Source: an optimization exercise on an open RTL-to-GDS flow (aim: small area and a short achievable clock period). Production flows keep margins and buffers that such runs may drop.
Only simulation tests tie the RTL to the original design; equivalence was not proved.
The series may have gaps, and a smaller design here may also do less where the tests do not look.
Power and IR-drop figures of this design are not reliable: the tool's default activity estimate is inflated in some of its runs.

File: flow/design.v
`timescale 1ns / 1ps
`default_nettype none
module Nbit_reg #(parameter n=1, r=0)
   (input  wire [n-1:0] in,
    output wire [n-1:0] out,
    input  wire         clk,
    input  wire         we,
    input  wire         gwe,
    input  wire         rst
    );
   reg [n-1:0] state;
   assign out = state;
   always @(posedge clk) 
     begin 
       if (gwe & rst) 
         state <= r;
       else if (gwe & we) 
         state <= in; 
     end
endmodule
`timescale 1ns / 1ps
`default_nettype none
module lc4_divider(input  wire [15:0] i_dividend,
                   input  wire [15:0] i_divisor,
                   output wire [15:0] o_remainder,
                   output wire [15:0] o_quotient);
      wire[15:0] dividend[16:0];
      wire[15:0] quotient[16:0];
      wire[15:0] remainder[16:0];
      assign dividend[0] = i_dividend;
      assign quotient[0] = 16'd0;
      assign remainder[0] = 16'd0;
      genvar i;
      for(i = 0; i < 16; i = i+1) begin
        lc4_divider_one_iter h0(.i_dividend(dividend[i]), .i_divisor(i_divisor), .i_remainder(remainder[i]), .i_quotient(quotient[i]), .o_dividend(dividend[i+1]), .o_remainder(remainder[i+1]), .o_quotient(quotient[i+1]));
      end
      assign o_remainder = i_divisor == 0 ? 0 : remainder[16];
      assign o_quotient = i_divisor == 0 ? 0 : quotient[16];
endmodule  
module lc4_divider_one_iter(input  wire [15:0] i_dividend,
                            input  wire [15:0] i_divisor,
                            input  wire [15:0] i_remainder,
                            input  wire [15:0] i_quotient,
                            output wire [15:0] o_dividend,
                            output wire [15:0] o_remainder,
                            output wire [15:0] o_quotient);
      wire [15:0] remainder, temp_quotient, temp_remainder;
      wire [0:0] less_than;
      assign remainder =  (i_remainder << 1) | ((i_dividend >> 15) & 16'd1);
      assign less_than = remainder < i_divisor;
      assign temp_quotient = less_than[0] ? ((i_quotient << 1) | 16'd0) : ((i_quotient << 1) | 16'd1);
      assign temp_remainder = less_than[0] ? remainder : (remainder - i_divisor);
      assign o_quotient = (i_divisor == 0) ? 16'd0 : temp_quotient;
      assign o_remainder = (i_divisor == 0) ? 16'd0 : temp_remainder;
      assign o_dividend = i_dividend << 1;
endmodule
`timescale 1ns / 1ps
`default_nettype none
module lc4_alu(input  wire [15:0] i_insn,
               input wire [15:0]  i_pc,
               input wire [15:0]  i_r1data,
               input wire [15:0]  i_r2data,
               output wire [15:0] o_result);
      wire [15:0] o_br, o_operation, o_cmp, o_jsr, o_logic, o_ldr_str, o_rti, o_const, o_shift, o_jump, o_hiconst, o_trap;
      br h0(.operation_type(i_insn[15:12]), .br_type(i_insn[11:9]), 
            .adder(i_insn[8:0]), .pc(i_pc), .o(o_br));
      operation h1(.operation_type(i_insn[15:12]), .op_type(i_insn[5:3]), 
                   .adder(i_insn[4:0]), .r1_data(i_r1data), .r2_data(i_r2data), .o(o_operation));
      compare h2(.operation_type(i_insn[15:12]), .cmp_type(i_insn[8:7]), 
                 .adder(i_insn[6:0]), .r1_data(i_r1data), .r2_data(i_r2data), .o(o_cmp));
      jsr h3(.operation_type(i_insn[15:12]), .jsr_type(i_insn[11]), 
                 .adder(i_insn[10:0]), .r1_data(i_r1data), .pc(i_pc), .o(o_jsr));
      alu_logic h4(.operation_type(i_insn[15:12]), .logic_type(i_insn[5:3]), 
                 .adder(i_insn[4:0]), .r1_data(i_r1data), .r2_data(i_r2data), .o(o_logic));
      ldr_str h5(.operation_type(i_insn[15:12]), .adder(i_insn[5:0]), 
                 .r1_data(i_r1data), .o(o_ldr_str));
      rti h6(.operation_type(i_insn[15:12]), .r1_data(i_r1data), .o(o_rti));
      alu_const h7(.operation_type(i_insn[15:12]), .i_const(i_insn[8:0]), .o(o_const));
      shift h8(.operation_type(i_insn[15:12]), .shift_type(i_insn[5:4]), 
               .shift_amount(i_insn[3:0]), .r1_data(i_r1data), .r2_data(i_r2data), .o(o_shift));
      jump h9(.operation_type(i_insn[15:12]), .jump_type(i_insn[11]), 
               .jump_amount(i_insn[10:0]), .r1_data(i_r1data), .pc(i_pc), .o(o_jump));
      hiconst h10(.operation_type(i_insn[15:12]), .i_hiconst(i_insn[7:0]), 
                  .r1_data(i_r1data), .o(o_hiconst));
      trap h11(.operation_type(i_insn[15:12]), .trap_amount(i_insn[8:0]), .o(o_trap));
      assign o_result = o_br | o_operation | o_cmp | o_jsr | o_logic | o_ldr_str | o_rti | o_const | o_shift | o_jump | o_hiconst | o_trap;
endmodule
module br(input wire [3:0] operation_type,
            input wire[2:0] br_type,
            input wire[8:0] adder,
            input wire[15:0] pc,
            output wire[15:0] o);
      wire[15:0] pc_plus_one, pc_plus_adder;
      assign pc_plus_one = pc + 1;
      assign pc_plus_adder = (pc_plus_one + {{7{adder[8]}}, adder});
      assign o = {16{(operation_type == 0)}} & pc_plus_adder;
endmodule
module operation(input wire [3:0] operation_type,
            input wire[2:0] op_type,
            input wire[4:0] adder,
            input wire[15:0] r1_data,
            input wire[15:0] r2_data,
            output wire[15:0] o);
      wire[15:0] plus, times, minus, div, plus_adder, remainder, quotient;
      assign plus = (r1_data + r2_data) & {16{(op_type == 0)}};
      assign times = (r1_data * r2_data) & {16{(op_type == 1)}};
      assign minus = (r1_data - r2_data) & {16{(op_type == 2)}};
      assign plus_adder = (r1_data + {{11{adder[4]}}, adder}) & {16{(op_type >= 4)}};
      lc4_divider h0(.i_dividend(r1_data), .i_divisor(r2_data), .o_remainder(remainder), .o_quotient(quotient));
      assign div = quotient & {16{(op_type == 3)}};
      assign o = (plus | times | minus | plus_adder | div) & {16{(operation_type == 1)}}; 
endmodule
module compare(input wire [3:0] operation_type,
            input wire[1:0] cmp_type,
            input wire[6:0] adder,
            input wire[15:0] r1_data,
            input wire[15:0] r2_data,
            output wire[15:0] o);
      wire[15:0] signed_reg, usigned_reg, signed_input, unsigned_input;
      assign signed_reg = (($signed(r1_data) > $signed(r2_data)) | 
                            {16{($signed(r1_data) < $signed(r2_data))}}) 
                          & {16{(cmp_type == 0)}};
      assign usigned_reg = ((r1_data > r2_data) | 
                            {16{(r1_data < r2_data)}}) 
                          & {16{(cmp_type == 1)}};
      assign signed_input = (($signed(r1_data) > $signed(adder)) | 
                            {16{($signed(r1_data) < $signed(adder))}}) 
                          & {16{(cmp_type == 2)}};
      assign unsigned_input = ((r1_data > adder) | 
                            {16{(r1_data < adder)}}) 
                          & {16{(cmp_type == 3)}};
      assign o = (signed_reg | usigned_reg | signed_input | unsigned_input) & {16{(operation_type == 2)}}; 
endmodule
module jsr(input wire [3:0] operation_type,
            input wire[0:0] jsr_type,
            input wire[10:0] adder,
            input wire[15:0] r1_data,
            input wire[15:0] pc,
            output wire[15:0] o);
      wire[15:0] o_jsr, o_jsrr;
      assign o_jsrr = (r1_data) & {16{(jsr_type == 0)}};
      assign o_jsr = ((pc & 16'd32768) | (adder << 4)) & {16{(jsr_type == 1)}};
      assign o = (o_jsr | o_jsrr) & {16{(operation_type == 4)}}; 
endmodule
module alu_logic(input wire [3:0] operation_type,
            input wire[2:0] logic_type,
            input wire[4:0] adder,
            input wire[15:0] r1_data,
            input wire[15:0] r2_data,
            output wire[15:0] o);
      wire[15:0] andd, nott, orr, xorr, and_with_input;
      assign andd = (r1_data & r2_data) & {16{(logic_type == 0)}};
      assign nott = ~r1_data & {16{(logic_type == 1)}};
      assign orr = (r1_data | r2_data) & {16{(logic_type == 2)}};
      assign xorr = (r1_data ^ r2_data) & {16{(logic_type == 3)}};
      assign and_with_input = (r1_data & {{11{adder[4]}}, adder}) & {16{(logic_type >= 4)}};
      assign o = (andd | orr | xorr | nott | and_with_input) & {16{(operation_type == 5)}}; 
endmodule
module ldr_str(input wire [3:0] operation_type,
            input wire[5:0] adder,
            input wire[15:0] r1_data,
            output wire[15:0] o);
      assign o = (r1_data + {{10{adder[5]}}, adder}) & {16{((operation_type == 6) || (operation_type == 7))}}; 
endmodule
module rti(input wire [3:0] operation_type,
            input wire[15:0] r1_data,
            output wire[15:0] o);
      assign o = r1_data & {16{(operation_type == 8)}}; 
endmodule
module alu_const(input wire [3:0] operation_type,
            input wire[8:0] i_const,
            output wire[15:0] o);
      assign o = {{7{i_const[8]}}, i_const} & {16{(operation_type == 9)}}; 
endmodule
module shift(input wire [3:0] operation_type,
            input wire[1:0] shift_type,
            input wire[3:0] shift_amount,
            input wire[15:0] r1_data,
            input wire[15:0] r2_data,
            output wire[15:0] o);
      wire[15:0] sll, sra, srl, mod, remainder, quotient;
      assign sll = (r1_data << shift_amount) & {16{(shift_type == 0)}};
      assign sra = $signed(($signed(r1_data)) >>> shift_amount) & {16{(shift_type == 1)}};
      assign srl = (r1_data >> shift_amount) & {16{(shift_type == 2)}};
      lc4_divider h0(.i_dividend(r1_data), .i_divisor(r2_data), .o_remainder(remainder), .o_quotient(quotient));
      assign mod = remainder & {16{(shift_type == 3)}};
      assign o = (sll | sra | srl | mod) & {16{(operation_type == 10)}}; 
endmodule
module jump(input wire [3:0] operation_type,
            input wire[0:0] jump_type,
            input wire[10:0] jump_amount,
            input wire[15:0] r1_data,
            input wire[15:0] pc,
            output wire[15:0] o);
      wire[15:0] jmp, jmpr;
      assign jmp = r1_data & {16{(jump_type == 0)}};
      assign jmpr = (pc + 1 + {{5{jump_amount[10]}}, jump_amount}) & {16{(jump_type== 1)}};
      assign o = (jmp | jmpr) & {16{(operation_type == 12)}}; 
endmodule
module hiconst(input wire [3:0] operation_type,
            input wire[7:0] i_hiconst,
            input wire[15:0] r1_data,
            output wire[15:0] o);
      assign o = ((16'd255 & r1_data) | (i_hiconst << 8)) & {16{(operation_type == 13)}}; 
endmodule
module trap(input wire [3:0] operation_type,
            input wire[7:0] trap_amount,
            output wire[15:0] o);
      assign o = (trap_amount | 16'd32768) & {16{(operation_type == 15)}}; 
endmodule
`timescale 1ns / 1ps
`default_nettype none
module lc4_decoder(input  wire [15:0] insn,                
                   output wire [ 2:0] r1sel,               
                   output wire        r1re,                
                   output wire [ 2:0] r2sel,               
                   output wire        r2re,                
                   output wire [ 2:0] wsel,                
                   output wire        regfile_we,          
                   output wire        nzp_we,              
                   output wire        select_pc_plus_one,  
                   output wire        is_load,             
                   output wire        is_store,            
                   output wire        is_branch,           
                   output wire        is_control_insn      
                   );
   wire [3:0] opcode = insn[15:12];
   assign     is_branch = (opcode == 4'b0000 & insn != 0);
   wire       is_arith = (opcode == 4'b0001);
   wire       is_add = (is_arith & (insn[5:3] == 3'b000));
   wire       is_mul = (is_arith & (insn[5:3] == 3'b001));
   wire       is_sub = (is_arith & (insn[5:3] == 3'b010));
   wire       is_div = (is_arith & (insn[5:3] == 3'b011));
   wire       is_addi = (is_arith & insn[5]);
   wire       is_compare = (opcode == 4'b0010);
   wire       is_cmp = (is_compare & (insn[8:7] == 2'b00));
   wire       is_cmpu = (is_compare & (insn[8:7] == 2'b01));
   wire       is_cmpi = (is_compare & (insn[8:7] == 2'b10));
   wire       is_cmpiu = (is_compare & (insn[8:7] == 2'b11));
   wire       is_jsr = (insn[15:11] == 5'b01001);
   wire       is_jsrr = (insn[15:11] == 5'b01000);
   wire       is_logic = (opcode == 4'b0101);
   wire       is_and = (is_logic & (insn[5:3] == 3'b000));
   wire       is_not = (is_logic & (insn[5:3] == 3'b001));
   wire       is_or = (is_logic & (insn[5:3] == 3'b010));
   wire       is_xor = (is_logic & (insn[5:3] == 3'b011));
   wire       is_andi = (is_logic & insn[5]);
   wire       is_ldr = (opcode == 4'b0110);
   wire       is_str = (opcode == 4'b0111);
   wire       is_rti = (opcode == 4'b1000);
   wire       is_const = (opcode == 4'b1001);
   wire       is_shift = (opcode == 4'b1010);
   wire       is_sll = (is_shift & (insn[5:4] == 2'b00));
   wire       is_sra = (is_shift & (insn[5:4] == 2'b01));
   wire       is_srl = (is_shift & (insn[5:4] == 2'b10));
   wire       is_mod = (is_shift & (insn[5:4] == 2'b11));
   wire       is_jmpr = (insn[15:11] == 5'b11000);
   wire       is_jmp = (insn[15:11] == 5'b11001);
   wire       is_hiconst = (opcode == 4'b1101);
   wire       is_trap = (opcode == 4'b1111);
   assign r1sel = (is_compare | is_hiconst) ? insn[11:9] :   
                  (is_rti) ? 3'd7 : insn[8:6];
   assign r1re = is_arith | 
                 is_compare | 
                 is_jsrr | 
                 is_logic | 
                 is_ldr | 
                 is_str | 
                 is_rti | 
                 is_shift | 
                 is_jmpr |
                 is_hiconst
                 ;
   assign r2sel = (is_str) ? insn[11:9] : insn[2:0];  
   assign r2re = is_add | is_mul |  is_sub | is_div |
                 is_cmp | is_cmpu |
                 is_and | is_or | is_xor |
                 is_str |
                 is_mod;
   assign wsel = (is_jsr | is_jsrr | is_trap) ? 3'd7 : insn[11:9];   
   assign regfile_we = is_arith | is_jsr | is_jsrr | is_logic | is_ldr | is_const | is_shift | is_hiconst | is_trap;
   assign nzp_we = regfile_we | is_compare;
   assign select_pc_plus_one = is_trap | is_jsrr | is_jsr;
   assign is_load = is_ldr;
   assign is_store = is_str;
   assign is_control_insn =  is_jsr | is_jsrr | is_rti | is_jmpr | is_jmp | is_trap;
endmodule
`timescale 1ns / 1ps
`default_nettype none
module lc4_regfile_ss #(parameter n = 16)
   (input  wire         clk,
    input  wire         gwe,
    input  wire         rst,
    input  wire [  2:0] i_rs_A,       
    output wire [n-1:0] o_rs_data_A,  
    input  wire [  2:0] i_rt_A,       
    output wire [n-1:0] o_rt_data_A,  
    input  wire [  2:0] i_rs_B,       
    output wire [n-1:0] o_rs_data_B,  
    input  wire [  2:0] i_rt_B,       
    output wire [n-1:0] o_rt_data_B,  
    input  wire [  2:0]  i_rd_A,      
    input  wire [n-1:0]  i_wdata_A,   
    input  wire          i_rd_we_A,   
    input  wire [  2:0]  i_rd_B,      
    input  wire [n-1:0]  i_wdata_B,   
    input  wire          i_rd_we_B    
    );
    wire[15:0] outputs[15:0];
    wire[1:0] we_1[15:0];
    wire[1:0] we_2[15:0];
    assign we_1[0] = (i_rd_A === 3'b000) && i_rd_we_A;
    assign we_1[1] = (i_rd_A === 3'b001) && i_rd_we_A;
    assign we_1[2] = (i_rd_A === 3'b010) && i_rd_we_A;
    assign we_1[3] = (i_rd_A === 3'b011) && i_rd_we_A;
    assign we_1[4] = (i_rd_A === 3'b100) && i_rd_we_A;
    assign we_1[5] = (i_rd_A === 3'b101) && i_rd_we_A;
    assign we_1[6] = (i_rd_A === 3'b110) && i_rd_we_A;
    assign we_1[7] = (i_rd_A === 3'b111) && i_rd_we_A;
    assign we_2[0] = (i_rd_B === 3'b000) && i_rd_we_B;
    assign we_2[1] = (i_rd_B === 3'b001) && i_rd_we_B;
    assign we_2[2] = (i_rd_B === 3'b010) && i_rd_we_B;
    assign we_2[3] = (i_rd_B === 3'b011) && i_rd_we_B;
    assign we_2[4] = (i_rd_B === 3'b100) && i_rd_we_B;
    assign we_2[5] = (i_rd_B === 3'b101) && i_rd_we_B;
    assign we_2[6] = (i_rd_B === 3'b110) && i_rd_we_B;
    assign we_2[7] = (i_rd_B === 3'b111) && i_rd_we_B;
    Nbit_reg #(n) r0(.in(we_2[0] ? i_wdata_B : i_wdata_A), .out(outputs[0]), .clk(clk),
                    .we(we_1[0] | we_2[0]), .gwe(gwe), .rst(rst));
    Nbit_reg #(n) r1(.in(we_2[1] ? i_wdata_B : i_wdata_A), .out(outputs[1]), .clk(clk), 
                    .we(we_1[1] | we_2[1]), .gwe(gwe), .rst(rst));
    Nbit_reg #(n) r2(.in(we_2[2] ? i_wdata_B : i_wdata_A), .out(outputs[2]), .clk(clk), 
                  .we(we_1[2] | we_2[2]), .gwe(gwe), .rst(rst));
    Nbit_reg #(n) r3(.in(we_2[3] ? i_wdata_B : i_wdata_A), .out(outputs[3]), .clk(clk), 
                  .we(we_1[3] | we_2[3]), .gwe(gwe), .rst(rst));
    Nbit_reg #(n) r4(.in(we_2[4] ? i_wdata_B : i_wdata_A), .out(outputs[4]), .clk(clk), 
                  .we(we_1[4] | we_2[4]), .gwe(gwe), .rst(rst));
    Nbit_reg #(n) r5(.in(we_2[5] ? i_wdata_B : i_wdata_A), .out(outputs[5]), .clk(clk),
                  .we(we_1[5] | we_2[5]), .gwe(gwe), .rst(rst));
    Nbit_reg #(n) r6(.in(we_2[6] ? i_wdata_B : i_wdata_A), .out(outputs[6]), .clk(clk),
                  .we(we_1[6] | we_2[6]), .gwe(gwe), .rst(rst));
    Nbit_reg #(n) r7(.in(we_2[7] ? i_wdata_B : i_wdata_A), .out(outputs[7]), .clk(clk), 
                  .we(we_1[7] | we_2[7]), .gwe(gwe), .rst(rst));
    assign o_rs_data_A = outputs[i_rs_A];
    assign o_rt_data_A = outputs[i_rt_A];
    assign o_rs_data_B = outputs[i_rs_B];
    assign o_rt_data_B = outputs[i_rt_B];
endmodule
`timescale 1ns / 1ps
`default_nettype none
module lc4_processor(input wire         clk,              
                     input wire         rst,              
                     input wire         gwe,              
                     output wire [15:0] o_cur_pc,         
                     input wire [15:0]  i_cur_insn_A,     
                     input wire [15:0]  i_cur_insn_B,     
                     output wire [15:0] o_dmem_addr,      
                     input wire [15:0]  i_cur_dmem_data,  
                     output wire        o_dmem_we,        
                     output wire [15:0] o_dmem_towrite,   
                     output wire [ 1:0] test_stall_A,         
                     output wire [ 1:0] test_stall_B,         
                     output wire [15:0] test_cur_pc_A,        
                     output wire [15:0] test_cur_pc_B,
                     output wire [15:0] test_cur_insn_A,      
                     output wire [15:0] test_cur_insn_B,
                     output wire        test_regfile_we_A,    
                     output wire        test_regfile_we_B,
                     output wire [ 2:0] test_regfile_wsel_A,  
                     output wire [ 2:0] test_regfile_wsel_B,
                     output wire [15:0] test_regfile_data_A,  
                     output wire [15:0] test_regfile_data_B,
                     output wire        test_nzp_we_A,        
                     output wire        test_nzp_we_B,
                     output wire [ 2:0] test_nzp_new_bits_A,  
                     output wire [ 2:0] test_nzp_new_bits_B,
                     output wire        test_dmem_we_A,       
                     output wire        test_dmem_we_B,
                     output wire [15:0] test_dmem_addr_A,     
                     output wire [15:0] test_dmem_addr_B,
                     output wire [15:0] test_dmem_data_A,     
                     output wire [15:0] test_dmem_data_B
                     );
    wire [15:0] pc, next_pc, fetch_pc_A, fetch_pc_B, fetch_insn_A, fetch_insn_B,
    decode_pc_A, decode_pc_B, decode_insn_A, decode_insn_B,
    d_r1data_A, d_r2data_A, d_r1data_B, d_r2data_B,
    execute_insn_A, execute_insn_B, execute_pc_A, execute_pc_B,
    x_r1data_A, x_r2data_A, x_r1data_B, x_r2data_B,
    x_alu_output_A, x_alu_output_B,
    memory_insn_A, memory_insn_B, memory_pc_A, memory_pc_B,
    write_insn_A, write_insn_B, write_pc_A, write_pc_B,
    to_write_A, to_write_B, m_alu_output_A, m_alu_output_B, 
    w_alu_output_A, w_alu_output_B, x_next_insn_A, x_next_insn_B,
    x_next_pc_A, x_next_pc_B, x_next_r1data_A, x_next_r1data_B,
    x_next_r2data_A, x_next_r2data_B,
    next_execute_insn_B, next_execute_pc_B, w_r2data_A, w_r2data_B,
    next_x_alu_output_B, m_r2data_A, m_r2data_B, w_dmem_data,
    next_x_r2data_A,next_x_r2data_B, next_x_r1data_A, next_x_r1data_B,
    m_r1data_A, m_r1data_B;
    wire [1:0] d_stall_A, d_stall_B, x_stall_A, x_stall_B, m_stall_A, m_stall_B, w_stall_A, w_stall_B,
    fetch_stall_A, fetch_stall_B, next_x_stall_B;
    wire [2:0] d_r1sel_A, d_r2sel_A, d_wsel_A, d_r1sel_B, d_r2sel_B, d_wsel_B, 
               x_wsel_A, x_wsel_B, m_wsel_A, m_wsel_B, w_wsel_A, w_wsel_B,
               x_next_wsel_A, x_next_wsel_B, x_next_stall_A, x_next_stall_B, write_nzp_from,
               next_x_wsel_B, x_r1sel_A, x_r1sel_B, x_r2sel_A, x_r2sel_B, m_r1sel_A, m_r1sel_B,
               m_r2sel_A, m_r2sel_B;
    wire next_n, next_z, next_p, n, z, p, cur_nzp_we, stall_1,
         d_r1re_A, d_r2re_A, d_r1re_B, d_r2re_B, d_is_control_insn_A, d_is_control_insn_B,
         d_regfile_we_A, d_regfile_we_B, d_nzp_we_A, d_nzp_we_B, x_nzp_we_A, x_nzp_we_B, m_nzp_we_A, m_nzp_we_B,
         d_select_pc_plus_one_A, d_select_pc_plus_one_B, d_is_branch_A, d_is_branch_B, w_nzp_we_A, w_nzp_we_B,
         d_is_load_A, d_is_load_B, d_is_store_A, d_is_store_B,
         x_regfile_we_A, x_regfile_we_B, w_regfile_we_A, w_regfile_we_B, m_regfile_we_A, m_regfile_we_B,
         x_next_regfile_we_A, x_next_regfile_we_B, x_is_control_insn_A, x_is_control_insn_B,
        x_next_nzp_we_A, x_next_nzp_we_B,mx_1_A_B, mx_2_A_B, mx_1_B_A,
        mx_2_B_A, mx_1_A_A, mx_2_A_A, mx_1_B_B, mx_2_B_B, wx_1_A_B, wx_2_A_B, wx_1_B_A,
        wx_2_B_A, wx_1_A_A, wx_2_A_A, wx_1_B_B, wx_2_B_B, pb_2_A_B, pb_1_B_A,
        pb_2_B_A, pb_1_A_A, pb_2_A_A, pb_1_B_B, pb_2_B_B, pb_1_A_B,
        next_n_test_A, next_z_test_A, next_p_test_A, x_is_branch_A, x_is_branch_B,
        next_n_test_B, next_z_test_B, next_p_test_B, branch_A, branch_B,
        x_is_load_A, x_is_load_B, m_is_load_A, m_is_load_B, w_is_load_A, w_is_load_B,
        next_x_regfile_we_B, next_x_nzp_we_B, next_x_is_load_B, stall_2_A, stall_2_B,
        curr_n, curr_p, curr_z, x_select_pc_plus_one_A, x_select_pc_plus_one_B,
        m_select_pc_plus_one_A, w_select_pc_plus_one_A, w_select_pc_plus_one_B,
        m_select_pc_plus_one_B, stall_3_B, stall_3_A, m_is_store_A, m_is_store_B,
        x_is_store_A, x_is_store_B, w_is_store_A, w_is_store_B, next_x_is_store_B,
        wm_A_A, wm_B_B, wm_B_A, wm_A_B, within_b;
    Nbit_reg #(1, 0) n_reg (.in(next_n), .out(n), .clk(clk), .we(write_nzp_from != 0), .gwe(gwe), .rst(rst));
    Nbit_reg #(1, 0) z_reg (.in(next_z), .out(z), .clk(clk), .we(write_nzp_from != 0), .gwe(gwe), .rst(rst));
    Nbit_reg #(1, 0) p_reg (.in(next_p), .out(p), .clk(clk), .we(write_nzp_from != 0), .gwe(gwe), .rst(rst));
    assign write_nzp_from = (3'b001 & {3{m_nzp_we_A & !m_nzp_we_B & !x_nzp_we_A &!x_nzp_we_B & m_is_load_A}}) |
                            (3'b10 & {3{m_nzp_we_B & !x_nzp_we_A & !x_nzp_we_B & m_is_load_B}}) |
                            (3'b11 & {3{x_nzp_we_A & !x_nzp_we_B}}) |
                            (3'b100 & {3{x_nzp_we_B & !stall_2_A}});
    assign next_n = (($signed(i_cur_dmem_data) < 0) & ((write_nzp_from == 1) | (write_nzp_from == 2))) |
                    (($signed(x_alu_output_A) < 0) & (write_nzp_from == 3)) |
                    (($signed(x_alu_output_B) < 0) & (write_nzp_from == 4));
    assign next_z = (($signed(i_cur_dmem_data) == 0) & ((write_nzp_from == 1) | (write_nzp_from == 2))) |
                    (($signed(x_alu_output_A) == 0) & (write_nzp_from == 3)) |
                    (($signed(x_alu_output_B) == 0) & (write_nzp_from == 4));
    assign next_p = (($signed(i_cur_dmem_data) > 0) & ((write_nzp_from == 1) | (write_nzp_from == 2))) |
                    (($signed(x_alu_output_A) > 0) & (write_nzp_from == 3)) |
                    (($signed(x_alu_output_B) > 0) & (write_nzp_from == 4));
    Nbit_reg #(16, 16'h8200) PC_reg (.in(next_pc), .out(pc), .clk(clk), .we(1'b1), .gwe(gwe), .rst(rst));
    assign next_pc = ((pc + 2) & {16{!stall_1 & (stall_2_A == 0) & (stall_2_B == 0) & (stall_3_A == 0) & (stall_3_B == 0)}}) |
                     ((pc + 1)  & {16{(stall_1 | stall_3_B) & (stall_2_A == 0) & (stall_2_B == 0) & (stall_3_A == 0)}}) |
                     ((pc)  & {16{(stall_3_A == 1) & (stall_2_A == 0) & (stall_2_B == 0)}}) |
    									(x_alu_output_A & {16{stall_2_A == 1}}) | (x_alu_output_B & {16{(stall_2_B == 1) &
    									(stall_2_A == 0)}});
    assign o_cur_pc = pc;
    assign fetch_insn_A = (i_cur_insn_A & {16{!stall_1 & !stall_2_A & !stall_2_B & !stall_3_A & !stall_3_B}})  
                           | (decode_insn_B & {16{(stall_1 | stall_3_B) & !stall_3_A}}) | (decode_insn_A & {16{stall_3_A}});
    assign fetch_insn_B = (i_cur_insn_B & {16{!stall_1 & !stall_2_A & !stall_2_B & !stall_3_A & !stall_3_B}})  
                           | (i_cur_insn_A & {16{(stall_1 | stall_3_B) & !stall_3_A}}) | (decode_insn_B & {16{(stall_3_A)}});
    assign fetch_pc_A = (pc & {16{!stall_1 & !stall_2_A & !stall_2_B & !stall_3_A & !stall_3_B}}) 
                         | (decode_pc_B & {16{(stall_1 | stall_3_B) & !stall_3_A}}) | (decode_pc_A & {16{stall_3_A}});
    assign fetch_pc_B = ((pc + 1) & {16{!stall_1 & !stall_2_A & !stall_2_B & !stall_3_A & !stall_3_B}}) 
                        | (pc & {16{(stall_1 | stall_3_B) & !stall_3_A}}) | (decode_pc_B & {16{(stall_3_A)}});
    Nbit_reg #(16, 16'd0) D_insn_A (.in(fetch_insn_A), .out(decode_insn_A), .clk(clk), .we(1), .gwe(gwe), .rst(rst));
    Nbit_reg #(16, 16'd0) D_insn_B (.in(fetch_insn_B), .out(decode_insn_B), .clk(clk), .we(1), .gwe(gwe), .rst(rst));
    Nbit_reg #(16, 16'd0) D_pc_A (.in(fetch_pc_A), .out(decode_pc_A), .clk(clk), .we(1), .gwe(gwe), .rst(rst));
    Nbit_reg #(16, 16'd0) D_pc_B (.in(fetch_pc_B), .out(decode_pc_B), .clk(clk), .we(1), .gwe(gwe), .rst(rst));
    Nbit_reg #(2, 2'b10) D_stall_A (.in(fetch_stall_A), .out(d_stall_A), .clk(clk), .we(1), .gwe(gwe), .rst(rst));
    Nbit_reg #(2, 2'b10) D_stall_B (.in(fetch_stall_B), .out(d_stall_B), .clk(clk), .we(1), .gwe(gwe), .rst(rst));
    lc4_decoder d_A(.insn(decode_insn_A), .r1sel(d_r1sel_A), .r1re(d_r1re_A), .r2sel(d_r2sel_A), .r2re(d_r2re_A), 
                     .wsel(d_wsel_A), .regfile_we(d_regfile_we_A), .nzp_we(d_nzp_we_A), 
                     .select_pc_plus_one(d_select_pc_plus_one_A), .is_load(d_is_load_A), 
                     .is_store(d_is_store_A), .is_branch(d_is_branch_A), .is_control_insn(d_is_control_insn_A));
    lc4_decoder d_B(.insn(decode_insn_B), .r1sel(d_r1sel_B), .r1re(d_r1re_B), .r2sel(d_r2sel_B), .r2re(d_r2re_B), 
                     .wsel(d_wsel_B), .regfile_we(d_regfile_we_B), .nzp_we(d_nzp_we_B), 
                     .select_pc_plus_one(d_select_pc_plus_one_B), .is_load(d_is_load_B), 
                     .is_store(d_is_store_B), .is_branch(d_is_branch_B), .is_control_insn(d_is_control_insn_B));
    assign stall_1 = (((((d_wsel_A == d_r1sel_B) & d_r1re_B) || ((d_wsel_A == d_r2sel_B) & d_r2re_B & (!d_is_store_B))) & d_regfile_we_A) ||
    								 (d_is_branch_B & d_nzp_we_A) || ((d_is_load_A | d_is_store_A) & (d_is_load_B | d_is_store_B)) ||
    								 (d_is_load_A & d_is_branch_B)) && 
    								 ((d_stall_A == 0) && (d_stall_B == 0) && (stall_2_A == 0) && (stall_2_B == 0));
    assign stall_2_A = (branch_A || x_is_control_insn_A) && (x_stall_A == 0);
    assign stall_2_B = (branch_B || x_is_control_insn_B) && (x_stall_B == 0);
    assign stall_3_B = (((((x_wsel_A == d_r1sel_B) & d_r1re_B) || ((x_wsel_A == d_r2sel_B) & d_r2re_B & !d_is_store_B)) & x_is_load_A & (x_stall_A == 0)) ||
                       ((((x_wsel_B == d_r1sel_B) & d_r1re_B) || ((x_wsel_B == d_r2sel_B) & d_r2re_B & !d_is_store_B)) & x_is_load_B & (x_stall_B == 0)) ||
                       (d_is_branch_B & !d_nzp_we_A & ((x_is_load_B & (x_stall_B==0)) | (x_is_load_A & (x_stall_A==0) & ((x_nzp_we_B == 0) | (x_stall_B != 0)))))) &&
                       !stall_1;
    assign stall_3_A = (((((x_wsel_A == d_r1sel_A) & d_r1re_A) || ((x_wsel_A == d_r2sel_A) & d_r2re_A & !d_is_store_A)) & x_is_load_A & (x_stall_A == 0)) ||
                       ((((x_wsel_B == d_r1sel_A) & d_r1re_A) || ((x_wsel_B == d_r2sel_A) & d_r2re_A & !d_is_store_A)) & x_is_load_B & (x_stall_B == 0)) ||
                       (d_is_branch_A & ((x_is_load_B & (x_stall_B==0)) | (x_is_load_A & (x_stall_A==0) & ((x_nzp_we_B == 0) | (x_stall_B != 0))))));
    assign fetch_stall_A = ((stall_2_A | stall_2_B) ? 2'b10 : 2'b00);
    assign fetch_stall_B = ((stall_2_A | stall_2_B) ? 2'b10 : 2'b00);
    assign mx_1_A_B = (d_r1sel_A == x_wsel_B) & d_r1re_A & x_regfile_we_B & (x_stall_B == 0) & (stall_3_A == 0);
    assign mx_2_A_B = (d_r2sel_A == x_wsel_B) & d_r2re_A & x_regfile_we_B & (x_stall_B == 0) & (stall_3_A == 0);
    assign mx_1_B_A = (d_r1sel_B == x_wsel_A) & d_r1re_B & x_regfile_we_A & (x_stall_A == 0) & (stall_3_B == 0) & (stall_3_A == 0);
    assign mx_2_B_A = (d_r2sel_B == x_wsel_A) & d_r2re_B & x_regfile_we_A & (x_stall_A == 0) & (stall_3_B == 0) & (stall_3_A == 0);
    assign mx_1_A_A = (d_r1sel_A == x_wsel_A) & d_r1re_A & x_regfile_we_A & (x_stall_A == 0) & (stall_3_A == 0);
    assign mx_2_A_A = (d_r2sel_A == x_wsel_A) & d_r2re_A & x_regfile_we_A & (x_stall_A == 0) & (stall_3_A == 0);
    assign mx_1_B_B = (d_r1sel_B == x_wsel_B) & d_r1re_B & x_regfile_we_B & (x_stall_B == 0) & (stall_3_B == 0) & (stall_3_A == 0);
    assign mx_2_B_B = (d_r2sel_B == x_wsel_B) & d_r2re_B & x_regfile_we_B & (x_stall_B == 0) & (stall_3_B == 0) & (stall_3_A == 0);
    assign wx_1_A_B = (d_r1sel_A == m_wsel_B) & d_r1re_A & m_regfile_we_B & (m_stall_B == 0);
    assign wx_2_A_B = (d_r2sel_A == m_wsel_B) & d_r2re_A & m_regfile_we_B & (m_stall_B == 0);
    assign wx_1_B_A = (d_r1sel_B == m_wsel_A) & d_r1re_B & m_regfile_we_A & (m_stall_A == 0);
    assign wx_2_B_A = (d_r2sel_B == m_wsel_A) & d_r2re_B & m_regfile_we_A & (m_stall_A == 0);
    assign wx_1_A_A = (d_r1sel_A == m_wsel_A) & d_r1re_A & m_regfile_we_A & (m_stall_A == 0);
    assign wx_2_A_A = (d_r2sel_A == m_wsel_A) & d_r2re_A & m_regfile_we_A & (m_stall_A == 0);
    assign wx_1_B_B = (d_r1sel_B == m_wsel_B) & d_r1re_B & m_regfile_we_B & (m_stall_B == 0);
    assign wx_2_B_B = (d_r2sel_B == m_wsel_B) & d_r2re_B & m_regfile_we_B & (m_stall_B == 0);
    assign pb_1_A_B = (d_r1sel_A == w_wsel_B) & d_r1re_A & w_regfile_we_B & (w_stall_B == 0);
    assign pb_2_A_B = (d_r2sel_A == w_wsel_B) & d_r2re_A & w_regfile_we_B & (w_stall_B == 0);
    assign pb_1_B_A = (d_r1sel_B == w_wsel_A) & d_r1re_B & w_regfile_we_A & (w_stall_A == 0);
    assign pb_2_B_A = (d_r2sel_B == w_wsel_A) & d_r2re_B & w_regfile_we_A & (w_stall_A == 0);
    assign pb_1_A_A = (d_r1sel_A == w_wsel_A) & d_r1re_A & w_regfile_we_A & (w_stall_A == 0);
    assign pb_2_A_A = (d_r2sel_A == w_wsel_A) & d_r2re_A & w_regfile_we_A & (w_stall_A == 0);
    assign pb_1_B_B = (d_r1sel_B == w_wsel_B) & d_r1re_B & w_regfile_we_B & (w_stall_B == 0);
    assign pb_2_B_B = (d_r2sel_B == w_wsel_B) & d_r2re_B & w_regfile_we_B & (w_stall_B == 0);
    assign wm_A_A = x_is_store_A & m_is_load_A & (m_wsel_A == x_r2sel_A) & ((m_wsel_B != x_r2sel_A) | (m_stall_B != 0)) & (m_stall_A == 0);
    assign wm_B_B = x_is_store_B & m_is_load_B & (m_wsel_B == x_r2sel_B) & ((x_wsel_A != x_r2sel_B) | (x_stall_A != 0)) & (m_stall_B == 0);
    assign wm_A_B = x_is_store_A & m_is_load_B & (m_wsel_B == x_r2sel_A) & (m_stall_B == 0);
    assign wm_B_A = x_is_store_B & m_is_load_A & (m_wsel_A == x_r2sel_B) & ((x_wsel_A != x_r2sel_B) | (x_stall_A != 0)) & ((m_wsel_B != x_r2sel_B) | (m_stall_B != 0)) & (m_stall_A == 0);
    assign within_b = (m_r2sel_B == m_wsel_A) & m_is_store_B & m_regfile_we_A;
    lc4_regfile_ss h1    (.clk(clk) , .gwe(gwe) , .rst(rst), .i_rs_A(d_r1sel_A), 
                          .o_rs_data_A(d_r1data_A), .i_rt_A(d_r2sel_A), .o_rt_data_A(d_r2data_A),
                          .i_rs_B(d_r1sel_B), .o_rs_data_B(d_r1data_B), .i_rt_B(d_r2sel_B), 
                          .o_rt_data_B(d_r2data_B), .i_rd_A(w_wsel_A),
                          .i_wdata_A(to_write_A), .i_rd_we_A(w_regfile_we_A), .i_rd_B(w_wsel_B), 
                          .i_wdata_B(to_write_B), .i_rd_we_B(w_regfile_we_B));
    assign x_next_insn_A = decode_insn_A & {16{!stall_2_A & !stall_2_B}} & {16{!stall_3_A}};
    assign x_next_insn_B = decode_insn_B & {16{!stall_1}} & {16{!stall_2_A & !stall_2_B}} & {16{!stall_3_A & !stall_3_B}};
    assign x_next_pc_A = decode_pc_A;
    assign x_next_pc_B = decode_pc_B;
    assign x_next_r1data_A = ((d_r1data_A & {16{!(mx_1_A_B | mx_1_A_A | wx_1_A_B | wx_1_A_A | pb_1_A_B | pb_1_A_A)}}) |
                              (x_alu_output_B & {16{mx_1_A_B}}) |
                              (x_alu_output_A & {16{mx_1_A_A & !mx_1_A_B}}) |
                              (m_alu_output_B & {16{wx_1_A_B & !mx_1_A_A & !mx_1_A_B & !m_is_load_B}}) |
                              (m_alu_output_A & {16{wx_1_A_A & !wx_1_A_B & !mx_1_A_A & !mx_1_A_B & !m_is_load_A}}) |
                              (i_cur_dmem_data & {16{wx_1_A_B & !mx_1_A_A & !mx_1_A_B & m_is_load_B}}) |
                              (i_cur_dmem_data & {16{wx_1_A_A & !wx_1_A_B & !mx_1_A_A & !mx_1_A_B & m_is_load_A}}) |
                              (to_write_B & {16{pb_1_A_B & !wx_1_A_A & !wx_1_A_B & !mx_1_A_A & !mx_1_A_B}}) |
                              (to_write_A & {16{pb_1_A_A & !pb_1_A_B & !wx_1_A_A & !wx_1_A_B & !mx_1_A_A & !mx_1_A_B}}));
    assign x_next_r1data_B = ((d_r1data_B & {16{!(mx_1_B_A | mx_1_B_B | wx_1_B_A | wx_1_B_B | pb_1_B_A | pb_1_B_B)}}) |
                              (x_alu_output_B & {16{mx_1_B_B}}) |
                              (x_alu_output_A & {16{mx_1_B_A & !mx_1_B_B}}) |
                              (m_alu_output_B & {16{wx_1_B_B & !mx_1_B_A & !mx_1_B_B & !m_is_load_B}}) |
                              (m_alu_output_A & {16{wx_1_B_A & !wx_1_B_B & !mx_1_B_B & !mx_1_B_A & !m_is_load_A}}) |
                              (i_cur_dmem_data & {16{wx_1_B_B & !mx_1_B_A & !mx_1_B_B & m_is_load_B}}) |
                              (i_cur_dmem_data & {16{wx_1_B_A & !wx_1_B_B & !mx_1_B_B & !mx_1_B_A & m_is_load_A}}) |
                              (to_write_B & {16{pb_1_B_B & !wx_1_B_A & !wx_1_B_B & !mx_1_B_B & !mx_1_B_A}}) |
                              (to_write_A & {16{pb_1_B_A & !pb_1_B_B & !wx_1_B_B & !wx_1_B_A & !mx_1_B_B & !mx_1_B_A}}));
    assign x_next_r2data_A = ((d_r2data_A & {16{!(mx_2_A_B | mx_2_A_A | wx_2_A_B | wx_2_A_A | pb_2_A_B | pb_2_A_A)}}) |
                              (x_alu_output_B & {16{mx_2_A_B}}) |
                              (x_alu_output_A & {16{mx_2_A_A & !mx_2_A_B}}) |
                              (m_alu_output_B & {16{wx_2_A_B & !mx_2_A_A & !mx_2_A_B & !m_is_load_B}}) |
                              (m_alu_output_A & {16{wx_2_A_A & !wx_2_A_B & !mx_2_A_A & !mx_2_A_B & !m_is_load_A}}) |
                              (i_cur_dmem_data & {16{wx_2_A_B & !mx_2_A_A & !mx_2_A_B &  m_is_load_B}}) |
                              (i_cur_dmem_data & {16{wx_2_A_A & !wx_2_A_B & !mx_2_A_A & !mx_2_A_B & m_is_load_A}}) |
                              (to_write_B & {16{pb_2_A_B & !wx_2_A_A & !wx_2_A_B & !mx_2_A_A & !mx_2_A_B}}) |
                              (to_write_A & {16{pb_2_A_A & !pb_2_A_B & !wx_2_A_A & !wx_2_A_B & !mx_2_A_A & !mx_2_A_B}}));
    assign x_next_r2data_B = ((d_r2data_B & {16{!(mx_2_B_A | mx_2_B_B | wx_2_B_A | wx_2_B_B | pb_2_B_A | pb_2_B_B)}}) |
                              (x_alu_output_B & {16{mx_2_B_B}}) |
                              (x_alu_output_A & {16{mx_2_B_A & !mx_2_B_B}}) |
                              (m_alu_output_B & {16{wx_2_B_B & !mx_2_B_A & !mx_2_B_B & !m_is_load_B}}) |
                              (m_alu_output_A & {16{wx_2_B_A & !wx_2_B_B & !mx_2_B_B & !mx_2_B_A & !m_is_load_A}}) |
                              (i_cur_dmem_data & {16{wx_2_B_B & !mx_2_B_A & !mx_2_B_B & m_is_load_B}}) |
                              (i_cur_dmem_data & {16{wx_2_B_A & !wx_2_B_B & !mx_2_B_B & !mx_2_B_A & m_is_load_A}}) |
                              (to_write_B & {16{pb_2_B_B & !wx_2_B_A & !wx_2_B_B & !mx_2_B_B & !mx_2_B_A}}) |
                              (to_write_A & {16{pb_2_B_A & !pb_2_B_B & !wx_2_B_B & !wx_2_B_A & !mx_2_B_B & !mx_2_B_A}}));
    assign x_next_regfile_we_A = d_regfile_we_A & (stall_2_A == 0) & (stall_2_B == 0) & (d_stall_A == 0) & !stall_3_A;
    assign x_next_regfile_we_B = d_regfile_we_B & !stall_1 & !stall_2_A & !stall_2_B & (d_stall_B == 0) & !stall_3_A & !stall_3_B;
    assign x_next_nzp_we_A = d_nzp_we_A & !stall_2_A & !stall_2_B & (d_stall_A == 0) & !stall_3_A;
    assign x_next_nzp_we_B = d_nzp_we_B & !stall_1 & (stall_2_A == 0) & !stall_2_B & (d_stall_B == 0) & !stall_3_A & !stall_3_B;
    assign x_next_wsel_A = d_wsel_A;
    assign x_next_wsel_B = d_wsel_B;
    assign x_next_stall_A = ({2{stall_3_A & !stall_2_A & !stall_2_B}} & 2'b11) | ({2{(stall_2_A | stall_2_B)}} & 2'b10) 
                            | ({2{!(stall_2_A | stall_2_B | stall_3_A)}} & d_stall_A);
    assign x_next_stall_B = ({2{(stall_3_B) & !stall_1 & !stall_2_A & !stall_2_B & !stall_3_A}} & 2'b11) | ({2{(stall_2_A | stall_2_B)}} & 2'b10) 
                            | ((!(stall_2_A | stall_2_B) & (stall_3_A | stall_1)) ? 2'b01 : d_stall_B);
    Nbit_reg #(16, 16'd0) X_insn_A (.in(x_next_insn_A), .out(execute_insn_A), .clk(clk), .we(1), .gwe(gwe), .rst(rst));
    Nbit_reg #(16, 16'd0) X_insn_B (.in(x_next_insn_B), .out(execute_insn_B), .clk(clk), .we(1), .gwe(gwe), .rst(rst));
    Nbit_reg #(16, 16'd0) X_pc_A (.in(x_next_pc_A), .out(execute_pc_A), .clk(clk), .we(1), .gwe(gwe), .rst(rst));
    Nbit_reg #(16, 16'd0) X_pc_B (.in(x_next_pc_B), .out(execute_pc_B), .clk(clk), .we(1), .gwe(gwe), .rst(rst));
    Nbit_reg #(16, 1'd0) X_r1data_A (.in(x_next_r1data_A), .out(x_r1data_A), .clk(clk), .we(1), .gwe(gwe), .rst(rst));
    Nbit_reg #(16, 1'd0) X_r1data_B (.in(x_next_r1data_B), .out(x_r1data_B), .clk(clk), .we(1), .gwe(gwe), .rst(rst));
    Nbit_reg #(16, 1'd0) X_r2data_A (.in(x_next_r2data_A), .out(x_r2data_A), .clk(clk), .we(1), .gwe(gwe), .rst(rst));
    Nbit_reg #(16, 1'd0) X_r2data_B (.in(x_next_r2data_B), .out(x_r2data_B), .clk(clk), .we(1), .gwe(gwe), .rst(rst));
    Nbit_reg #(1, 1'd0) X_regfile_we_A (.in(x_next_regfile_we_A), .out(x_regfile_we_A), .clk(clk), .we(1), .gwe(gwe), .rst(rst));
    Nbit_reg #(1, 1'd0) X_regfile_we_B (.in(x_next_regfile_we_B), .out(x_regfile_we_B), .clk(clk), .we(1), .gwe(gwe), .rst(rst));
    Nbit_reg #(1, 1'd0) X_nzp_we_A (.in(x_next_nzp_we_A), .out(x_nzp_we_A), .clk(clk), .we(1), .gwe(gwe), .rst(rst));
    Nbit_reg #(1, 1'd0) X_nzp_we_B (.in(x_next_nzp_we_B), .out(x_nzp_we_B), .clk(clk), .we(1), .gwe(gwe), .rst(rst));
    Nbit_reg #(1, 1'd0) X_ld_A (.in(d_is_load_A), .out(x_is_load_A), .clk(clk), .we(1), .gwe(gwe), .rst(rst));
    Nbit_reg #(1, 1'd0) X_ld_B (.in(d_is_load_B & !stall_1), .out(x_is_load_B), .clk(clk), .we(1), .gwe(gwe), .rst(rst));
    Nbit_reg #(1, 1'd0) X_str_A (.in(d_is_store_A), .out(x_is_store_A), .clk(clk), .we(1), .gwe(gwe), .rst(rst));
    Nbit_reg #(1, 1'd0) X_str_B (.in(d_is_store_B & !stall_1), .out(x_is_store_B), .clk(clk), .we(1), .gwe(gwe), .rst(rst));
    Nbit_reg #(1, 1'd0) X_branch_A (.in(d_is_branch_A), .out(x_is_branch_A), .clk(clk), .we(1), .gwe(gwe), .rst(rst));
    Nbit_reg #(1, 1'd0) X_branch_B (.in(d_is_branch_B & !stall_1), .out(x_is_branch_B), .clk(clk), .we(1), .gwe(gwe), .rst(rst));
    Nbit_reg #(1, 1'd0) X_pc_plus_one_A (.in(d_select_pc_plus_one_A), .out(x_select_pc_plus_one_A), .clk(clk), .we(1), .gwe(gwe), .rst(rst));
    Nbit_reg #(1, 1'd0) X_pc_plus_one_B (.in(d_select_pc_plus_one_B & !stall_1), .out(x_select_pc_plus_one_B), .clk(clk), .we(1), .gwe(gwe), .rst(rst));
    Nbit_reg #(1, 1'd0) X_control_A (.in(d_is_control_insn_A), .out(x_is_control_insn_A), .clk(clk), .we(1), .gwe(gwe), .rst(rst));
    Nbit_reg #(1, 1'd0) X_control_B (.in(d_is_control_insn_B & !stall_1), .out(x_is_control_insn_B), .clk(clk), .we(1), .gwe(gwe), .rst(rst));
    Nbit_reg #(3, 3'd0) X_wsel_A (.in(x_next_wsel_A), .out(x_wsel_A), .clk(clk), .we(1), .gwe(gwe), .rst(rst));
    Nbit_reg #(3, 3'd0) X_wsel_B (.in(x_next_wsel_B), .out(x_wsel_B), .clk(clk), .we(1), .gwe(gwe), .rst(rst));
    Nbit_reg #(3, 3'd0) X_r1sel_A (.in(d_r1sel_A), .out(x_r1sel_A), .clk(clk), .we(1), .gwe(gwe), .rst(rst));
    Nbit_reg #(3, 3'd0) X_r1sel_B (.in(d_r1sel_B), .out(x_r1sel_B), .clk(clk), .we(1), .gwe(gwe), .rst(rst));
    Nbit_reg #(3, 3'd0) X_r2sel_A (.in(d_r2sel_A), .out(x_r2sel_A), .clk(clk), .we(1), .gwe(gwe), .rst(rst));
    Nbit_reg #(3, 3'd0) X_r2sel_B (.in(d_r2sel_B), .out(x_r2sel_B), .clk(clk), .we(1), .gwe(gwe), .rst(rst));
    Nbit_reg #(2, 2'b10) X_stall_A (.in(x_next_stall_A), .out(x_stall_A), .clk(clk), .we(1), .gwe(gwe), .rst(rst));
    Nbit_reg #(2, 2'b10) X_stall_B (.in(x_next_stall_B), .out(x_stall_B), .clk(clk), .we(1), .gwe(gwe), .rst(rst));
    lc4_alu ALU_A(.i_insn(execute_insn_A), .i_pc(execute_pc_A), 
                  .i_r1data(x_r1data_A), .i_r2data(x_r2data_A), .o_result(x_alu_output_A));
    lc4_alu ALU_B(.i_insn(execute_insn_B), .i_pc(execute_pc_B), 
                  .i_r1data(x_r1data_B), .i_r2data(x_r2data_B), .o_result(x_alu_output_B));
    assign curr_n = n;
    assign curr_p = p;
    assign curr_z = z;
    assign branch_A = ((execute_insn_A[11:9] == 1 && curr_p) | (execute_insn_A[11:9] == 2 && curr_z) | 
    (execute_insn_A[11:9] == 3 && (curr_z | curr_p)) | (execute_insn_A[11:9] == 4 && curr_n) |
    (execute_insn_A[11:9] == 5 && (curr_n | curr_p)) | (execute_insn_A[11:9] == 6 && (curr_n | curr_z)) |
    (execute_insn_A[11:9] == 7 && (curr_n | curr_p | curr_z))) && x_is_branch_A;
    assign branch_B = ((execute_insn_B[11:9] == 1 && curr_p) | (execute_insn_B[11:9] == 2 && curr_z) | 
    (execute_insn_B[11:9] == 3 && (curr_z | curr_p)) | (execute_insn_B[11:9] == 4 && curr_n) |
    (execute_insn_B[11:9] == 5 && (curr_n | curr_p)) | (execute_insn_B[11:9] == 6 && (curr_n | curr_z)) |
    (execute_insn_B[11:9] == 7 && (curr_n | curr_p | curr_z))) && x_is_branch_B && !branch_A;
    assign next_execute_insn_B = execute_insn_B;
    assign next_execute_pc_B = execute_pc_B;
    assign next_x_regfile_we_B = x_regfile_we_B  & (stall_2_A == 0);
    assign next_x_nzp_we_B = x_nzp_we_B & (stall_2_A == 0);
    assign next_x_alu_output_B = x_alu_output_B;
    assign next_x_wsel_B = x_wsel_B;
    assign next_x_stall_B = ({2{(stall_2_A == 1)}} & 2'b10) | ({2{(stall_2_A == 0)}} & x_stall_B);
    assign next_x_is_load_B = x_is_load_B & (stall_2_A == 0);
    assign next_x_is_store_B = x_is_store_B & (stall_2_A == 0);
    assign next_x_r2data_A = (x_r2data_A & {16{!wm_A_A & !wm_A_B}}) | 
                             (i_cur_dmem_data & {16{wm_A_A | wm_A_B}});
    assign next_x_r2data_B = (x_r2data_B & {16{!wm_B_A & !wm_B_B}}) | 
                             (i_cur_dmem_data & {16{(wm_B_B | wm_B_A)}});
    Nbit_reg #(16, 16'd0) M_insn_A (.in(execute_insn_A), .out(memory_insn_A), .clk(clk), .we(1), .gwe(gwe), .rst(rst));
    Nbit_reg #(16, 16'd0) M_insn_B (.in(next_execute_insn_B), .out(memory_insn_B), .clk(clk), .we(1), .gwe(gwe), .rst(rst));
    Nbit_reg #(16, 16'd0) M_pc_A (.in(execute_pc_A), .out(memory_pc_A), .clk(clk), .we(1), .gwe(gwe), .rst(rst));
    Nbit_reg #(16, 16'd0) M_pc_B (.in(next_execute_pc_B), .out(memory_pc_B), .clk(clk), .we(1), .gwe(gwe), .rst(rst));
    Nbit_reg #(1, 1'd0) M_regfile_we_A (.in(x_regfile_we_A), .out(m_regfile_we_A), .clk(clk), .we(1), .gwe(gwe), .rst(rst));
    Nbit_reg #(1, 1'd0) M_regfile_we_B (.in(next_x_regfile_we_B), .out(m_regfile_we_B), .clk(clk), .we(1), .gwe(gwe), .rst(rst));
    Nbit_reg #(1, 1'd0) M_nzp_we_A (.in(x_nzp_we_A), .out(m_nzp_we_A), .clk(clk), .we(1), .gwe(gwe), .rst(rst));
    Nbit_reg #(1, 1'd0) M_nzp_we_B (.in(next_x_nzp_we_B), .out(m_nzp_we_B), .clk(clk), .we(1), .gwe(gwe), .rst(rst));
    Nbit_reg #(16, 16'd0) M_alu_output_A (.in(x_alu_output_A), .out(m_alu_output_A), .clk(clk), .we(1), .gwe(gwe), .rst(rst));
    Nbit_reg #(16, 16'd0) M_alu_output_B (.in(next_x_alu_output_B), .out(m_alu_output_B), .clk(clk), .we(1), .gwe(gwe), .rst(rst));
    Nbit_reg #(3, 3'd0) M_wsel_A (.in(x_wsel_A), .out(m_wsel_A), .clk(clk), .we(1), .gwe(gwe), .rst(rst));
    Nbit_reg #(3, 3'd0) M_wsel_B (.in(next_x_wsel_B), .out(m_wsel_B), .clk(clk), .we(1), .gwe(gwe), .rst(rst));
    Nbit_reg #(2, 2'b10) M_stall_A (.in(x_stall_A), .out(m_stall_A), .clk(clk), .we(1), .gwe(gwe), .rst(rst));
    Nbit_reg #(2, 2'b10) M_stall_B (.in(next_x_stall_B), .out(m_stall_B), .clk(clk), .we(1), .gwe(gwe), .rst(rst));
    Nbit_reg #(16, 16'd0) M_r2data_A (.in(next_x_r2data_A), .out(m_r2data_A), .clk(clk), .we(1), .gwe(gwe), .rst(rst));
    Nbit_reg #(16, 16'd0) M_r2data_B (.in(next_x_r2data_B), .out(m_r2data_B), .clk(clk), .we(1), .gwe(gwe), .rst(rst));
    Nbit_reg #(3, 3'd0) M_r1sel_A (.in(x_r1sel_A), .out(m_r1sel_A), .clk(clk), .we(1), .gwe(gwe), .rst(rst));
    Nbit_reg #(3, 3'd0) M_r1sel_B (.in(x_r1sel_B), .out(m_r1sel_B), .clk(clk), .we(1), .gwe(gwe), .rst(rst));
    Nbit_reg #(3, 3'd0) M_r2sel_A (.in(x_r2sel_A), .out(m_r2sel_A), .clk(clk), .we(1), .gwe(gwe), .rst(rst));
    Nbit_reg #(3, 3'd0) M_r2sel_B (.in(x_r2sel_B), .out(m_r2sel_B), .clk(clk), .we(1), .gwe(gwe), .rst(rst));
    Nbit_reg #(1, 1'd0) M_ld_A (.in(x_is_load_A), .out(m_is_load_A), .clk(clk), .we(1), .gwe(gwe), .rst(rst));
    Nbit_reg #(1, 1'd0) M_ld_B (.in(next_x_is_load_B), .out(m_is_load_B), .clk(clk), .we(1), .gwe(gwe), .rst(rst));
    Nbit_reg #(1, 1'd0) M_str_A (.in(x_is_store_A), .out(m_is_store_A), .clk(clk), .we(1), .gwe(gwe), .rst(rst));
    Nbit_reg #(1, 1'd0) M_str_B (.in(next_x_is_store_B), .out(m_is_store_B), .clk(clk), .we(1), .gwe(gwe), .rst(rst));
    Nbit_reg #(1, 1'd0) M_pc_plus_one_A (.in(x_select_pc_plus_one_A), .out(m_select_pc_plus_one_A), .clk(clk), .we(1), .gwe(gwe), .rst(rst));
    Nbit_reg #(1, 1'd0) M_pc_plus_one_B (.in(x_select_pc_plus_one_B), .out(m_select_pc_plus_one_B), .clk(clk), .we(1), .gwe(gwe), .rst(rst));
    assign o_dmem_addr = (m_alu_output_A & {16{(m_is_load_A | m_is_store_A) & (m_stall_A == 0)}}) |  (m_alu_output_B & {16{(m_is_load_B | m_is_store_B) & (m_stall_B == 0)}});
    assign o_dmem_we = (m_is_store_A & (m_stall_A == 0)) | (m_is_store_B & (m_stall_B == 0));
    assign o_dmem_towrite = (m_alu_output_A & {16{m_is_store_B & within_b}}) | (m_r2data_A & {16{m_is_store_A}}) |  (m_r2data_B & {16{m_is_store_B & !within_b}});
    Nbit_reg #(16, 16'd0) W_insn_A (.in(memory_insn_A), .out(write_insn_A), .clk(clk), .we(1), .gwe(gwe), .rst(rst));
    Nbit_reg #(16, 16'd0) W_insn_B (.in(memory_insn_B), .out(write_insn_B), .clk(clk), .we(1), .gwe(gwe), .rst(rst));
    Nbit_reg #(16, 16'd0) W_pc_A (.in(memory_pc_A), .out(write_pc_A), .clk(clk), .we(1), .gwe(gwe), .rst(rst));
    Nbit_reg #(16, 16'd0) W_pc_B (.in(memory_pc_B), .out(write_pc_B), .clk(clk), .we(1), .gwe(gwe), .rst(rst));
    Nbit_reg #(1, 1'd0) W_regfile_we_A (.in(m_regfile_we_A), .out(w_regfile_we_A), .clk(clk), .we(1), .gwe(gwe), .rst(rst));
    Nbit_reg #(1, 1'd0) W_regfile_we_B (.in(m_regfile_we_B), .out(w_regfile_we_B), .clk(clk), .we(1), .gwe(gwe), .rst(rst));
    Nbit_reg #(16, 16'd0) W_alu_output_A (.in(m_alu_output_A), .out(w_alu_output_A), .clk(clk), .we(1), .gwe(gwe), .rst(rst));
    Nbit_reg #(16, 16'd0) W_alu_output_B (.in(m_alu_output_B), .out(w_alu_output_B), .clk(clk), .we(1), .gwe(gwe), .rst(rst));
    Nbit_reg #(1, 1'd0) W_nzp_we_A (.in(m_nzp_we_A), .out(w_nzp_we_A), .clk(clk), .we(1), .gwe(gwe), .rst(rst));
    Nbit_reg #(1, 1'd0) W_nzp_we_B (.in(m_nzp_we_B), .out(w_nzp_we_B), .clk(clk), .we(1), .gwe(gwe), .rst(rst));
    Nbit_reg #(3, 3'd0) W_wsel_A (.in(m_wsel_A), .out(w_wsel_A), .clk(clk), .we(1), .gwe(gwe), .rst(rst));
    Nbit_reg #(3, 3'd0) W_wsel_B (.in(m_wsel_B), .out(w_wsel_B), .clk(clk), .we(1), .gwe(gwe), .rst(rst));
    Nbit_reg #(2, 2'd10) W_stall_A (.in(m_stall_A), .out(w_stall_A), .clk(clk), .we(1), .gwe(gwe), .rst(rst));
    Nbit_reg #(2, 2'd10) W_stall_B (.in(m_stall_B), .out(w_stall_B), .clk(clk), .we(1), .gwe(gwe), .rst(rst));
    Nbit_reg #(16, 16'd0) W_r2data_A (.in(m_r2data_A), .out(w_r2data_A), .clk(clk), .we(1), .gwe(gwe), .rst(rst));
    Nbit_reg #(16, 16'd0) W_r2data_B (.in((m_r2data_B & {16{!m_is_store_B | !within_b}}) | (m_alu_output_A & {16{m_is_store_B & within_b}})), .out(w_r2data_B), .clk(clk), .we(1), .gwe(gwe), .rst(rst));
    Nbit_reg #(1, 1'd0) W_ld_A (.in(m_is_load_A), .out(w_is_load_A), .clk(clk), .we(1), .gwe(gwe), .rst(rst));
    Nbit_reg #(1, 1'd0) W_ld_B (.in(m_is_load_B), .out(w_is_load_B), .clk(clk), .we(1), .gwe(gwe), .rst(rst));
    Nbit_reg #(1, 1'd0) W_str_A (.in(m_is_store_A), .out(w_is_store_A), .clk(clk), .we(1), .gwe(gwe), .rst(rst));
    Nbit_reg #(1, 1'd0) W_str_B (.in(m_is_store_B), .out(w_is_store_B), .clk(clk), .we(1), .gwe(gwe), .rst(rst));
    Nbit_reg #(16, 16'd0) W_dmem (.in(i_cur_dmem_data), .out(w_dmem_data), .clk(clk), .we(1), .gwe(gwe), .rst(rst));
    Nbit_reg #(1, 1'd0) W_pc_plus_one_A (.in(m_select_pc_plus_one_A), .out(w_select_pc_plus_one_A), .clk(clk), .we(1), .gwe(gwe), .rst(rst));
    Nbit_reg #(1, 1'd0) W_pc_plus_one_B (.in(m_select_pc_plus_one_B), .out(w_select_pc_plus_one_B), .clk(clk), .we(1), .gwe(gwe), .rst(rst));
    assign to_write_A = ((w_alu_output_A & {16{!w_select_pc_plus_one_A & !w_is_load_A}}) | 
                        ((write_pc_A + 1) & {16{w_select_pc_plus_one_A & !w_is_load_A}}) |
                        ((w_dmem_data) & {16{!w_select_pc_plus_one_A & w_is_load_A}}));
    assign to_write_B = ((w_alu_output_B & {16{!w_select_pc_plus_one_B & !w_is_load_B}}) |
                        ((write_pc_B + 1) & {16{w_select_pc_plus_one_B & !w_is_load_B}}) |
                        ((w_dmem_data) & {16{!w_select_pc_plus_one_B & w_is_load_B}}));
    assign next_n_test_A = $signed(to_write_A) < 0;
    assign next_z_test_A = $signed(to_write_A) == 0;
    assign next_p_test_A = $signed(to_write_A) > 0;
    assign next_n_test_B = $signed(to_write_B) < 0;
    assign next_z_test_B = $signed(to_write_B) == 0;
    assign next_p_test_B = $signed(to_write_B) > 0;
    assign test_cur_pc_A = write_pc_A;        
    assign test_cur_pc_B = write_pc_B;
    assign test_cur_insn_A = write_insn_A;      
    assign test_cur_insn_B = write_insn_B;
    assign test_regfile_we_A = w_regfile_we_A;    
    assign test_regfile_we_B = w_regfile_we_B;
    assign test_regfile_wsel_A = w_wsel_A;  
    assign test_regfile_wsel_B = w_wsel_B;
    assign test_regfile_data_A = to_write_A;  
    assign test_regfile_data_B = to_write_B;
    assign test_nzp_we_A = w_nzp_we_A;        
    assign test_nzp_we_B = w_nzp_we_B;
    assign test_nzp_new_bits_A = {next_n_test_A,next_z_test_A,next_p_test_A};  
    assign test_nzp_new_bits_B = {next_n_test_B,next_z_test_B,next_p_test_B};
    assign test_dmem_we_A = (w_is_store_A) & (w_stall_A == 0);       
    assign test_dmem_we_B = (w_is_store_B) & (w_stall_B == 0);
    assign test_dmem_addr_A = (w_alu_output_A & {16{w_is_load_A | w_is_store_A}});     
    assign test_dmem_addr_B = (w_alu_output_B & {16{w_is_load_B | w_is_store_B}});
    assign test_dmem_data_A = (w_r2data_A & {16{(!w_is_load_A & w_is_store_A) & (w_stall_A == 0)}}) | 
    (w_dmem_data & {16{(w_is_load_A & !w_is_store_A) & (w_stall_A == 0)}});     
    assign test_dmem_data_B = (w_r2data_B & {16{(!w_is_load_B & w_is_store_B) & 
    (w_stall_B == 0)}}) | (w_dmem_data & {16{(w_is_load_B & !w_is_store_B) & (w_stall_B == 0)}});
    assign test_stall_A = w_stall_A;
    assign test_stall_B = w_stall_B;
endmodule
File: flow/run.sh
#!/bin/bash
# synth_recipe.tcl (not shown) runs the flow's synth.tcl, then flattens the netlist and writes it again
# the make line also repeats each setting of config.mk as NAME=value (left out here)
make -C /OpenROAD-flow-scripts/flow DESIGN_CONFIG=/design/flow/config.mk WORK_HOME=/design/flow/orfs CLKGATE_MAP_FILE= SYNTH_SCRIPT=/design/flow/synth_recipe.tcl finish
File: flow/config.mk
export PLATFORM = sky130hd
export DESIGN_NAME = lc4_processor
export DESIGN_NICKNAME = lc4_processor
export VERILOG_FILES = /design/flow/design.v
export SDC_FILE = /design/flow/constraint.sdc
export NUM_CORES = 4
export LEC_CHECK = 0
export CAP_MARGIN = 20
export CORE_MARGIN = 2
export CORE_UTILIZATION = 28
export SLEW_MARGIN = 20
File: flow/constraint.sdc
create_clock -name core_clock -period 45.0 [get_ports {clk}]
set_input_delay 9.0000 -clock core_clock [delete_from_list [all_inputs] [get_ports {clk}]]
set_output_delay 9.0000 -clock core_clock [all_outputs]
set_load 0.01 [all_outputs]
### The metal 1 layer, run 1

Supply wires on this layer in gray.
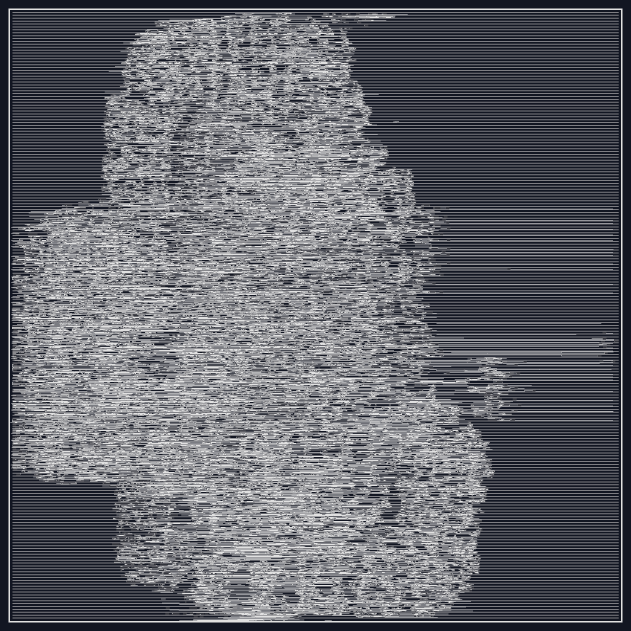
longest straight run	184 µm
nets with wire on the layer	12630
main direction	horizontal
wire length on this layer	196 mm
share of all routed wire	40%
total number of vias: 103133
GR Layer Usage met1: 37.1%

### M2 wires, run 1

Bar = 200 µm.
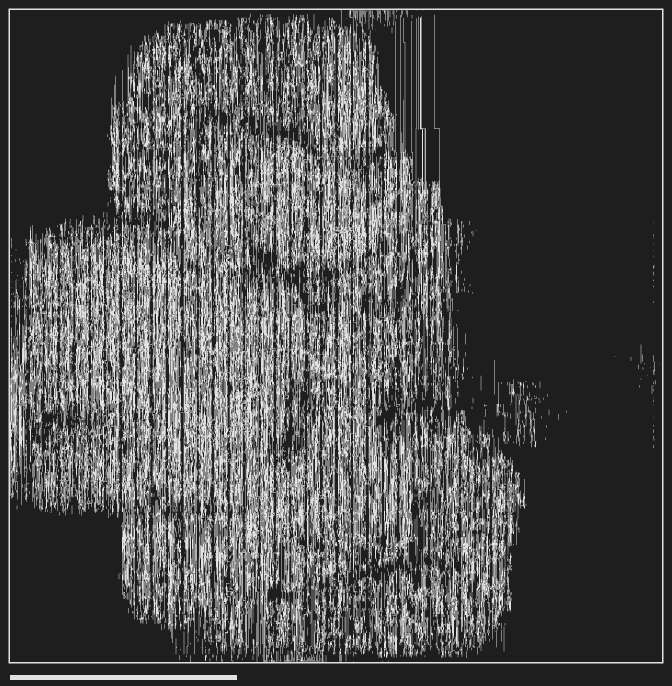
wire length on this layer	186 mm
main direction	vertical
final WL: 485000 µm
met2 GRT Util: 38.1%

==> out/metrics.cfg, run 1 <==
[run_status]
status=timing/DRC/antenna clean

[clocking]
clkLatencyLatePin_ns=0.71
ctsHoldBuffers=0
cts_tree=built
cts_buffers=71
path_clk_slew_ns=0.07
cts_buffer_depth=3
clock-root-buffer=clkbuf_16

[routing]
drc_errors=0
ant_nets=0
viasPerCell=6.15

[yosys]
syn_area_um2=90800
syn_avg_cell_area_um2=7.24
yosys.area_share.xor_xnor_pct=6.25
yosys.area.top_type=dfxtp_1
synth-seq-cells=685
synth_enable_flop_cells=0
ys_top_cells_by_area=dfxtp_1, ha_1, nand2_1
yosys.area_share.simple_pct=21.3
muxShareOfSynthArea_pct=3.23
seq_area_frac_synth_pct=15.1
async_reset_ff_share_pct=0
synth_cell_types=123
syn_inst=12551
synth_warnings=228
synth-adder-area-share_pct=15.9

[setup_path]
critical-path-slowest-cell=o31ai_2
cp_common_cell=ha_1
required_ns=45.61
start_kind=register
worst-r2r-cell-count=144
endpoint_kind=register

[timing]
grt_setup_unrepaired=false
finalHoldViolations=0
max-slew-margin-rel_pct=12.7
drv_slew=0
hold_ws_ns=0.459
tns_ns=0
post-route-min-period_ns=42.41
setup_viol=0
fmax_mhz=23.6

[global_routing]
gr-usage-all-layers_pct=27.9
grt_pass1_vias=93258

[floorplan]
dieArea_um2=329000
num_rows=209
die_width_um=574
die_h_um=574

[layout]
n_fill_cell=35108
final_cell_area_um2=101000
nets=13466
final_common_cell=nand2_1
mostFrequentLayoutCells=nand2_1, nor2_1, a21oi_1

[min_path]
hold_depth=1

[placement]
dp.cells=16631
gp_congestion=1.05
dp_hpwl_um=358000

[run]
maxCapViolations=0

### M3 wires, run 1

Bar = 200 µm.
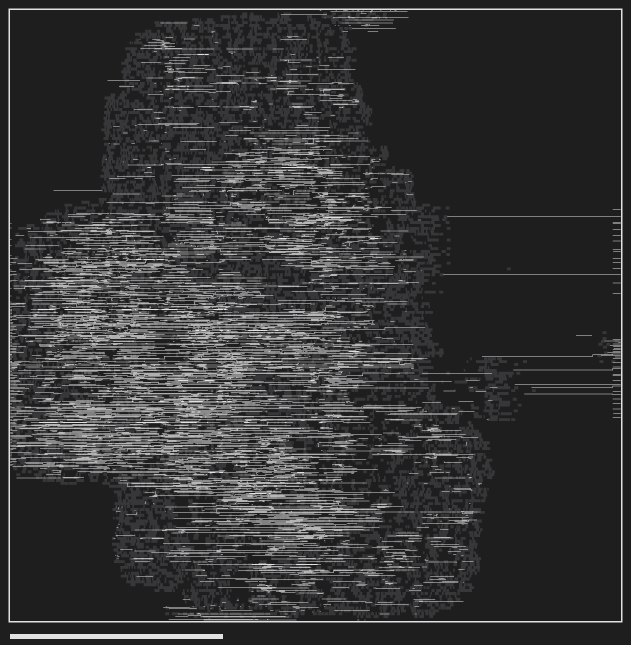
nets with wire on the layer	1812
longest straight run	238 µm
wire length on this layer	62.5 mm
share of all routed wire	13%
M3 GR Usage: 8.72%

### Met4 routing, run 1

Bar = 200 µm. Supply wires on this layer in gray.
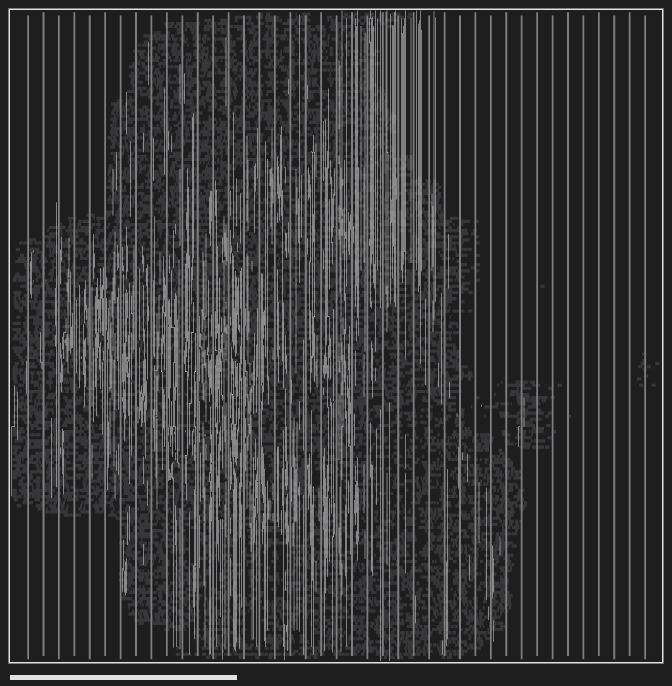
share of all routed wire	8.2%
wire length on this layer	39.6 mm
main direction	vertical
nets with wire on the layer	478

## run 1: synthesized netlist by cell type, drive strengths merged, types with 61 or more instances
library cell	number
a221oi	148
or3	78
o211ai	137
a31oi	146
mux2i	141
a222oi	108
ha	838
nand2b	117
buf	161
a22o	144
a22oi	88
nor4	74
dfxtp	685
nor3	258
a211oi	304
nor2	1410
o22ai	116
a21oi	941
nand4	84
xnor2	418
and3	108
xor2	230
clkbuf	723
o2bb2ai	292
a21boi	61
nand2	1482
inv	582
a21o	156
o221ai	86
and2	92
fa	198
o21ai	702
nor2b	147
o21a	176
nand3	242
## run 1: repair_timing
item                                    4_1_cts  5_1_grt
endpoints found under the setup margin        0       99
gates resized for setup                       0       12
setup buffers                                 0        0
## run 1: layout make-up
| class | instances | area [µm²] | share of cell area (%) |
|---|---|---|---|
| Antenna cell | 9 | 22.5 | 0.0223 |
| Inverter | 597 | 2250 | 2.22 |
| Timing Repair Buffer | 626 | 5440 | 5.38 |
| Tap cell | 4325 | 5410 | 5.35 |
| Sequential cell | 685 | 13700 | 13.6 |
| Clock inverter | 30 | 382 | 0.377 |
| Clock buffer | 95 | 2030 | 2.01 |
| Multi-Input combinational cell | 10398 | 71900 | 71.1 |
## run 1: worst paths after layout
path	from	to	slack, ns
setup / recovery	X_r1data_B.state[15]	z_reg.state	2.59
hold reg to reg	X_branch_B.state	X_branch_B.state	0.46
setup reg to reg	X_r1data_B.state[15]	z_reg.state	2.59
hold / removal	X_branch_B.state	X_branch_B.state	0.46
## run 1: critical path, delay by kind of cell (launching register included)
kind | cells | cell delay (ns)
fa+ha+maj | 17 | 5.45
simple gates | 45 | 12.01
xor+xnor | 1 | 0.08
flops | 1 | 0.31
mux | 2 | 0.76
compound gates | 72 | 21.86
buf+inv | 7 | 1.77
## run 1: per-layer routing
layer  wire, µm  up-vias  GRT usage [%]
li1           -    45647              -
met1     196000    49358           37.1
met2     186000     6679           38.1
met3      62500     1425           8.72
met4      39600       24           18.8
met5        315        -          0.465
## run 1: through the flow
step / worst slack [ns]
after floorplan: 8.84
after global placement: 2.64
after detailed placement: 1.71
after CTS: 1.56
after global routing: 0.0147
final: 2.59
## Run 2: large edit since run 1, in outline
flow/design.v: 718 -> 726 lines; modules unchanged: 4
  lc4_divider: edited, 17 -> 123 lines
  lc4_alu: edited, 29 -> 71 lines
  removed: lc4_divider_one_iter, br, operation, compare, jsr, alu_logic, ldr_str, rti, alu_const, shift, jump, hiconst, trap
==> module lc4_alu as of run 2 <==
module lc4_alu(input  wire [15:0] i_insn,
               input  wire [15:0] i_pc,
               input  wire [15:0] i_r1data,
               input  wire [15:0] i_r2data,
               output reg  [15:0] o_result);
   wire [3:0] op  = i_insn[15:12];
   wire [2:0] sub = i_insn[5:3];
   wire [15:0] sext5  = {{11{i_insn[4]}}, i_insn[4:0]};
   wire [15:0] sext6  = {{10{i_insn[5]}}, i_insn[5:0]};
   wire [15:0] sext9  = {{7{i_insn[8]}}, i_insn[8:0]};
   wire [15:0] sext11 = {{5{i_insn[10]}}, i_insn[10:0]};
   wire pcrel   = (op == 4'd0) | (op == 4'd12);
   wire is_sub  = (op == 4'd1) & (sub == 3'd2);
   reg  [15:0] add_b;
   always @* begin
      case (op)
         4'd0:    add_b = sext9;
         4'd12:   add_b = sext11;
         4'd6, 4'd7: add_b = sext6;
         default: add_b = i_insn[5] ? sext5 : (is_sub ? ~i_r2data : i_r2data);
      endcase
   end
   wire [15:0] add_a = pcrel ? i_pc : i_r1data;
   wire [15:0] sum   = add_a + add_b + {15'd0, pcrel | is_sub};
   wire [15:0] cmp_b = i_insn[8] ? (i_insn[7] ? {9'd0, i_insn[6:0]} : {{9{i_insn[6]}}, i_insn[6:0]})
                                 : i_r2data;
   wire        sgn   = ~i_insn[7];
   wire [16:0] cdiff = {1'b0, i_r1data ^ {sgn, 15'd0}} - {1'b0, cmp_b ^ {sgn, 15'd0}};
   wire        c_lt  = cdiff[16];
   wire        c_eq  = (i_r1data == cmp_b);
   wire [15:0] cmp_res = c_lt ? 16'hFFFF : {15'd0, ~c_eq};
   wire [15:0] prod = i_r1data * i_r2data;
   wire [15:0] quo, rem;
   lc4_divider div(.i_dividend(i_r1data), .i_divisor(i_r2data),
                   .o_remainder(rem), .o_quotient(quo));
   wire [15:0] sll = i_r1data << i_insn[3:0];
   wire [15:0] srl = i_r1data >> i_insn[3:0];
   wire [15:0] sra = $signed(i_r1data) >>> i_insn[3:0];
   always @* begin
      case (op)
         4'd0:  o_result = sum;
         4'd1:  case (sub)
                   3'd1:    o_result = prod;
                   3'd3:    o_result = quo;
                   default: o_result = sum;
                endcase
         4'd2:  o_result = cmp_res;
         4'd4:  o_result = i_insn[11] ? {i_pc[15], i_insn[10:0], 4'd0} : i_r1data;
         4'd5:  case (sub)
                   3'd0:    o_result = i_r1data & i_r2data;
                   3'd1:    o_result = ~i_r1data;
                   3'd2:    o_result = i_r1data | i_r2data;
                   3'd3:    o_result = i_r1data ^ i_r2data;
                   default: o_result = i_r1data & sext5;
                endcase
         4'd6, 4'd7: o_result = sum;
         4'd8:  o_result = i_r1data;
         4'd9:  o_result = sext9;
         4'd10: case (i_insn[5:4])
                   2'd0:    o_result = sll;
                   2'd1:    o_result = sra;
                   2'd2:    o_result = srl;
                   default: o_result = rem;
                endcase
         4'd12: o_result = i_insn[11] ? sum : i_r1data;
         4'd13: o_result = {i_insn[7:0], i_r1data[7:0]};
         4'd15: o_result = {8'h80, i_insn[7:0]};
         default: o_result = 16'd0;
      endcase
   end
endmodule
==> module lc4_divider as of run 2 <==
module lc4_divider(input  wire [15:0] i_dividend,
                   input  wire [15:0] i_divisor,
                   output wire [15:0] o_remainder,
                   output wire [15:0] o_quotient);
   wire [17:0] m1 = {2'd0, i_divisor};
   wire [17:0] m2 = {m1[16:0], 1'b0};
   wire [17:0] m3 = m1 + m2;
   wire [1:0] t0 = i_dividend[15:14];
   wire [2:0] s0_1 = {1'b0, t0} - {1'b0, m1[1:0]};
   wire g0_1 = ~|m1[17:2] & ~s0_1[2];
   wire [2:0] s0_2 = {1'b0, t0} - {1'b0, m2[1:0]};
   wire g0_2 = ~|m2[17:2] & ~s0_2[2];
   wire [2:0] s0_3 = {1'b0, t0} - {1'b0, m3[1:0]};
   wire g0_3 = ~|m3[17:2] & ~s0_3[2];
   reg [1:0] q0; reg [1:0] r0;
   always @* begin
      q0 = 2'd0; r0 = t0;
      if (g0_1) begin q0 = 2'd1; r0 = s0_1[1:0]; end
      if (g0_2) begin q0 = 2'd2; r0 = s0_2[1:0]; end
      if (g0_3) begin q0 = 2'd3; r0 = s0_3[1:0]; end
   end
   wire [3:0] t1 = {r0, i_dividend[13:12]};
   wire [4:0] s1_1 = {1'b0, t1} - {1'b0, m1[3:0]};
   wire g1_1 = ~|m1[17:4] & ~s1_1[4];
   wire [4:0] s1_2 = {1'b0, t1} - {1'b0, m2[3:0]};
   wire g1_2 = ~|m2[17:4] & ~s1_2[4];
   wire [4:0] s1_3 = {1'b0, t1} - {1'b0, m3[3:0]};
   wire g1_3 = ~|m3[17:4] & ~s1_3[4];
   reg [1:0] q1; reg [3:0] r1;
   always @* begin
      q1 = 2'd0; r1 = t1;
      if (g1_1) begin q1 = 2'd1; r1 = s1_1[3:0]; end
      if (g1_2) begin q1 = 2'd2; r1 = s1_2[3:0]; end
      if (g1_3) begin q1 = 2'd3; r1 = s1_3[3:0]; end
   end
   wire [5:0] t2 = {r1, i_dividend[11:10]};
   wire [6:0] s2_1 = {1'b0, t2} - {1'b0, m1[5:0]};
   wire g2_1 = ~|m1[17:6] & ~s2_1[6];
   wire [6:0] s2_2 = {1'b0, t2} - {1'b0, m2[5:0]};
   wire g2_2 = ~|m2[17:6] & ~s2_2[6];
   wire [6:0] s2_3 = {1'b0, t2} - {1'b0, m3[5:0]};
   wire g2_3 = ~|m3[17:6] & ~s2_3[6];
   reg [1:0] q2; reg [5:0] r2;
   always @* begin
      q2 = 2'd0; r2 = t2;
      if (g2_1) begin q2 = 2'd1; r2 = s2_1[5:0]; end
      if (g2_2) begin q2 = 2'd2; r2 = s2_2[5:0]; end
      if (g2_3) begin q2 = 2'd3; r2 = s2_3[5:0]; end
   end
   wire [7:0] t3 = {r2, i_dividend[9:8]};
   wire [8:0] s3_1 = {1'b0, t3} - {1'b0, m1[7:0]};
   wire g3_1 = ~|m1[17:8] & ~s3_1[8];
   wire [8:0] s3_2 = {1'b0, t3} - {1'b0, m2[7:0]};
   wire g3_2 = ~|m2[17:8] & ~s3_2[8];
   wire [8:0] s3_3 = {1'b0, t3} - {1'b0, m3[7:0]};
   wire g3_3 = ~|m3[17:8] & ~s3_3[8];
   reg [1:0] q3; reg [7:0] r3;
   always @* begin
      q3 = 2'd0; r3 = t3;
      if (g3_1) begin q3 = 2'd1; r3 = s3_1[7:0]; end
      if (g3_2) begin q3 = 2'd2; r3 = s3_2[7:0]; end
      if (g3_3) begin q3 = 2'd3; r3 = s3_3[7:0]; end
   end
   wire [9:0] t4 = {r3, i_dividend[7:6]};
   wire [10:0] s4_1 = {1'b0, t4} - {1'b0, m1[9:0]};
   wire g4_1 = ~|m1[17:10] & ~s4_1[10];
   wire [10:0] s4_2 = {1'b0, t4} - {1'b0, m2[9:0]};
   wire g4_2 = ~|m2[17:10] & ~s4_2[10];
   wire [10:0] s4_3 = {1'b0, t4} - {1'b0, m3[9:0]};
   wire g4_3 = ~|m3[17:10] & ~s4_3[10];
   reg [1:0] q4; reg [9:0] r4;
   always @* begin
      q4 = 2'd0; r4 = t4;
      if (g4_1) begin q4 = 2'd1; r4 = s4_1[9:0]; end
      if (g4_2) begin q4 = 2'd2; r4 = s4_2[9:0]; end
      if (g4_3) begin q4 = 2'd3; r4 = s4_3[9:0]; end
   end
   wire [11:0] t5 = {r4, i_dividend[5:4]};
   wire [12:0] s5_1 = {1'b0, t5} - {1'b0, m1[11:0]};
   wire g5_1 = ~|m1[17:12] & ~s5_1[12];
   wire [12:0] s5_2 = {1'b0, t5} - {1'b0, m2[11:0]};
   wire g5_2 = ~|m2[17:12] & ~s5_2[12];
   wire [12:0] s5_3 = {1'b0, t5} - {1'b0, m3[11:0]};
   wire g5_3 = ~|m3[17:12] & ~s5_3[12];
   reg [1:0] q5; reg [11:0] r5;
   always @* begin
      q5 = 2'd0; r5 = t5;
      if (g5_1) begin q5 = 2'd1; r5 = s5_1[11:0]; end
      if (g5_2) begin q5 = 2'd2; r5 = s5_2[11:0]; end
      if (g5_3) begin q5 = 2'd3; r5 = s5_3[11:0]; end
   end
   wire [13:0] t6 = {r5, i_dividend[3:2]};
   wire [14:0] s6_1 = {1'b0, t6} - {1'b0, m1[13:0]};
   wire g6_1 = ~|m1[17:14] & ~s6_1[14];
   wire [14:0] s6_2 = {1'b0, t6} - {1'b0, m2[13:0]};
   wire g6_2 = ~|m2[17:14] & ~s6_2[14];
   wire [14:0] s6_3 = {1'b0, t6} - {1'b0, m3[13:0]};
   wire g6_3 = ~|m3[17:14] & ~s6_3[14];
   reg [1:0] q6; reg [13:0] r6;
   always @* begin
      q6 = 2'd0; r6 = t6;
      if (g6_1) begin q6 = 2'd1; r6 = s6_1[13:0]; end
      if (g6_2) begin q6 = 2'd2; r6 = s6_2[13:0]; end
      if (g6_3) begin q6 = 2'd3; r6 = s6_3[13:0]; end
   end
   wire [15:0] t7 = {r6, i_dividend[1:0]};
   wire [16:0] s7_1 = {1'b0, t7} - {1'b0, m1[15:0]};
   wire g7_1 = ~|m1[17:16] & ~s7_1[16];
   wire [16:0] s7_2 = {1'b0, t7} - {1'b0, m2[15:0]};
   wire g7_2 = ~|m2[17:16] & ~s7_2[16];
   wire [16:0] s7_3 = {1'b0, t7} - {1'b0, m3[15:0]};
   wire g7_3 = ~|m3[17:16] & ~s7_3[16];
   reg [1:0] q7; reg [15:0] r7;
   always @* begin
      q7 = 2'd0; r7 = t7;
      if (g7_1) begin q7 = 2'd1; r7 = s7_1[15:0]; end
      if (g7_2) begin q7 = 2'd2; r7 = s7_2[15:0]; end
      if (g7_3) begin q7 = 2'd3; r7 = s7_3[15:0]; end
   end
   wire nz = |i_divisor;
   assign o_quotient  = {q0, q1, q2, q3, q4, q5, q6, q7} & {16{nz}};
   assign o_remainder = r7 & {16{nz}};
endmodule
--- a/flow/config.mk
+++ b/flow/config.mk
@@ -6,6 +6,7 @@
 export NUM_CORES = 4
 export LEC_CHECK = 0
+export ABC_AREA = 1
 export CAP_MARGIN = 20
 export CORE_MARGIN = 2
-export CORE_UTILIZATION = 28
+export CORE_UTILIZATION = 35
 export SLEW_MARGIN = 20
### The metal 1 layer, run 2

Supply wires on this layer in gray.
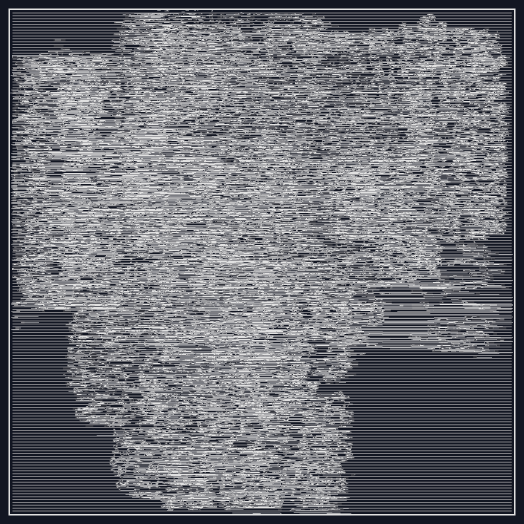
main direction	horizontal
nets with wire on the layer	12454
GR Layer Usage met1: 46.0%
total number of vias: 90703
final WL: 425000 µm

### M3 wires, run 2

Bar = 100 µm.
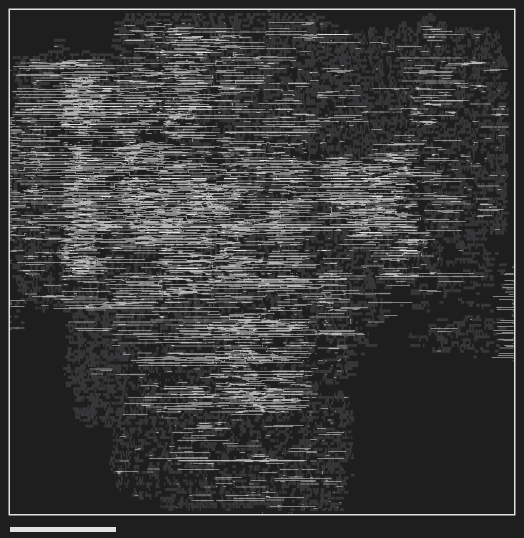
share of all routed wire	12%
nets with wire on the layer	1731
main direction	horizontal
wire length on this layer	52.0 mm
longest straight run	166 µm
M3 GR Usage: 11.4%

==> run 2 against run 1 <==
Core utilization rose by 8.2 points. Clock skew is 0.038 ns higher. Worst setup slack better by 18 ns. Still clean on timing, DRC and antenna. Design area fell by 13%. Via count down 12%. Fmax grew 74%. Non-clock buffer count decreased by 69. Register-to-register slack better by 18 ns.
==> out/metrics.cfg, run 2 <==
[placement]
gp_congestion=1.12  ; +6.4%
dp_hpwl_um=326000  ; -8.9%

[global_routing]
gr-usage-all-layers_pct=36.0  ; +8.1 points
grt_pass1_vias=83199  ; -11%

[timing]
fmax_mhz=41.1  ; +74%
finalHoldViolations=0  ; unchanged
drv_slew=0  ; unchanged
post-route-min-period_ns=24.35  ; -18.06 ns
grt_setup_unrepaired=false
setup_viol=0  ; unchanged

[floorplan]
dieArea_um2=227000  ; -31%

[yosys]
seq_area_frac_synth_pct=17.6  ; +2.5 points
ys_top_cells_by_area=dfxtp_1, ha_1, nand2_1
yosysMostFrequentCell=nand2_1
yosys.area.top_type=dfxtp_1
synth_warnings=228  ; unchanged
async_reset_ff_share_pct=0  ; unchanged
synth_enable_flop_cells=0  ; unchanged
syn_area_um2=78000  ; -14%
synth-seq-cells=685  ; unchanged

[setup_path]
critPathTopFamily=simple AND/OR/NAND/NOR gates
startpoint=X_r2data_B.state[7]
path_buf_inv=17  ; +10

[min_path]
hold_path.startpoint=M_pc_A.state[4]

[clocking]
post_cts_resized=0  ; unchanged
clock-root-buffer=clkbuf_16
postCtsSetupBuffers=0  ; unchanged

[run_status]
status=timing/DRC/antenna clean

[run]
maxCapViolations=0  ; unchanged

[layout]
mostFrequentLayoutCells=nand2_1, inv_1, a21oi_1
final_common_cell=nand2_1

[routing]
drc_errors=0  ; unchanged

### IR drop map, run 2

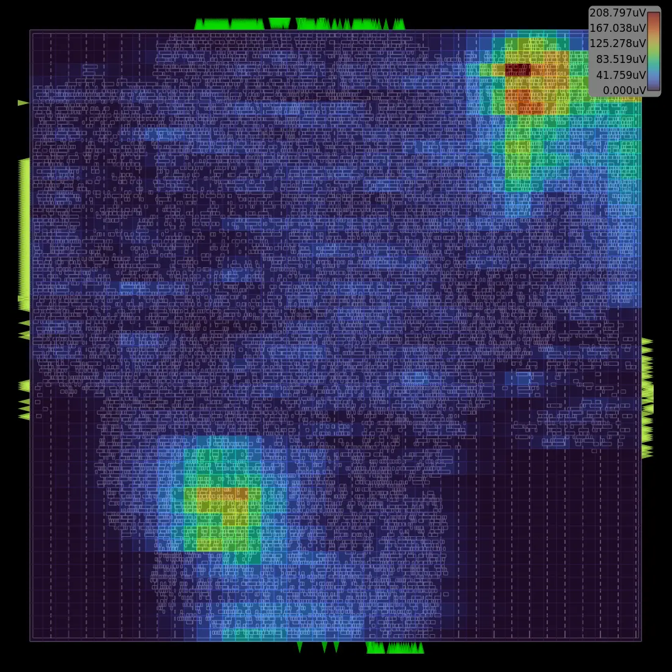

## run 2: cell type report
type                    count  area [µm²]
clock buffers             110        2270
inverters                2098        7900
well taps                2975        3720
flip-flops and latches    685       13700
clock inverters            34         517
fillers                 23920      134000
multi-input cells        8660       54500
diodes                     15        37.5
repair buffers            557        4920
## run 2: logic make-up after synthesis
logic type,share of synthesized area [%]
AOI/OAI and AO/OA,27.1
xor gates and xnor gates,4.69
adders and majority gates,16.9
buffers and inverters,12.7
DFF,17.6
muxes,0.103
and+or+nand+nor,20.9
## run 2: final timing paths
check | end | slack [ns] | cells after the start
min reg2reg | W_pc_A.state[4] | 0.43 | 2
max reg2reg | z_reg.state | 20.65 | 120
min | W_pc_A.state[4] | 0.43 | 2
max | z_reg.state | 20.65 | 120
## run 2: layer usage
layer / vias up / routed length, µm / track usage, %
li1: 40699 / - / -
met1: 42575 / 168000 / 46.0
met2: 5930 / 170000 / 52.2
met3: 1473 / 52000 / 11.4
met4: 26 / 33700 / 22.7
met5: - / 172 / 0.576
## run 2: worst register-to-register path, delay by kind of cell, from the launching register on
kind / cells / cell delay [ns]
mux: 2 / 1.05
fa+ha+maj: 8 / 2.75
buf+inv: 17 / 3.36
flops: 1 / 1.05
simple gates: 59 / 9.17
compound gates: 34 / 6.89
==> run 3, diff against run 2 <==
--- a/flow/design.v
+++ b/flow/design.v
@@ -19,4 +19,19 @@
      end
 endmodule
+module Nbit_reg_nr #(parameter n=1)
+   (input  wire [n-1:0] in,
+    output wire [n-1:0] out,
+    input  wire         clk,
+    input  wire         we,
+    input  wire         gwe
+    );
+   reg [n-1:0] state;
+   assign out = state;
+   always @(posedge clk)
+     begin
+       if (gwe & we)
+         state <= in;
+     end
+endmodule
 `timescale 1ns / 1ps
 `default_nettype none
@@ -155,25 +170,26 @@
    wire [15:0] sext5  = {{11{i_insn[4]}}, i_insn[4:0]};
    wire [15:0] sext6  = {{10{i_insn[5]}}, i_insn[5:0]};
+   wire [15:0] sext7  = {{9{i_insn[6]}}, i_insn[6:0]};
    wire [15:0] sext9  = {{7{i_insn[8]}}, i_insn[8:0]};
    wire [15:0] sext11 = {{5{i_insn[10]}}, i_insn[10:0]};
-   wire pcrel   = (op == 4'd0) | (op == 4'd12);
-   wire is_sub  = (op == 4'd1) & (sub == 3'd2);
+   wire [15:0] cmp_b = i_insn[8] ? (i_insn[7] ? {9'd0, i_insn[6:0]} : sext7) : i_r2data;
+   wire pcrel  = (op == 4'd0) | (op == 4'd12);
+   wire is_cmp = (op == 4'd2);
+   wire is_sub = (op == 4'd1) & ~i_insn[5] & (i_insn[4:3] == 2'd2);
    reg  [15:0] add_b;
    always @* begin
       case (op)
-         4'd0:    add_b = sext9;
-         4'd12:   add_b = sext11;
+         4'd0:       add_b = sext9;
+         4'd12:      add_b = sext11;
          4'd6, 4'd7: add_b = sext6;
-         default: add_b = i_insn[5] ? sext5 : (is_sub ? ~i_r2data : i_r2data);
+         4'd2:       add_b = ~cmp_b;
+         default:    add_b = i_insn[5] ? sext5 : (is_sub ? ~i_r2data : i_r2data);
       endcase
    end
    wire [15:0] add_a = pcrel ? i_pc : i_r1data;
-   wire [15:0] sum   = add_a + add_b + {15'd0, pcrel | is_sub};
-   wire [15:0] cmp_b = i_insn[8] ? (i_insn[7] ? {9'd0, i_insn[6:0]} : {{9{i_insn[6]}}, i_insn[6:0]})
-                                 : i_r2data;
-   wire        sgn   = ~i_insn[7];
-   wire [16:0] cdiff = {1'b0, i_r1data ^ {sgn, 15'd0}} - {1'b0, cmp_b ^ {sgn, 15'd0}};
-   wire        c_lt  = cdiff[16];
-   wire        c_eq  = (i_r1data == cmp_b);
+   wire [16:0] sum   = {1'b0, add_a} + {1'b0, add_b} + {16'd0, pcrel | is_sub | is_cmp};
+   wire c_ltu = ~sum[16];
+   wire c_lt  = (~i_insn[7] & (i_r1data[15] ^ cmp_b[15])) ? i_r1data[15] : c_ltu;
+   wire c_eq  = (sum[15:0] == 16'd0);
    wire [15:0] cmp_res = c_lt ? 16'hFFFF : {15'd0, ~c_eq};
    wire [15:0] prod = i_r1data * i_r2data;
@@ -181,14 +197,29 @@
    lc4_divider div(.i_dividend(i_r1data), .i_divisor(i_r2data),
                    .o_remainder(rem), .o_quotient(quo));
-   wire [15:0] sll = i_r1data << i_insn[3:0];
-   wire [15:0] srl = i_r1data >> i_insn[3:0];
-   wire [15:0] sra = $signed(i_r1data) >>> i_insn[3:0];
+   wire        is_sll = (i_insn[5:4] == 2'd0);
+   wire [15:0] r1_rev;
+   genvar k;
+   generate
+      for (k = 0; k < 16; k = k + 1) begin : rv
+         assign r1_rev[k] = i_r1data[15-k];
+      end
+   endgenerate
+   wire [15:0] sh_in  = is_sll ? r1_rev : i_r1data;
+   wire        sh_fill = (i_insn[5:4] == 2'd1) & i_r1data[15];
+   wire [31:0] sh_ext = {{16{sh_fill}}, sh_in} >> i_insn[3:0];
+   wire [15:0] sh_out = sh_ext[15:0];
+   wire [15:0] sh_rev;
+   generate
+      for (k = 0; k < 16; k = k + 1) begin : ro
+         assign sh_rev[k] = sh_out[15-k];
+      end
+   endgenerate
    always @* begin
       case (op)
-         4'd0:  o_result = sum;
+         4'd0:  o_result = sum[15:0];
          4'd1:  case (sub)
                    3'd1:    o_result = prod;
                    3'd3:    o_result = quo;
-                   default: o_result = sum;
+                   default: o_result = sum[15:0];
                 endcase
          4'd2:  o_result = cmp_res;
@@ -201,14 +232,13 @@
                    default: o_result = i_r1data & sext5;
                 endcase
-         4'd6, 4'd7: o_result = sum;
+         4'd6, 4'd7: o_result = sum[15:0];
          4'd8:  o_result = i_r1data;
          4'd9:  o_result = sext9;
          4'd10: case (i_insn[5:4])
-                   2'd0:    o_result = sll;
-                   2'd1:    o_result = sra;
-                   2'd2:    o_result = srl;
-                   default: o_result = rem;
+                   2'd0:    o_result = sh_rev;
+                   2'd3:    o_result = rem;
+                   default: o_result = sh_out;
                 endcase
-         4'd12: o_result = i_insn[11] ? sum : i_r1data;
+         4'd12: o_result = i_insn[11] ? sum[15:0] : i_r1data;
          4'd13: o_result = {i_insn[7:0], i_r1data[7:0]};
          4'd15: o_result = {8'h80, i_insn[7:0]};
@@ -582,8 +612,8 @@
     Nbit_reg #(16, 16'd0) X_pc_A (.in(x_next_pc_A), .out(execute_pc_A), .clk(clk), .we(1), .gwe(gwe), .rst(rst));
     Nbit_reg #(16, 16'd0) X_pc_B (.in(x_next_pc_B), .out(execute_pc_B), .clk(clk), .we(1), .gwe(gwe), .rst(rst));
-    Nbit_reg #(16, 1'd0) X_r1data_A (.in(x_next_r1data_A), .out(x_r1data_A), .clk(clk), .we(1), .gwe(gwe), .rst(rst));
-    Nbit_reg #(16, 1'd0) X_r1data_B (.in(x_next_r1data_B), .out(x_r1data_B), .clk(clk), .we(1), .gwe(gwe), .rst(rst));
-    Nbit_reg #(16, 1'd0) X_r2data_A (.in(x_next_r2data_A), .out(x_r2data_A), .clk(clk), .we(1), .gwe(gwe), .rst(rst));
-    Nbit_reg #(16, 1'd0) X_r2data_B (.in(x_next_r2data_B), .out(x_r2data_B), .clk(clk), .we(1), .gwe(gwe), .rst(rst));
+    Nbit_reg_nr #(16) X_r1data_A (.in(x_next_r1data_A), .out(x_r1data_A), .clk(clk), .we(1), .gwe(gwe));
+    Nbit_reg_nr #(16) X_r1data_B (.in(x_next_r1data_B), .out(x_r1data_B), .clk(clk), .we(1), .gwe(gwe));
+    Nbit_reg_nr #(16) X_r2data_A (.in(x_next_r2data_A), .out(x_r2data_A), .clk(clk), .we(1), .gwe(gwe));
+    Nbit_reg_nr #(16) X_r2data_B (.in(x_next_r2data_B), .out(x_r2data_B), .clk(clk), .we(1), .gwe(gwe));
     Nbit_reg #(1, 1'd0) X_regfile_we_A (.in(x_next_regfile_we_A), .out(x_regfile_we_A), .clk(clk), .we(1), .gwe(gwe), .rst(rst));
     Nbit_reg #(1, 1'd0) X_regfile_we_B (.in(x_next_regfile_we_B), .out(x_regfile_we_B), .clk(clk), .we(1), .gwe(gwe), .rst(rst));
@@ -650,6 +680,6 @@
     Nbit_reg #(2, 2'b10) M_stall_A (.in(x_stall_A), .out(m_stall_A), .clk(clk), .we(1), .gwe(gwe), .rst(rst));
     Nbit_reg #(2, 2'b10) M_stall_B (.in(next_x_stall_B), .out(m_stall_B), .clk(clk), .we(1), .gwe(gwe), .rst(rst));
-    Nbit_reg #(16, 16'd0) M_r2data_A (.in(next_x_r2data_A), .out(m_r2data_A), .clk(clk), .we(1), .gwe(gwe), .rst(rst));
-    Nbit_reg #(16, 16'd0) M_r2data_B (.in(next_x_r2data_B), .out(m_r2data_B), .clk(clk), .we(1), .gwe(gwe), .rst(rst));
+    Nbit_reg_nr #(16) M_r2data_A (.in(next_x_r2data_A), .out(m_r2data_A), .clk(clk), .we(1), .gwe(gwe));
+    Nbit_reg_nr #(16) M_r2data_B (.in(next_x_r2data_B), .out(m_r2data_B), .clk(clk), .we(1), .gwe(gwe));
     Nbit_reg #(3, 3'd0) M_r1sel_A (.in(x_r1sel_A), .out(m_r1sel_A), .clk(clk), .we(1), .gwe(gwe), .rst(rst));
     Nbit_reg #(3, 3'd0) M_r1sel_B (.in(x_r1sel_B), .out(m_r1sel_B), .clk(clk), .we(1), .gwe(gwe), .rst(rst));
@@ -679,11 +709,11 @@
     Nbit_reg #(2, 2'd10) W_stall_A (.in(m_stall_A), .out(w_stall_A), .clk(clk), .we(1), .gwe(gwe), .rst(rst));
     Nbit_reg #(2, 2'd10) W_stall_B (.in(m_stall_B), .out(w_stall_B), .clk(clk), .we(1), .gwe(gwe), .rst(rst));
-    Nbit_reg #(16, 16'd0) W_r2data_A (.in(m_r2data_A), .out(w_r2data_A), .clk(clk), .we(1), .gwe(gwe), .rst(rst));
-    Nbit_reg #(16, 16'd0) W_r2data_B (.in((m_r2data_B & {16{!m_is_store_B | !within_b}}) | (m_alu_output_A & {16{m_is_store_B & within_b}})), .out(w_r2data_B), .clk(clk), .we(1), .gwe(gwe), .rst(rst));
+    Nbit_reg_nr #(16) W_r2data_A (.in(m_r2data_A), .out(w_r2data_A), .clk(clk), .we(1), .gwe(gwe));
+    Nbit_reg_nr #(16) W_r2data_B (.in((m_r2data_B & {16{!m_is_store_B | !within_b}}) | (m_alu_output_A & {16{m_is_store_B & within_b}})), .out(w_r2data_B), .clk(clk), .we(1), .gwe(gwe));
     Nbit_reg #(1, 1'd0) W_ld_A (.in(m_is_load_A), .out(w_is_load_A), .clk(clk), .we(1), .gwe(gwe), .rst(rst));
     Nbit_reg #(1, 1'd0) W_ld_B (.in(m_is_load_B), .out(w_is_load_B), .clk(clk), .we(1), .gwe(gwe), .rst(rst));
     Nbit_reg #(1, 1'd0) W_str_A (.in(m_is_store_A), .out(w_is_store_A), .clk(clk), .we(1), .gwe(gwe), .rst(rst));
     Nbit_reg #(1, 1'd0) W_str_B (.in(m_is_store_B), .out(w_is_store_B), .clk(clk), .we(1), .gwe(gwe), .rst(rst));
-    Nbit_reg #(16, 16'd0) W_dmem (.in(i_cur_dmem_data), .out(w_dmem_data), .clk(clk), .we(1), .gwe(gwe), .rst(rst));
+    Nbit_reg_nr #(16) W_dmem (.in(i_cur_dmem_data), .out(w_dmem_data), .clk(clk), .we(1), .gwe(gwe));
     Nbit_reg #(1, 1'd0) W_pc_plus_one_A (.in(m_select_pc_plus_one_A), .out(w_select_pc_plus_one_A), .clk(clk), .we(1), .gwe(gwe), .rst(rst));
     Nbit_reg #(1, 1'd0) W_pc_plus_one_B (.in(m_select_pc_plus_one_B), .out(w_select_pc_plus_one_B), .clk(clk), .we(1), .gwe(gwe), .rst(rst));
### The metal 1 layer, run 3

Supply wires on this layer in gray.
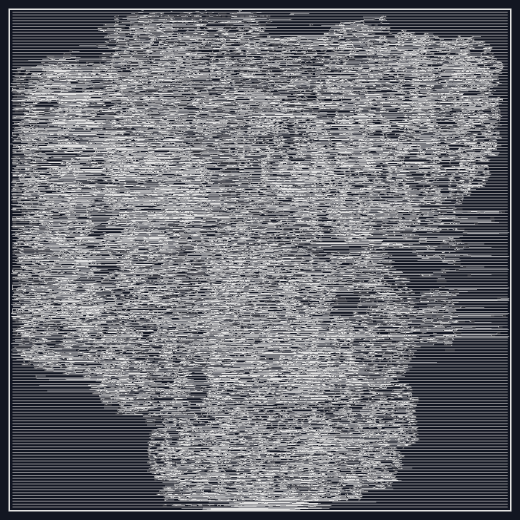
total number of vias: 86958
GR Layer Usage met1: 44.6%
final WL: 415000 µm

### IR drop map, run 3

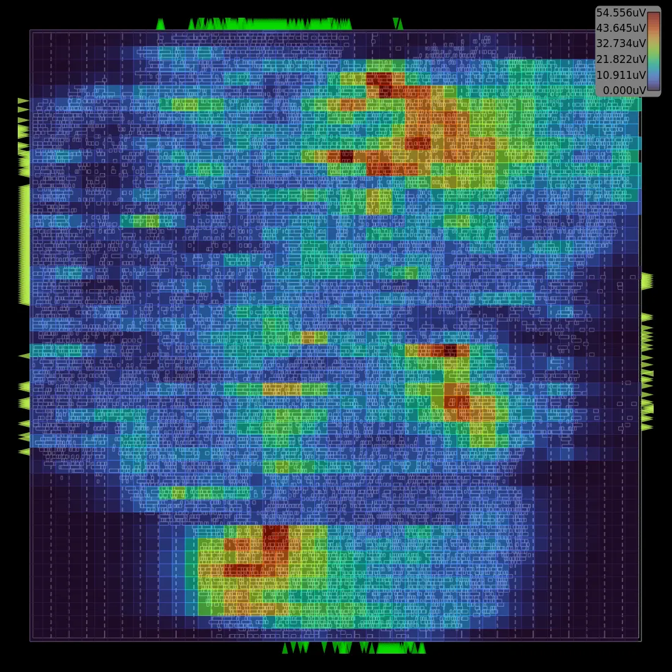

==> run 3 against run 2 <==
Area after synthesis is 1.4% lower. Still clean on timing, DRC and antenna. Fmax is 8.2% higher. Worst setup slack better by 1.8 ns. Routed wire length is 2.3% lower. Count of clock-buffer cells in the layout is 2 higher. Worst hold slack better by 0.0076 ns. Clock skew is 0.023 ns higher.
==> out/metrics.cfg, run 3 <==
[yosys]
synth_warnings=228  ; unchanged
async_reset_ff_share_pct=0  ; unchanged
syn_area_um2=76900  ; -1.4%
yosysMostFrequentCell=nand2_1
yosys.area.top_type=dfxtp_1
ys_top_cells_by_area=dfxtp_1, ha_1, nand2_1
seq_area_frac_synth_pct=19.7  ; +2.1 points
synth_enable_flop_cells=144  ; +144
synth-seq-cells=685  ; unchanged

[timing]
setup_slack_ns=22.49
hold_ws_ns=0.439
post-route-min-period_ns=22.51  ; -1.84 ns
setup_viol=0  ; unchanged
drv_slew=0  ; unchanged
fmax_mhz=44.4  ; +8.2%

[min_path]
hold_path.startpoint=M_pc_B.state[15]
hold_depth=2  ; unchanged
min_to=W_pc_B.state[15]

[layout]
multiInputGateArea_um2=52500  ; -3.6%
n_fill_cell=23518  ; -1.7%

[floorplan]
dieArea_um2=223000  ; -1.4%

[clocking]
post_cts_resized=0  ; unchanged
postCtsSetupBuffers=0  ; unchanged

[setup_path]
r2r-end=z_reg.state
worst-r2r-cell-count=128  ; +6.7%

[run_status]
status=timing/DRC/antenna clean

[placement]
dp_hpwl_um=319000  ; -2.2%
gp_congestion=1.09  ; -2.1%

[global_routing]
grt_pass1_vias=79858  ; -4.0%
gr-usage-all-layers_pct=35.8  ; -0.29 points

[routing]
drc_errors=0  ; unchanged

[run]
maxCapViolations=0  ; unchanged

### The clock network, run 3

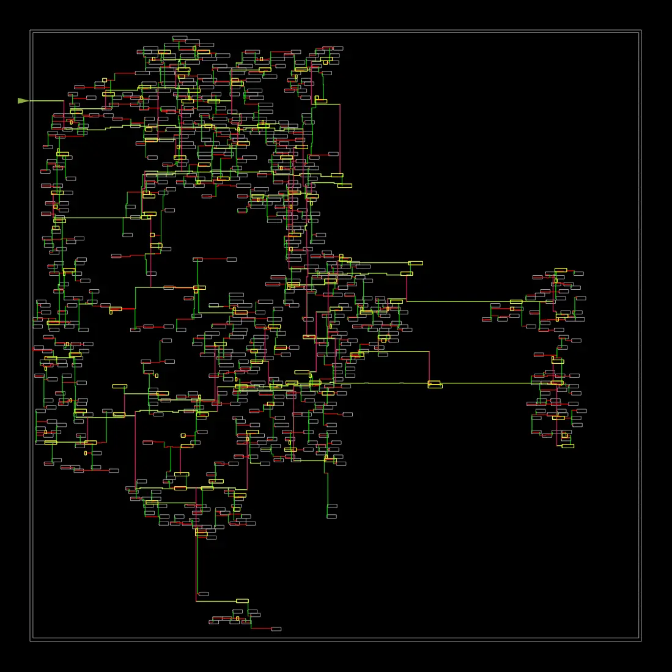
Layout Skew: 0.109 ns
number of sequential cells: 685

[run 3: worst max-delay path, delay by kind of cell, from the launching register on]
kind | cells | cell delay (ns)
flip-flops | 1 | 0.32
AND/OR/NAND/NOR | 77 | 9.45
buffers and inverters | 16 | 3.58
AO/OA/AOI/OAI | 27 | 6.13
adder cells (fa/ha/maj) | 8 | 2.93
[run 3: kinds of logic (layout without fill, tap and decap cells)]
group	Yosys count	after routing	share of synthesized area, %
AO/OA/AOI/OAI	3226	3226	25.8
multiplexers	23	23	0.300
AND/OR/NAND/NOR	3765	3765	20.9
flip-flops	685	685	19.7
adder cells (fa/ha/maj)	900	900	16.7
XOR/XNOR	391	391	4.46
other	0	14	0
buffers and inverters	2470	2691	12.2
[run 3: routing by layer]
| metal | vias up | GRT usage, % | wire [µm] |
|---|---|---|---|
| met5 | - | 0.454 | 430 |
| met2 | 5488 | 52.4 | 169000 |
| met1 | 40616 | 44.6 | 162000 |
| met3 | 1557 | 10.6 | 47600 |
| met4 | 52 | 25.1 | 36000 |
| li1 | 39245 | - | - |
[run 3: layout make-up]
type                    count  area share (%)
repair buffers            538            5.53
diodes                     14          0.0406
multi-input cells        8305            60.9
well taps                2871            4.16
inverters                2000            8.72
clock buffers             112            2.64
flip-flops and latches    685            17.6
clock inverters            41           0.499
[run 3: worst max-delay path by stage]
| stage | from | to |
|---|---|---|
| final | X_r2data_A.state[1] | z_reg.state |
| after global placement | X_r2data_A.state[1] | z_reg.state |
| after CTS | X_r2data_A.state[1] | z_reg.state |
| after detailed placement | X_r2data_A.state[1] | z_reg.state |
| after global routing | X_r2data_A.state[1] | z_reg.state |
| after floorplan | X_r2data_A.state[1] | z_reg.state |
[run 3: metrics by stage]
step | utilization [%] | instance area [µm²]
final | 39.4 | 86300
after global routing | 39.4 | 86300
after CTS | 39.3 | 86200
after detailed placement | 38.1 | 83500
after global placement | 38.1 | 83500
after floorplan | - | 76900
==> run 4, diff against run 3 <==
--- a/flow/design.v
+++ b/flow/design.v
@@ -40,122 +40,152 @@
                    output wire [15:0] o_remainder,
                    output wire [15:0] o_quotient);
-   wire [17:0] m1 = {2'd0, i_divisor};
-   wire [17:0] m2 = {m1[16:0], 1'b0};
-   wire [17:0] m3 = m1 + m2;
-   wire [1:0] t0 = i_dividend[15:14];
-   wire [2:0] s0_1 = {1'b0, t0} - {1'b0, m1[1:0]};
-   wire g0_1 = ~|m1[17:2] & ~s0_1[2];
-   wire [2:0] s0_2 = {1'b0, t0} - {1'b0, m2[1:0]};
-   wire g0_2 = ~|m2[17:2] & ~s0_2[2];
-   wire [2:0] s0_3 = {1'b0, t0} - {1'b0, m3[1:0]};
-   wire g0_3 = ~|m3[17:2] & ~s0_3[2];
-   reg [1:0] q0; reg [1:0] r0;
-   always @* begin
-      q0 = 2'd0; r0 = t0;
-      if (g0_1) begin q0 = 2'd1; r0 = s0_1[1:0]; end
-      if (g0_2) begin q0 = 2'd2; r0 = s0_2[1:0]; end
-      if (g0_3) begin q0 = 2'd3; r0 = s0_3[1:0]; end
+   wire [18:0] m1 = {3'd0, i_divisor};
+   wire [18:0] m2 = {m1[17:0], 1'b0};
+   wire [18:0] m3 = m1 + m2;
+   wire [18:0] m4 = {m2[17:0], 1'b0};
+   wire [18:0] m5 = m4 + m1;
+   wire [18:0] m6 = {m3[17:0], 1'b0};
+   wire [18:0] m7 = {m1[15:0], 3'd0} - m1;
+   wire [0:0] t0 = i_dividend[15:15];
+   wire [1:0] s0_1 = {1'b0, t0} - {1'b0, m1[0:0]};
+   wire g0_1 = ~|m1[18:1] & ~s0_1[1];
+   reg [0:0] q0; reg [0:0] r0;
+   always @* begin
+      q0 = 1'd0; r0 = t0;
+      if (g0_1) begin q0 = 1'd1; r0 = s0_1[0:0]; end
    end
-   wire [3:0] t1 = {r0, i_dividend[13:12]};
+   wire [3:0] t1 = {r0, i_dividend[14:12]};
    wire [4:0] s1_1 = {1'b0, t1} - {1'b0, m1[3:0]};
-   wire g1_1 = ~|m1[17:4] & ~s1_1[4];
+   wire g1_1 = ~|m1[18:4] & ~s1_1[4];
    wire [4:0] s1_2 = {1'b0, t1} - {1'b0, m2[3:0]};
-   wire g1_2 = ~|m2[17:4] & ~s1_2[4];
+   wire g1_2 = ~|m2[18:4] & ~s1_2[4];
    wire [4:0] s1_3 = {1'b0, t1} - {1'b0, m3[3:0]};
-   wire g1_3 = ~|m3[17:4] & ~s1_3[4];
-   reg [1:0] q1; reg [3:0] r1;
-   always @* begin
-      q1 = 2'd0; r1 = t1;
-      if (g1_1) begin q1 = 2'd1; r1 = s1_1[3:0]; end
-      if (g1_2) begin q1 = 2'd2; r1 = s1_2[3:0]; end
-      if (g1_3) begin q1 = 2'd3; r1 = s1_3[3:0]; end
-   end
-   wire [5:0] t2 = {r1, i_dividend[11:10]};
-   wire [6:0] s2_1 = {1'b0, t2} - {1'b0, m1[5:0]};
-   wire g2_1 = ~|m1[17:6] & ~s2_1[6];
-   wire [6:0] s2_2 = {1'b0, t2} - {1'b0, m2[5:0]};
-   wire g2_2 = ~|m2[17:6] & ~s2_2[6];
-   wire [6:0] s2_3 = {1'b0, t2} - {1'b0, m3[5:0]};
-   wire g2_3 = ~|m3[17:6] & ~s2_3[6];
-   reg [1:0] q2; reg [5:0] r2;
-   always @* begin
-      q2 = 2'd0; r2 = t2;
-      if (g2_1) begin q2 = 2'd1; r2 = s2_1[5:0]; end
-      if (g2_2) begin q2 = 2'd2; r2 = s2_2[5:0]; end
-      if (g2_3) begin q2 = 2'd3; r2 = s2_3[5:0]; end
-   end
-   wire [7:0] t3 = {r2, i_dividend[9:8]};
-   wire [8:0] s3_1 = {1'b0, t3} - {1'b0, m1[7:0]};
-   wire g3_1 = ~|m1[17:8] & ~s3_1[8];
-   wire [8:0] s3_2 = {1'b0, t3} - {1'b0, m2[7:0]};
-   wire g3_2 = ~|m2[17:8] & ~s3_2[8];
-   wire [8:0] s3_3 = {1'b0, t3} - {1'b0, m3[7:0]};
-   wire g3_3 = ~|m3[17:8] & ~s3_3[8];
-   reg [1:0] q3; reg [7:0] r3;
-   always @* begin
-      q3 = 2'd0; r3 = t3;
-      if (g3_1) begin q3 = 2'd1; r3 = s3_1[7:0]; end
-      if (g3_2) begin q3 = 2'd2; r3 = s3_2[7:0]; end
-      if (g3_3) begin q3 = 2'd3; r3 = s3_3[7:0]; end
-   end
-   wire [9:0] t4 = {r3, i_dividend[7:6]};
-   wire [10:0] s4_1 = {1'b0, t4} - {1'b0, m1[9:0]};
-   wire g4_1 = ~|m1[17:10] & ~s4_1[10];
-   wire [10:0] s4_2 = {1'b0, t4} - {1'b0, m2[9:0]};
-   wire g4_2 = ~|m2[17:10] & ~s4_2[10];
-   wire [10:0] s4_3 = {1'b0, t4} - {1'b0, m3[9:0]};
-   wire g4_3 = ~|m3[17:10] & ~s4_3[10];
-   reg [1:0] q4; reg [9:0] r4;
-   always @* begin
-      q4 = 2'd0; r4 = t4;
-      if (g4_1) begin q4 = 2'd1; r4 = s4_1[9:0]; end
-      if (g4_2) begin q4 = 2'd2; r4 = s4_2[9:0]; end
-      if (g4_3) begin q4 = 2'd3; r4 = s4_3[9:0]; end
-   end
-   wire [11:0] t5 = {r4, i_dividend[5:4]};
-   wire [12:0] s5_1 = {1'b0, t5} - {1'b0, m1[11:0]};
-   wire g5_1 = ~|m1[17:12] & ~s5_1[12];
-   wire [12:0] s5_2 = {1'b0, t5} - {1'b0, m2[11:0]};
-   wire g5_2 = ~|m2[17:12] & ~s5_2[12];
-   wire [12:0] s5_3 = {1'b0, t5} - {1'b0, m3[11:0]};
-   wire g5_3 = ~|m3[17:12] & ~s5_3[12];
-   reg [1:0] q5; reg [11:0] r5;
-   always @* begin
-      q5 = 2'd0; r5 = t5;
-      if (g5_1) begin q5 = 2'd1; r5 = s5_1[11:0]; end
-      if (g5_2) begin q5 = 2'd2; r5 = s5_2[11:0]; end
-      if (g5_3) begin q5 = 2'd3; r5 = s5_3[11:0]; end
-   end
-   wire [13:0] t6 = {r5, i_dividend[3:2]};
-   wire [14:0] s6_1 = {1'b0, t6} - {1'b0, m1[13:0]};
-   wire g6_1 = ~|m1[17:14] & ~s6_1[14];
-   wire [14:0] s6_2 = {1'b0, t6} - {1'b0, m2[13:0]};
-   wire g6_2 = ~|m2[17:14] & ~s6_2[14];
-   wire [14:0] s6_3 = {1'b0, t6} - {1'b0, m3[13:0]};
-   wire g6_3 = ~|m3[17:14] & ~s6_3[14];
-   reg [1:0] q6; reg [13:0] r6;
-   always @* begin
-      q6 = 2'd0; r6 = t6;
-      if (g6_1) begin q6 = 2'd1; r6 = s6_1[13:0]; end
-      if (g6_2) begin q6 = 2'd2; r6 = s6_2[13:0]; end
-      if (g6_3) begin q6 = 2'd3; r6 = s6_3[13:0]; end
-   end
-   wire [15:0] t7 = {r6, i_dividend[1:0]};
-   wire [16:0] s7_1 = {1'b0, t7} - {1'b0, m1[15:0]};
-   wire g7_1 = ~|m1[17:16] & ~s7_1[16];
-   wire [16:0] s7_2 = {1'b0, t7} - {1'b0, m2[15:0]};
-   wire g7_2 = ~|m2[17:16] & ~s7_2[16];
-   wire [16:0] s7_3 = {1'b0, t7} - {1'b0, m3[15:0]};
-   wire g7_3 = ~|m3[17:16] & ~s7_3[16];
-   reg [1:0] q7; reg [15:0] r7;
-   always @* begin
-      q7 = 2'd0; r7 = t7;
-      if (g7_1) begin q7 = 2'd1; r7 = s7_1[15:0]; end
-      if (g7_2) begin q7 = 2'd2; r7 = s7_2[15:0]; end
-      if (g7_3) begin q7 = 2'd3; r7 = s7_3[15:0]; end
+   wire g1_3 = ~|m3[18:4] & ~s1_3[4];
+   wire [4:0] s1_4 = {1'b0, t1} - {1'b0, m4[3:0]};
+   wire g1_4 = ~|m4[18:4] & ~s1_4[4];
+   wire [4:0] s1_5 = {1'b0, t1} - {1'b0, m5[3:0]};
+   wire g1_5 = ~|m5[18:4] & ~s1_5[4];
+   wire [4:0] s1_6 = {1'b0, t1} - {1'b0, m6[3:0]};
+   wire g1_6 = ~|m6[18:4] & ~s1_6[4];
+   wire [4:0] s1_7 = {1'b0, t1} - {1'b0, m7[3:0]};
+   wire g1_7 = ~|m7[18:4] & ~s1_7[4];
+   reg [2:0] q1; reg [3:0] r1;
+   always @* begin
+      q1 = 3'd0; r1 = t1;
+      if (g1_1) begin q1 = 3'd1; r1 = s1_1[3:0]; end
+      if (g1_2) begin q1 = 3'd2; r1 = s1_2[3:0]; end
+      if (g1_3) begin q1 = 3'd3; r1 = s1_3[3:0]; end
+      if (g1_4) begin q1 = 3'd4; r1 = s1_4[3:0]; end
+      if (g1_5) begin q1 = 3'd5; r1 = s1_5[3:0]; end
+      if (g1_6) begin q1 = 3'd6; r1 = s1_6[3:0]; end
+      if (g1_7) begin q1 = 3'd7; r1 = s1_7[3:0]; end
+   end
+   wire [6:0] t2 = {r1, i_dividend[11:9]};
+   wire [7:0] s2_1 = {1'b0, t2} - {1'b0, m1[6:0]};
+   wire g2_1 = ~|m1[18:7] & ~s2_1[7];
+   wire [7:0] s2_2 = {1'b0, t2} - {1'b0, m2[6:0]};
+   wire g2_2 = ~|m2[18:7] & ~s2_2[7];
+   wire [7:0] s2_3 = {1'b0, t2} - {1'b0, m3[6:0]};
+   wire g2_3 = ~|m3[18:7] & ~s2_3[7];
+   wire [7:0] s2_4 = {1'b0, t2} - {1'b0, m4[6:0]};
+   wire g2_4 = ~|m4[18:7] & ~s2_4[7];
+   wire [7:0] s2_5 = {1'b0, t2} - {1'b0, m5[6:0]};
+   wire g2_5 = ~|m5[18:7] & ~s2_5[7];
+   wire [7:0] s2_6 = {1'b0, t2} - {1'b0, m6[6:0]};
+   wire g2_6 = ~|m6[18:7] & ~s2_6[7];
+   wire [7:0] s2_7 = {1'b0, t2} - {1'b0, m7[6:0]};
+   wire g2_7 = ~|m7[18:7] & ~s2_7[7];
+   reg [2:0] q2; reg [6:0] r2;
+   always @* begin
+      q2 = 3'd0; r2 = t2;
+      if (g2_1) begin q2 = 3'd1; r2 = s2_1[6:0]; end
+      if (g2_2) begin q2 = 3'd2; r2 = s2_2[6:0]; end
+      if (g2_3) begin q2 = 3'd3; r2 = s2_3[6:0]; end
+      if (g2_4) begin q2 = 3'd4; r2 = s2_4[6:0]; end
+      if (g2_5) begin q2 = 3'd5; r2 = s2_5[6:0]; end
+      if (g2_6) begin q2 = 3'd6; r2 = s2_6[6:0]; end
+      if (g2_7) begin q2 = 3'd7; r2 = s2_7[6:0]; end
+   end
+   wire [9:0] t3 = {r2, i_dividend[8:6]};
+   wire [10:0] s3_1 = {1'b0, t3} - {1'b0, m1[9:0]};
+   wire g3_1 = ~|m1[18:10] & ~s3_1[10];
+   wire [10:0] s3_2 = {1'b0, t3} - {1'b0, m2[9:0]};
+   wire g3_2 = ~|m2[18:10] & ~s3_2[10];
+   wire [10:0] s3_3 = {1'b0, t3} - {1'b0, m3[9:0]};
+   wire g3_3 = ~|m3[18:10] & ~s3_3[10];
+   wire [10:0] s3_4 = {1'b0, t3} - {1'b0, m4[9:0]};
+   wire g3_4 = ~|m4[18:10] & ~s3_4[10];
+   wire [10:0] s3_5 = {1'b0, t3} - {1'b0, m5[9:0]};
+   wire g3_5 = ~|m5[18:10] & ~s3_5[10];
+   wire [10:0] s3_6 = {1'b0, t3} - {1'b0, m6[9:0]};
+   wire g3_6 = ~|m6[18:10] & ~s3_6[10];
+   wire [10:0] s3_7 = {1'b0, t3} - {1'b0, m7[9:0]};
+   wire g3_7 = ~|m7[18:10] & ~s3_7[10];
+   reg [2:0] q3; reg [9:0] r3;
+   always @* begin
+      q3 = 3'd0; r3 = t3;
+      if (g3_1) begin q3 = 3'd1; r3 = s3_1[9:0]; end
+      if (g3_2) begin q3 = 3'd2; r3 = s3_2[9:0]; end
+      if (g3_3) begin q3 = 3'd3; r3 = s3_3[9:0]; end
+      if (g3_4) begin q3 = 3'd4; r3 = s3_4[9:0]; end
+      if (g3_5) begin q3 = 3'd5; r3 = s3_5[9:0]; end
+      if (g3_6) begin q3 = 3'd6; r3 = s3_6[9:0]; end
+      if (g3_7) begin q3 = 3'd7; r3 = s3_7[9:0]; end
+   end
+   wire [12:0] t4 = {r3, i_dividend[5:3]};
+   wire [13:0] s4_1 = {1'b0, t4} - {1'b0, m1[12:0]};
+   wire g4_1 = ~|m1[18:13] & ~s4_1[13];
+   wire [13:0] s4_2 = {1'b0, t4} - {1'b0, m2[12:0]};
+   wire g4_2 = ~|m2[18:13] & ~s4_2[13];
+   wire [13:0] s4_3 = {1'b0, t4} - {1'b0, m3[12:0]};
+   wire g4_3 = ~|m3[18:13] & ~s4_3[13];
+   wire [13:0] s4_4 = {1'b0, t4} - {1'b0, m4[12:0]};
+   wire g4_4 = ~|m4[18:13] & ~s4_4[13];
+   wire [13:0] s4_5 = {1'b0, t4} - {1'b0, m5[12:0]};
+   wire g4_5 = ~|m5[18:13] & ~s4_5[13];
+   wire [13:0] s4_6 = {1'b0, t4} - {1'b0, m6[12:0]};
+   wire g4_6 = ~|m6[18:13] & ~s4_6[13];
+   wire [13:0] s4_7 = {1'b0, t4} - {1'b0, m7[12:0]};
+   wire g4_7 = ~|m7[18:13] & ~s4_7[13];
+   reg [2:0] q4; reg [12:0] r4;
+   always @* begin
+      q4 = 3'd0; r4 = t4;
+      if (g4_1) begin q4 = 3'd1; r4 = s4_1[12:0]; end
+      if (g4_2) begin q4 = 3'd2; r4 = s4_2[12:0]; end
+      if (g4_3) begin q4 = 3'd3; r4 = s4_3[12:0]; end
+      if (g4_4) begin q4 = 3'd4; r4 = s4_4[12:0]; end
+      if (g4_5) begin q4 = 3'd5; r4 = s4_5[12:0]; end
+      if (g4_6) begin q4 = 3'd6; r4 = s4_6[12:0]; end
+      if (g4_7) begin q4 = 3'd7; r4 = s4_7[12:0]; end
+   end
+   wire [15:0] t5 = {r4, i_dividend[2:0]};
+   wire [16:0] s5_1 = {1'b0, t5} - {1'b0, m1[15:0]};
+   wire g5_1 = ~|m1[18:16] & ~s5_1[16];
+   wire [16:0] s5_2 = {1'b0, t5} - {1'b0, m2[15:0]};
+   wire g5_2 = ~|m2[18:16] & ~s5_2[16];
+   wire [16:0] s5_3 = {1'b0, t5} - {1'b0, m3[15:0]};
+   wire g5_3 = ~|m3[18:16] & ~s5_3[16];
+   wire [16:0] s5_4 = {1'b0, t5} - {1'b0, m4[15:0]};
+   wire g5_4 = ~|m4[18:16] & ~s5_4[16];
+   wire [16:0] s5_5 = {1'b0, t5} - {1'b0, m5[15:0]};
+   wire g5_5 = ~|m5[18:16] & ~s5_5[16];
+   wire [16:0] s5_6 = {1'b0, t5} - {1'b0, m6[15:0]};
+   wire g5_6 = ~|m6[18:16] & ~s5_6[16];
+   wire [16:0] s5_7 = {1'b0, t5} - {1'b0, m7[15:0]};
+   wire g5_7 = ~|m7[18:16] & ~s5_7[16];
+   reg [2:0] q5; reg [15:0] r5;
+   always @* begin
+      q5 = 3'd0; r5 = t5;
+      if (g5_1) begin q5 = 3'd1; r5 = s5_1[15:0]; end
+      if (g5_2) begin q5 = 3'd2; r5 = s5_2[15:0]; end
+      if (g5_3) begin q5 = 3'd3; r5 = s5_3[15:0]; end
+      if (g5_4) begin q5 = 3'd4; r5 = s5_4[15:0]; end
+      if (g5_5) begin q5 = 3'd5; r5 = s5_5[15:0]; end
+      if (g5_6) begin q5 = 3'd6; r5 = s5_6[15:0]; end
+      if (g5_7) begin q5 = 3'd7; r5 = s5_7[15:0]; end
    end
    wire nz = |i_divisor;
-   assign o_quotient  = {q0, q1, q2, q3, q4, q5, q6, q7} & {16{nz}};
-   assign o_remainder = r7 & {16{nz}};
+   assign o_quotient  = {q0, q1, q2, q3, q4, q5} & {16{nz}};
+   assign o_remainder = r5 & {16{nz}};
 endmodule
 `timescale 1ns / 1ps
### IR drop map, run 4

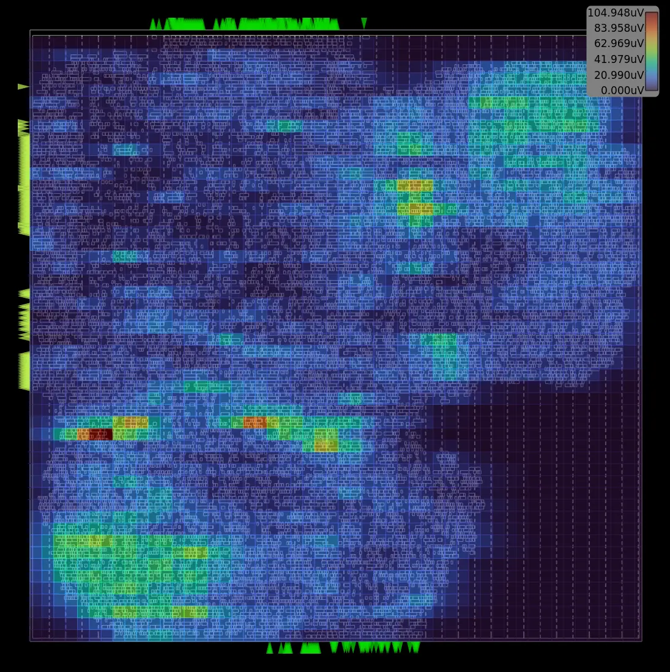

### The metal 1 layer, run 4

Supply wires on this layer in gray.
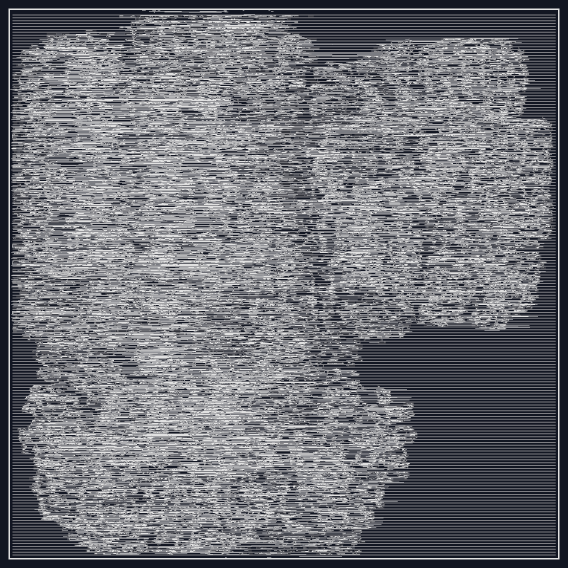
nets with wire on the layer	14836
share of all routed wire	39%
longest straight run	130 µm
GR Layer Usage met1: 46.9%
final WL: 509000 µm
total number of vias: 106515

==> run 4 against run 3 <==
Die area is 19% higher. Sequential cell count stayed put. Via count is 22% higher. Routed wire length is 23% higher. Highest routed layer unchanged. Global-route usage is 0.97 points higher. Clock skew hardly changed. Critical path depth is 36 lower.
==> out/metrics.cfg, run 4 <==
[setup_path]
r2r-end=X_r1data_B.state[8]
worstSetupEndpoint=X_r1data_B.state[8]
worst-r2r-cell-count=92  ; -28%

[yosys]
ys_top_cells_by_area=ha_1, nand2_1, dfxtp_1
async_reset_ff_share_pct=0  ; unchanged
synth-seq-cells=685  ; unchanged
synth_warnings=228  ; unchanged
seq_area_frac_synth_pct=16.5  ; -3.2 points
yosys.area.top_type=ha_1
yosysMostFrequentCell=nand2_1
syn_area_um2=91800  ; +19%

[clocking]
post_cts_resized=0  ; unchanged
postCtsSetupBuffers=0  ; unchanged

[placement]
dp_hpwl_um=394000  ; +23%

[global_routing]
grt_pass1_vias=97351  ; +22%
gr-usage-all-layers_pct=36.7  ; +0.97 points
grt_use_met3_pct=10.9  ; +0.29 points
met2_usage_pct=52.7  ; +0.31 points

[run]
maxCapViolations=0  ; unchanged

[min_path]
hold_path.startpoint=M_pc_B.state[6]

[floorplan]
dieArea_um2=266000  ; +19%

[timing]
setup_viol=0  ; unchanged
drv_slew=0  ; unchanged

[layout]
finish.utilization_pct=39.4  ; about the same

[routing]
highest-signal-layer=met5
wl_met2_um=204000  ; +20%
met1Wirelength_um=200000  ; +24%

[run_status]
status=timing/DRC/antenna clean

### Met4 routing, run 4

Bar = 200 µm. Supply wires on this layer in gray.
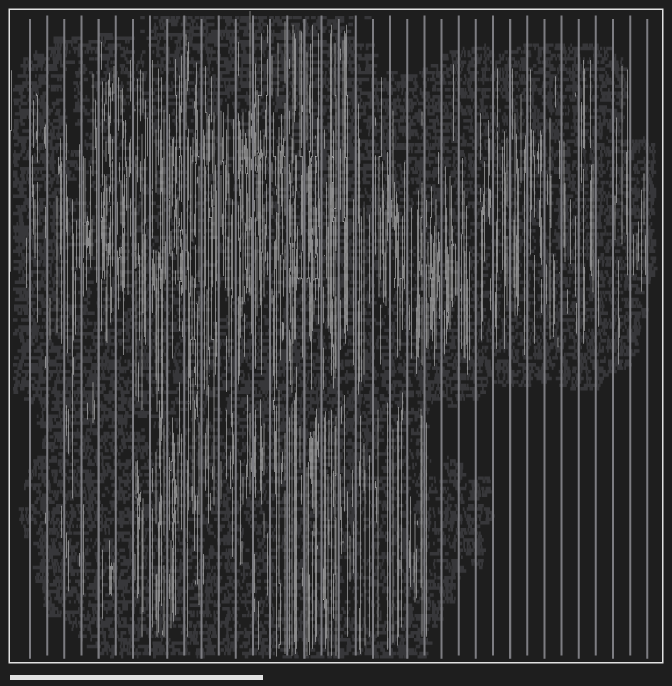
wire length on this layer	42.6 mm
share of all routed wire	8.4%

run 4: cell count changes after synthesis, sizes merged, moves of 31 or more:
cell and delta:
nand3 +80, o22ai -31, o21ai +209, ha +272
a21oi +293, nand2 +692, nand4 +32, inv +466
xnor2 +47, xor2 +155, o21bai +45, nor2 +224
run 4: logic make-up after synthesis:
logic type               synth area share, %
AND/OR/NAND/NOR                         21.9
buffers and inverters                   12.3
adder cells (fa/ha/maj)                 17.8
multiplexers                           0.229
AO/OA/AOI/OAI                           25.5
XOR/XNOR                                5.69
flip-flops                              16.5
run 4: cell type report:
| cell class | instances | area, µm² |
|---|---|---|
| fillers | 28237 | 158000 |
| multi-input cells | 10486 | 65500 |
| flip-flops and latches | 685 | 15200 |
| inverters | 2481 | 9330 |
| repair buffers | 611 | 5320 |
| well taps | 3496 | 4370 |
| clock buffers | 97 | 2130 |
| clock inverters | 45 | 528 |
| diodes | 19 | 47.5 |
run 4: critical path, delay by kind of cell (launching register included):
family          cells  cell delay (ns)
simple gates       43             8.97
compound gates     31             5.41
fa+ha+maj           6             2.41
flops               1             0.74
buf+inv            12             2.77
run 4: worst min path at each step:
| stage | endpoint | depth (start not counted) | slack (ns) |
|---|---|---|---|
| 6_report | W_pc_B.state[6] | 2 | 0.44 |
| 5_1_grt | W_r2data_A.state[13] | 0 | 0.47 |
| 4_1_cts | W_pc_B.state[15] | 2 | 0.46 |
| 3_5_place_dp | W_r2data_A.state[4] | 0 | 0.44 |
| 3_3_place_gp | W_insn_B.state[0] | 2 | 0.44 |
| 2_1_floorplan | W_r2data_A.state[0] | 0 | 0.43 |
run 4: through the flow:
stage / instance area [µm²] / hold slack (ns) / cells / setup slack [ns]
2_1_floorplan: 91800 / 0.427 / 14151 / 30.78
3_3_place_gp: 99700 / 0.436 / 17757 / 25.14
3_5_place_dp: 99700 / 0.437 / 17757 / 25.02
4_1_cts: 102000 / 0.456 / 17899 / 24.95
5_1_grt: 102000 / 0.472 / 17901 / 23.01
6_report: 102000 / 0.443 / 17920 / 24.12

## afterwards: timing with drivers on the ports
The flow's constraints put no driver on any port. The routed layouts listed below were extracted and timed again, unchanged, in two steps. Step 1 sets driving cells, clkbuf_16 on the clock port and buf_2 on the other inputs (assumed; they add their load-dependent delay and slew). Step 2 times the ports against the registers' clock, not the clock port: input delays grow and output delays shrink by t, the midpoint of the rising clock arrivals with the driver on. a / b / c = no drivers / after step 1 / after step 2; a / b = the first two.
| run | shift t [ns] | setup slack, ns | worst setup path at the end | pins driven straight from the clock port |
|---|---|---|---|---|
| run 1 | 0.772 | 2.593 / 2.593 / 2.593 | register to register | 1 |
| run 2 | 0.802 | 20.651 / 20.651 / 20.651 | register to register | 1 |
| run 3 | 0.857 | 22.487 / 22.487 / 22.487 | register to register | 1 |
| run 4 | 0.810 | 24.118 / 24.118 / 24.118 | register to register | 1 |
After both steps every run listed still meets setup and hold.
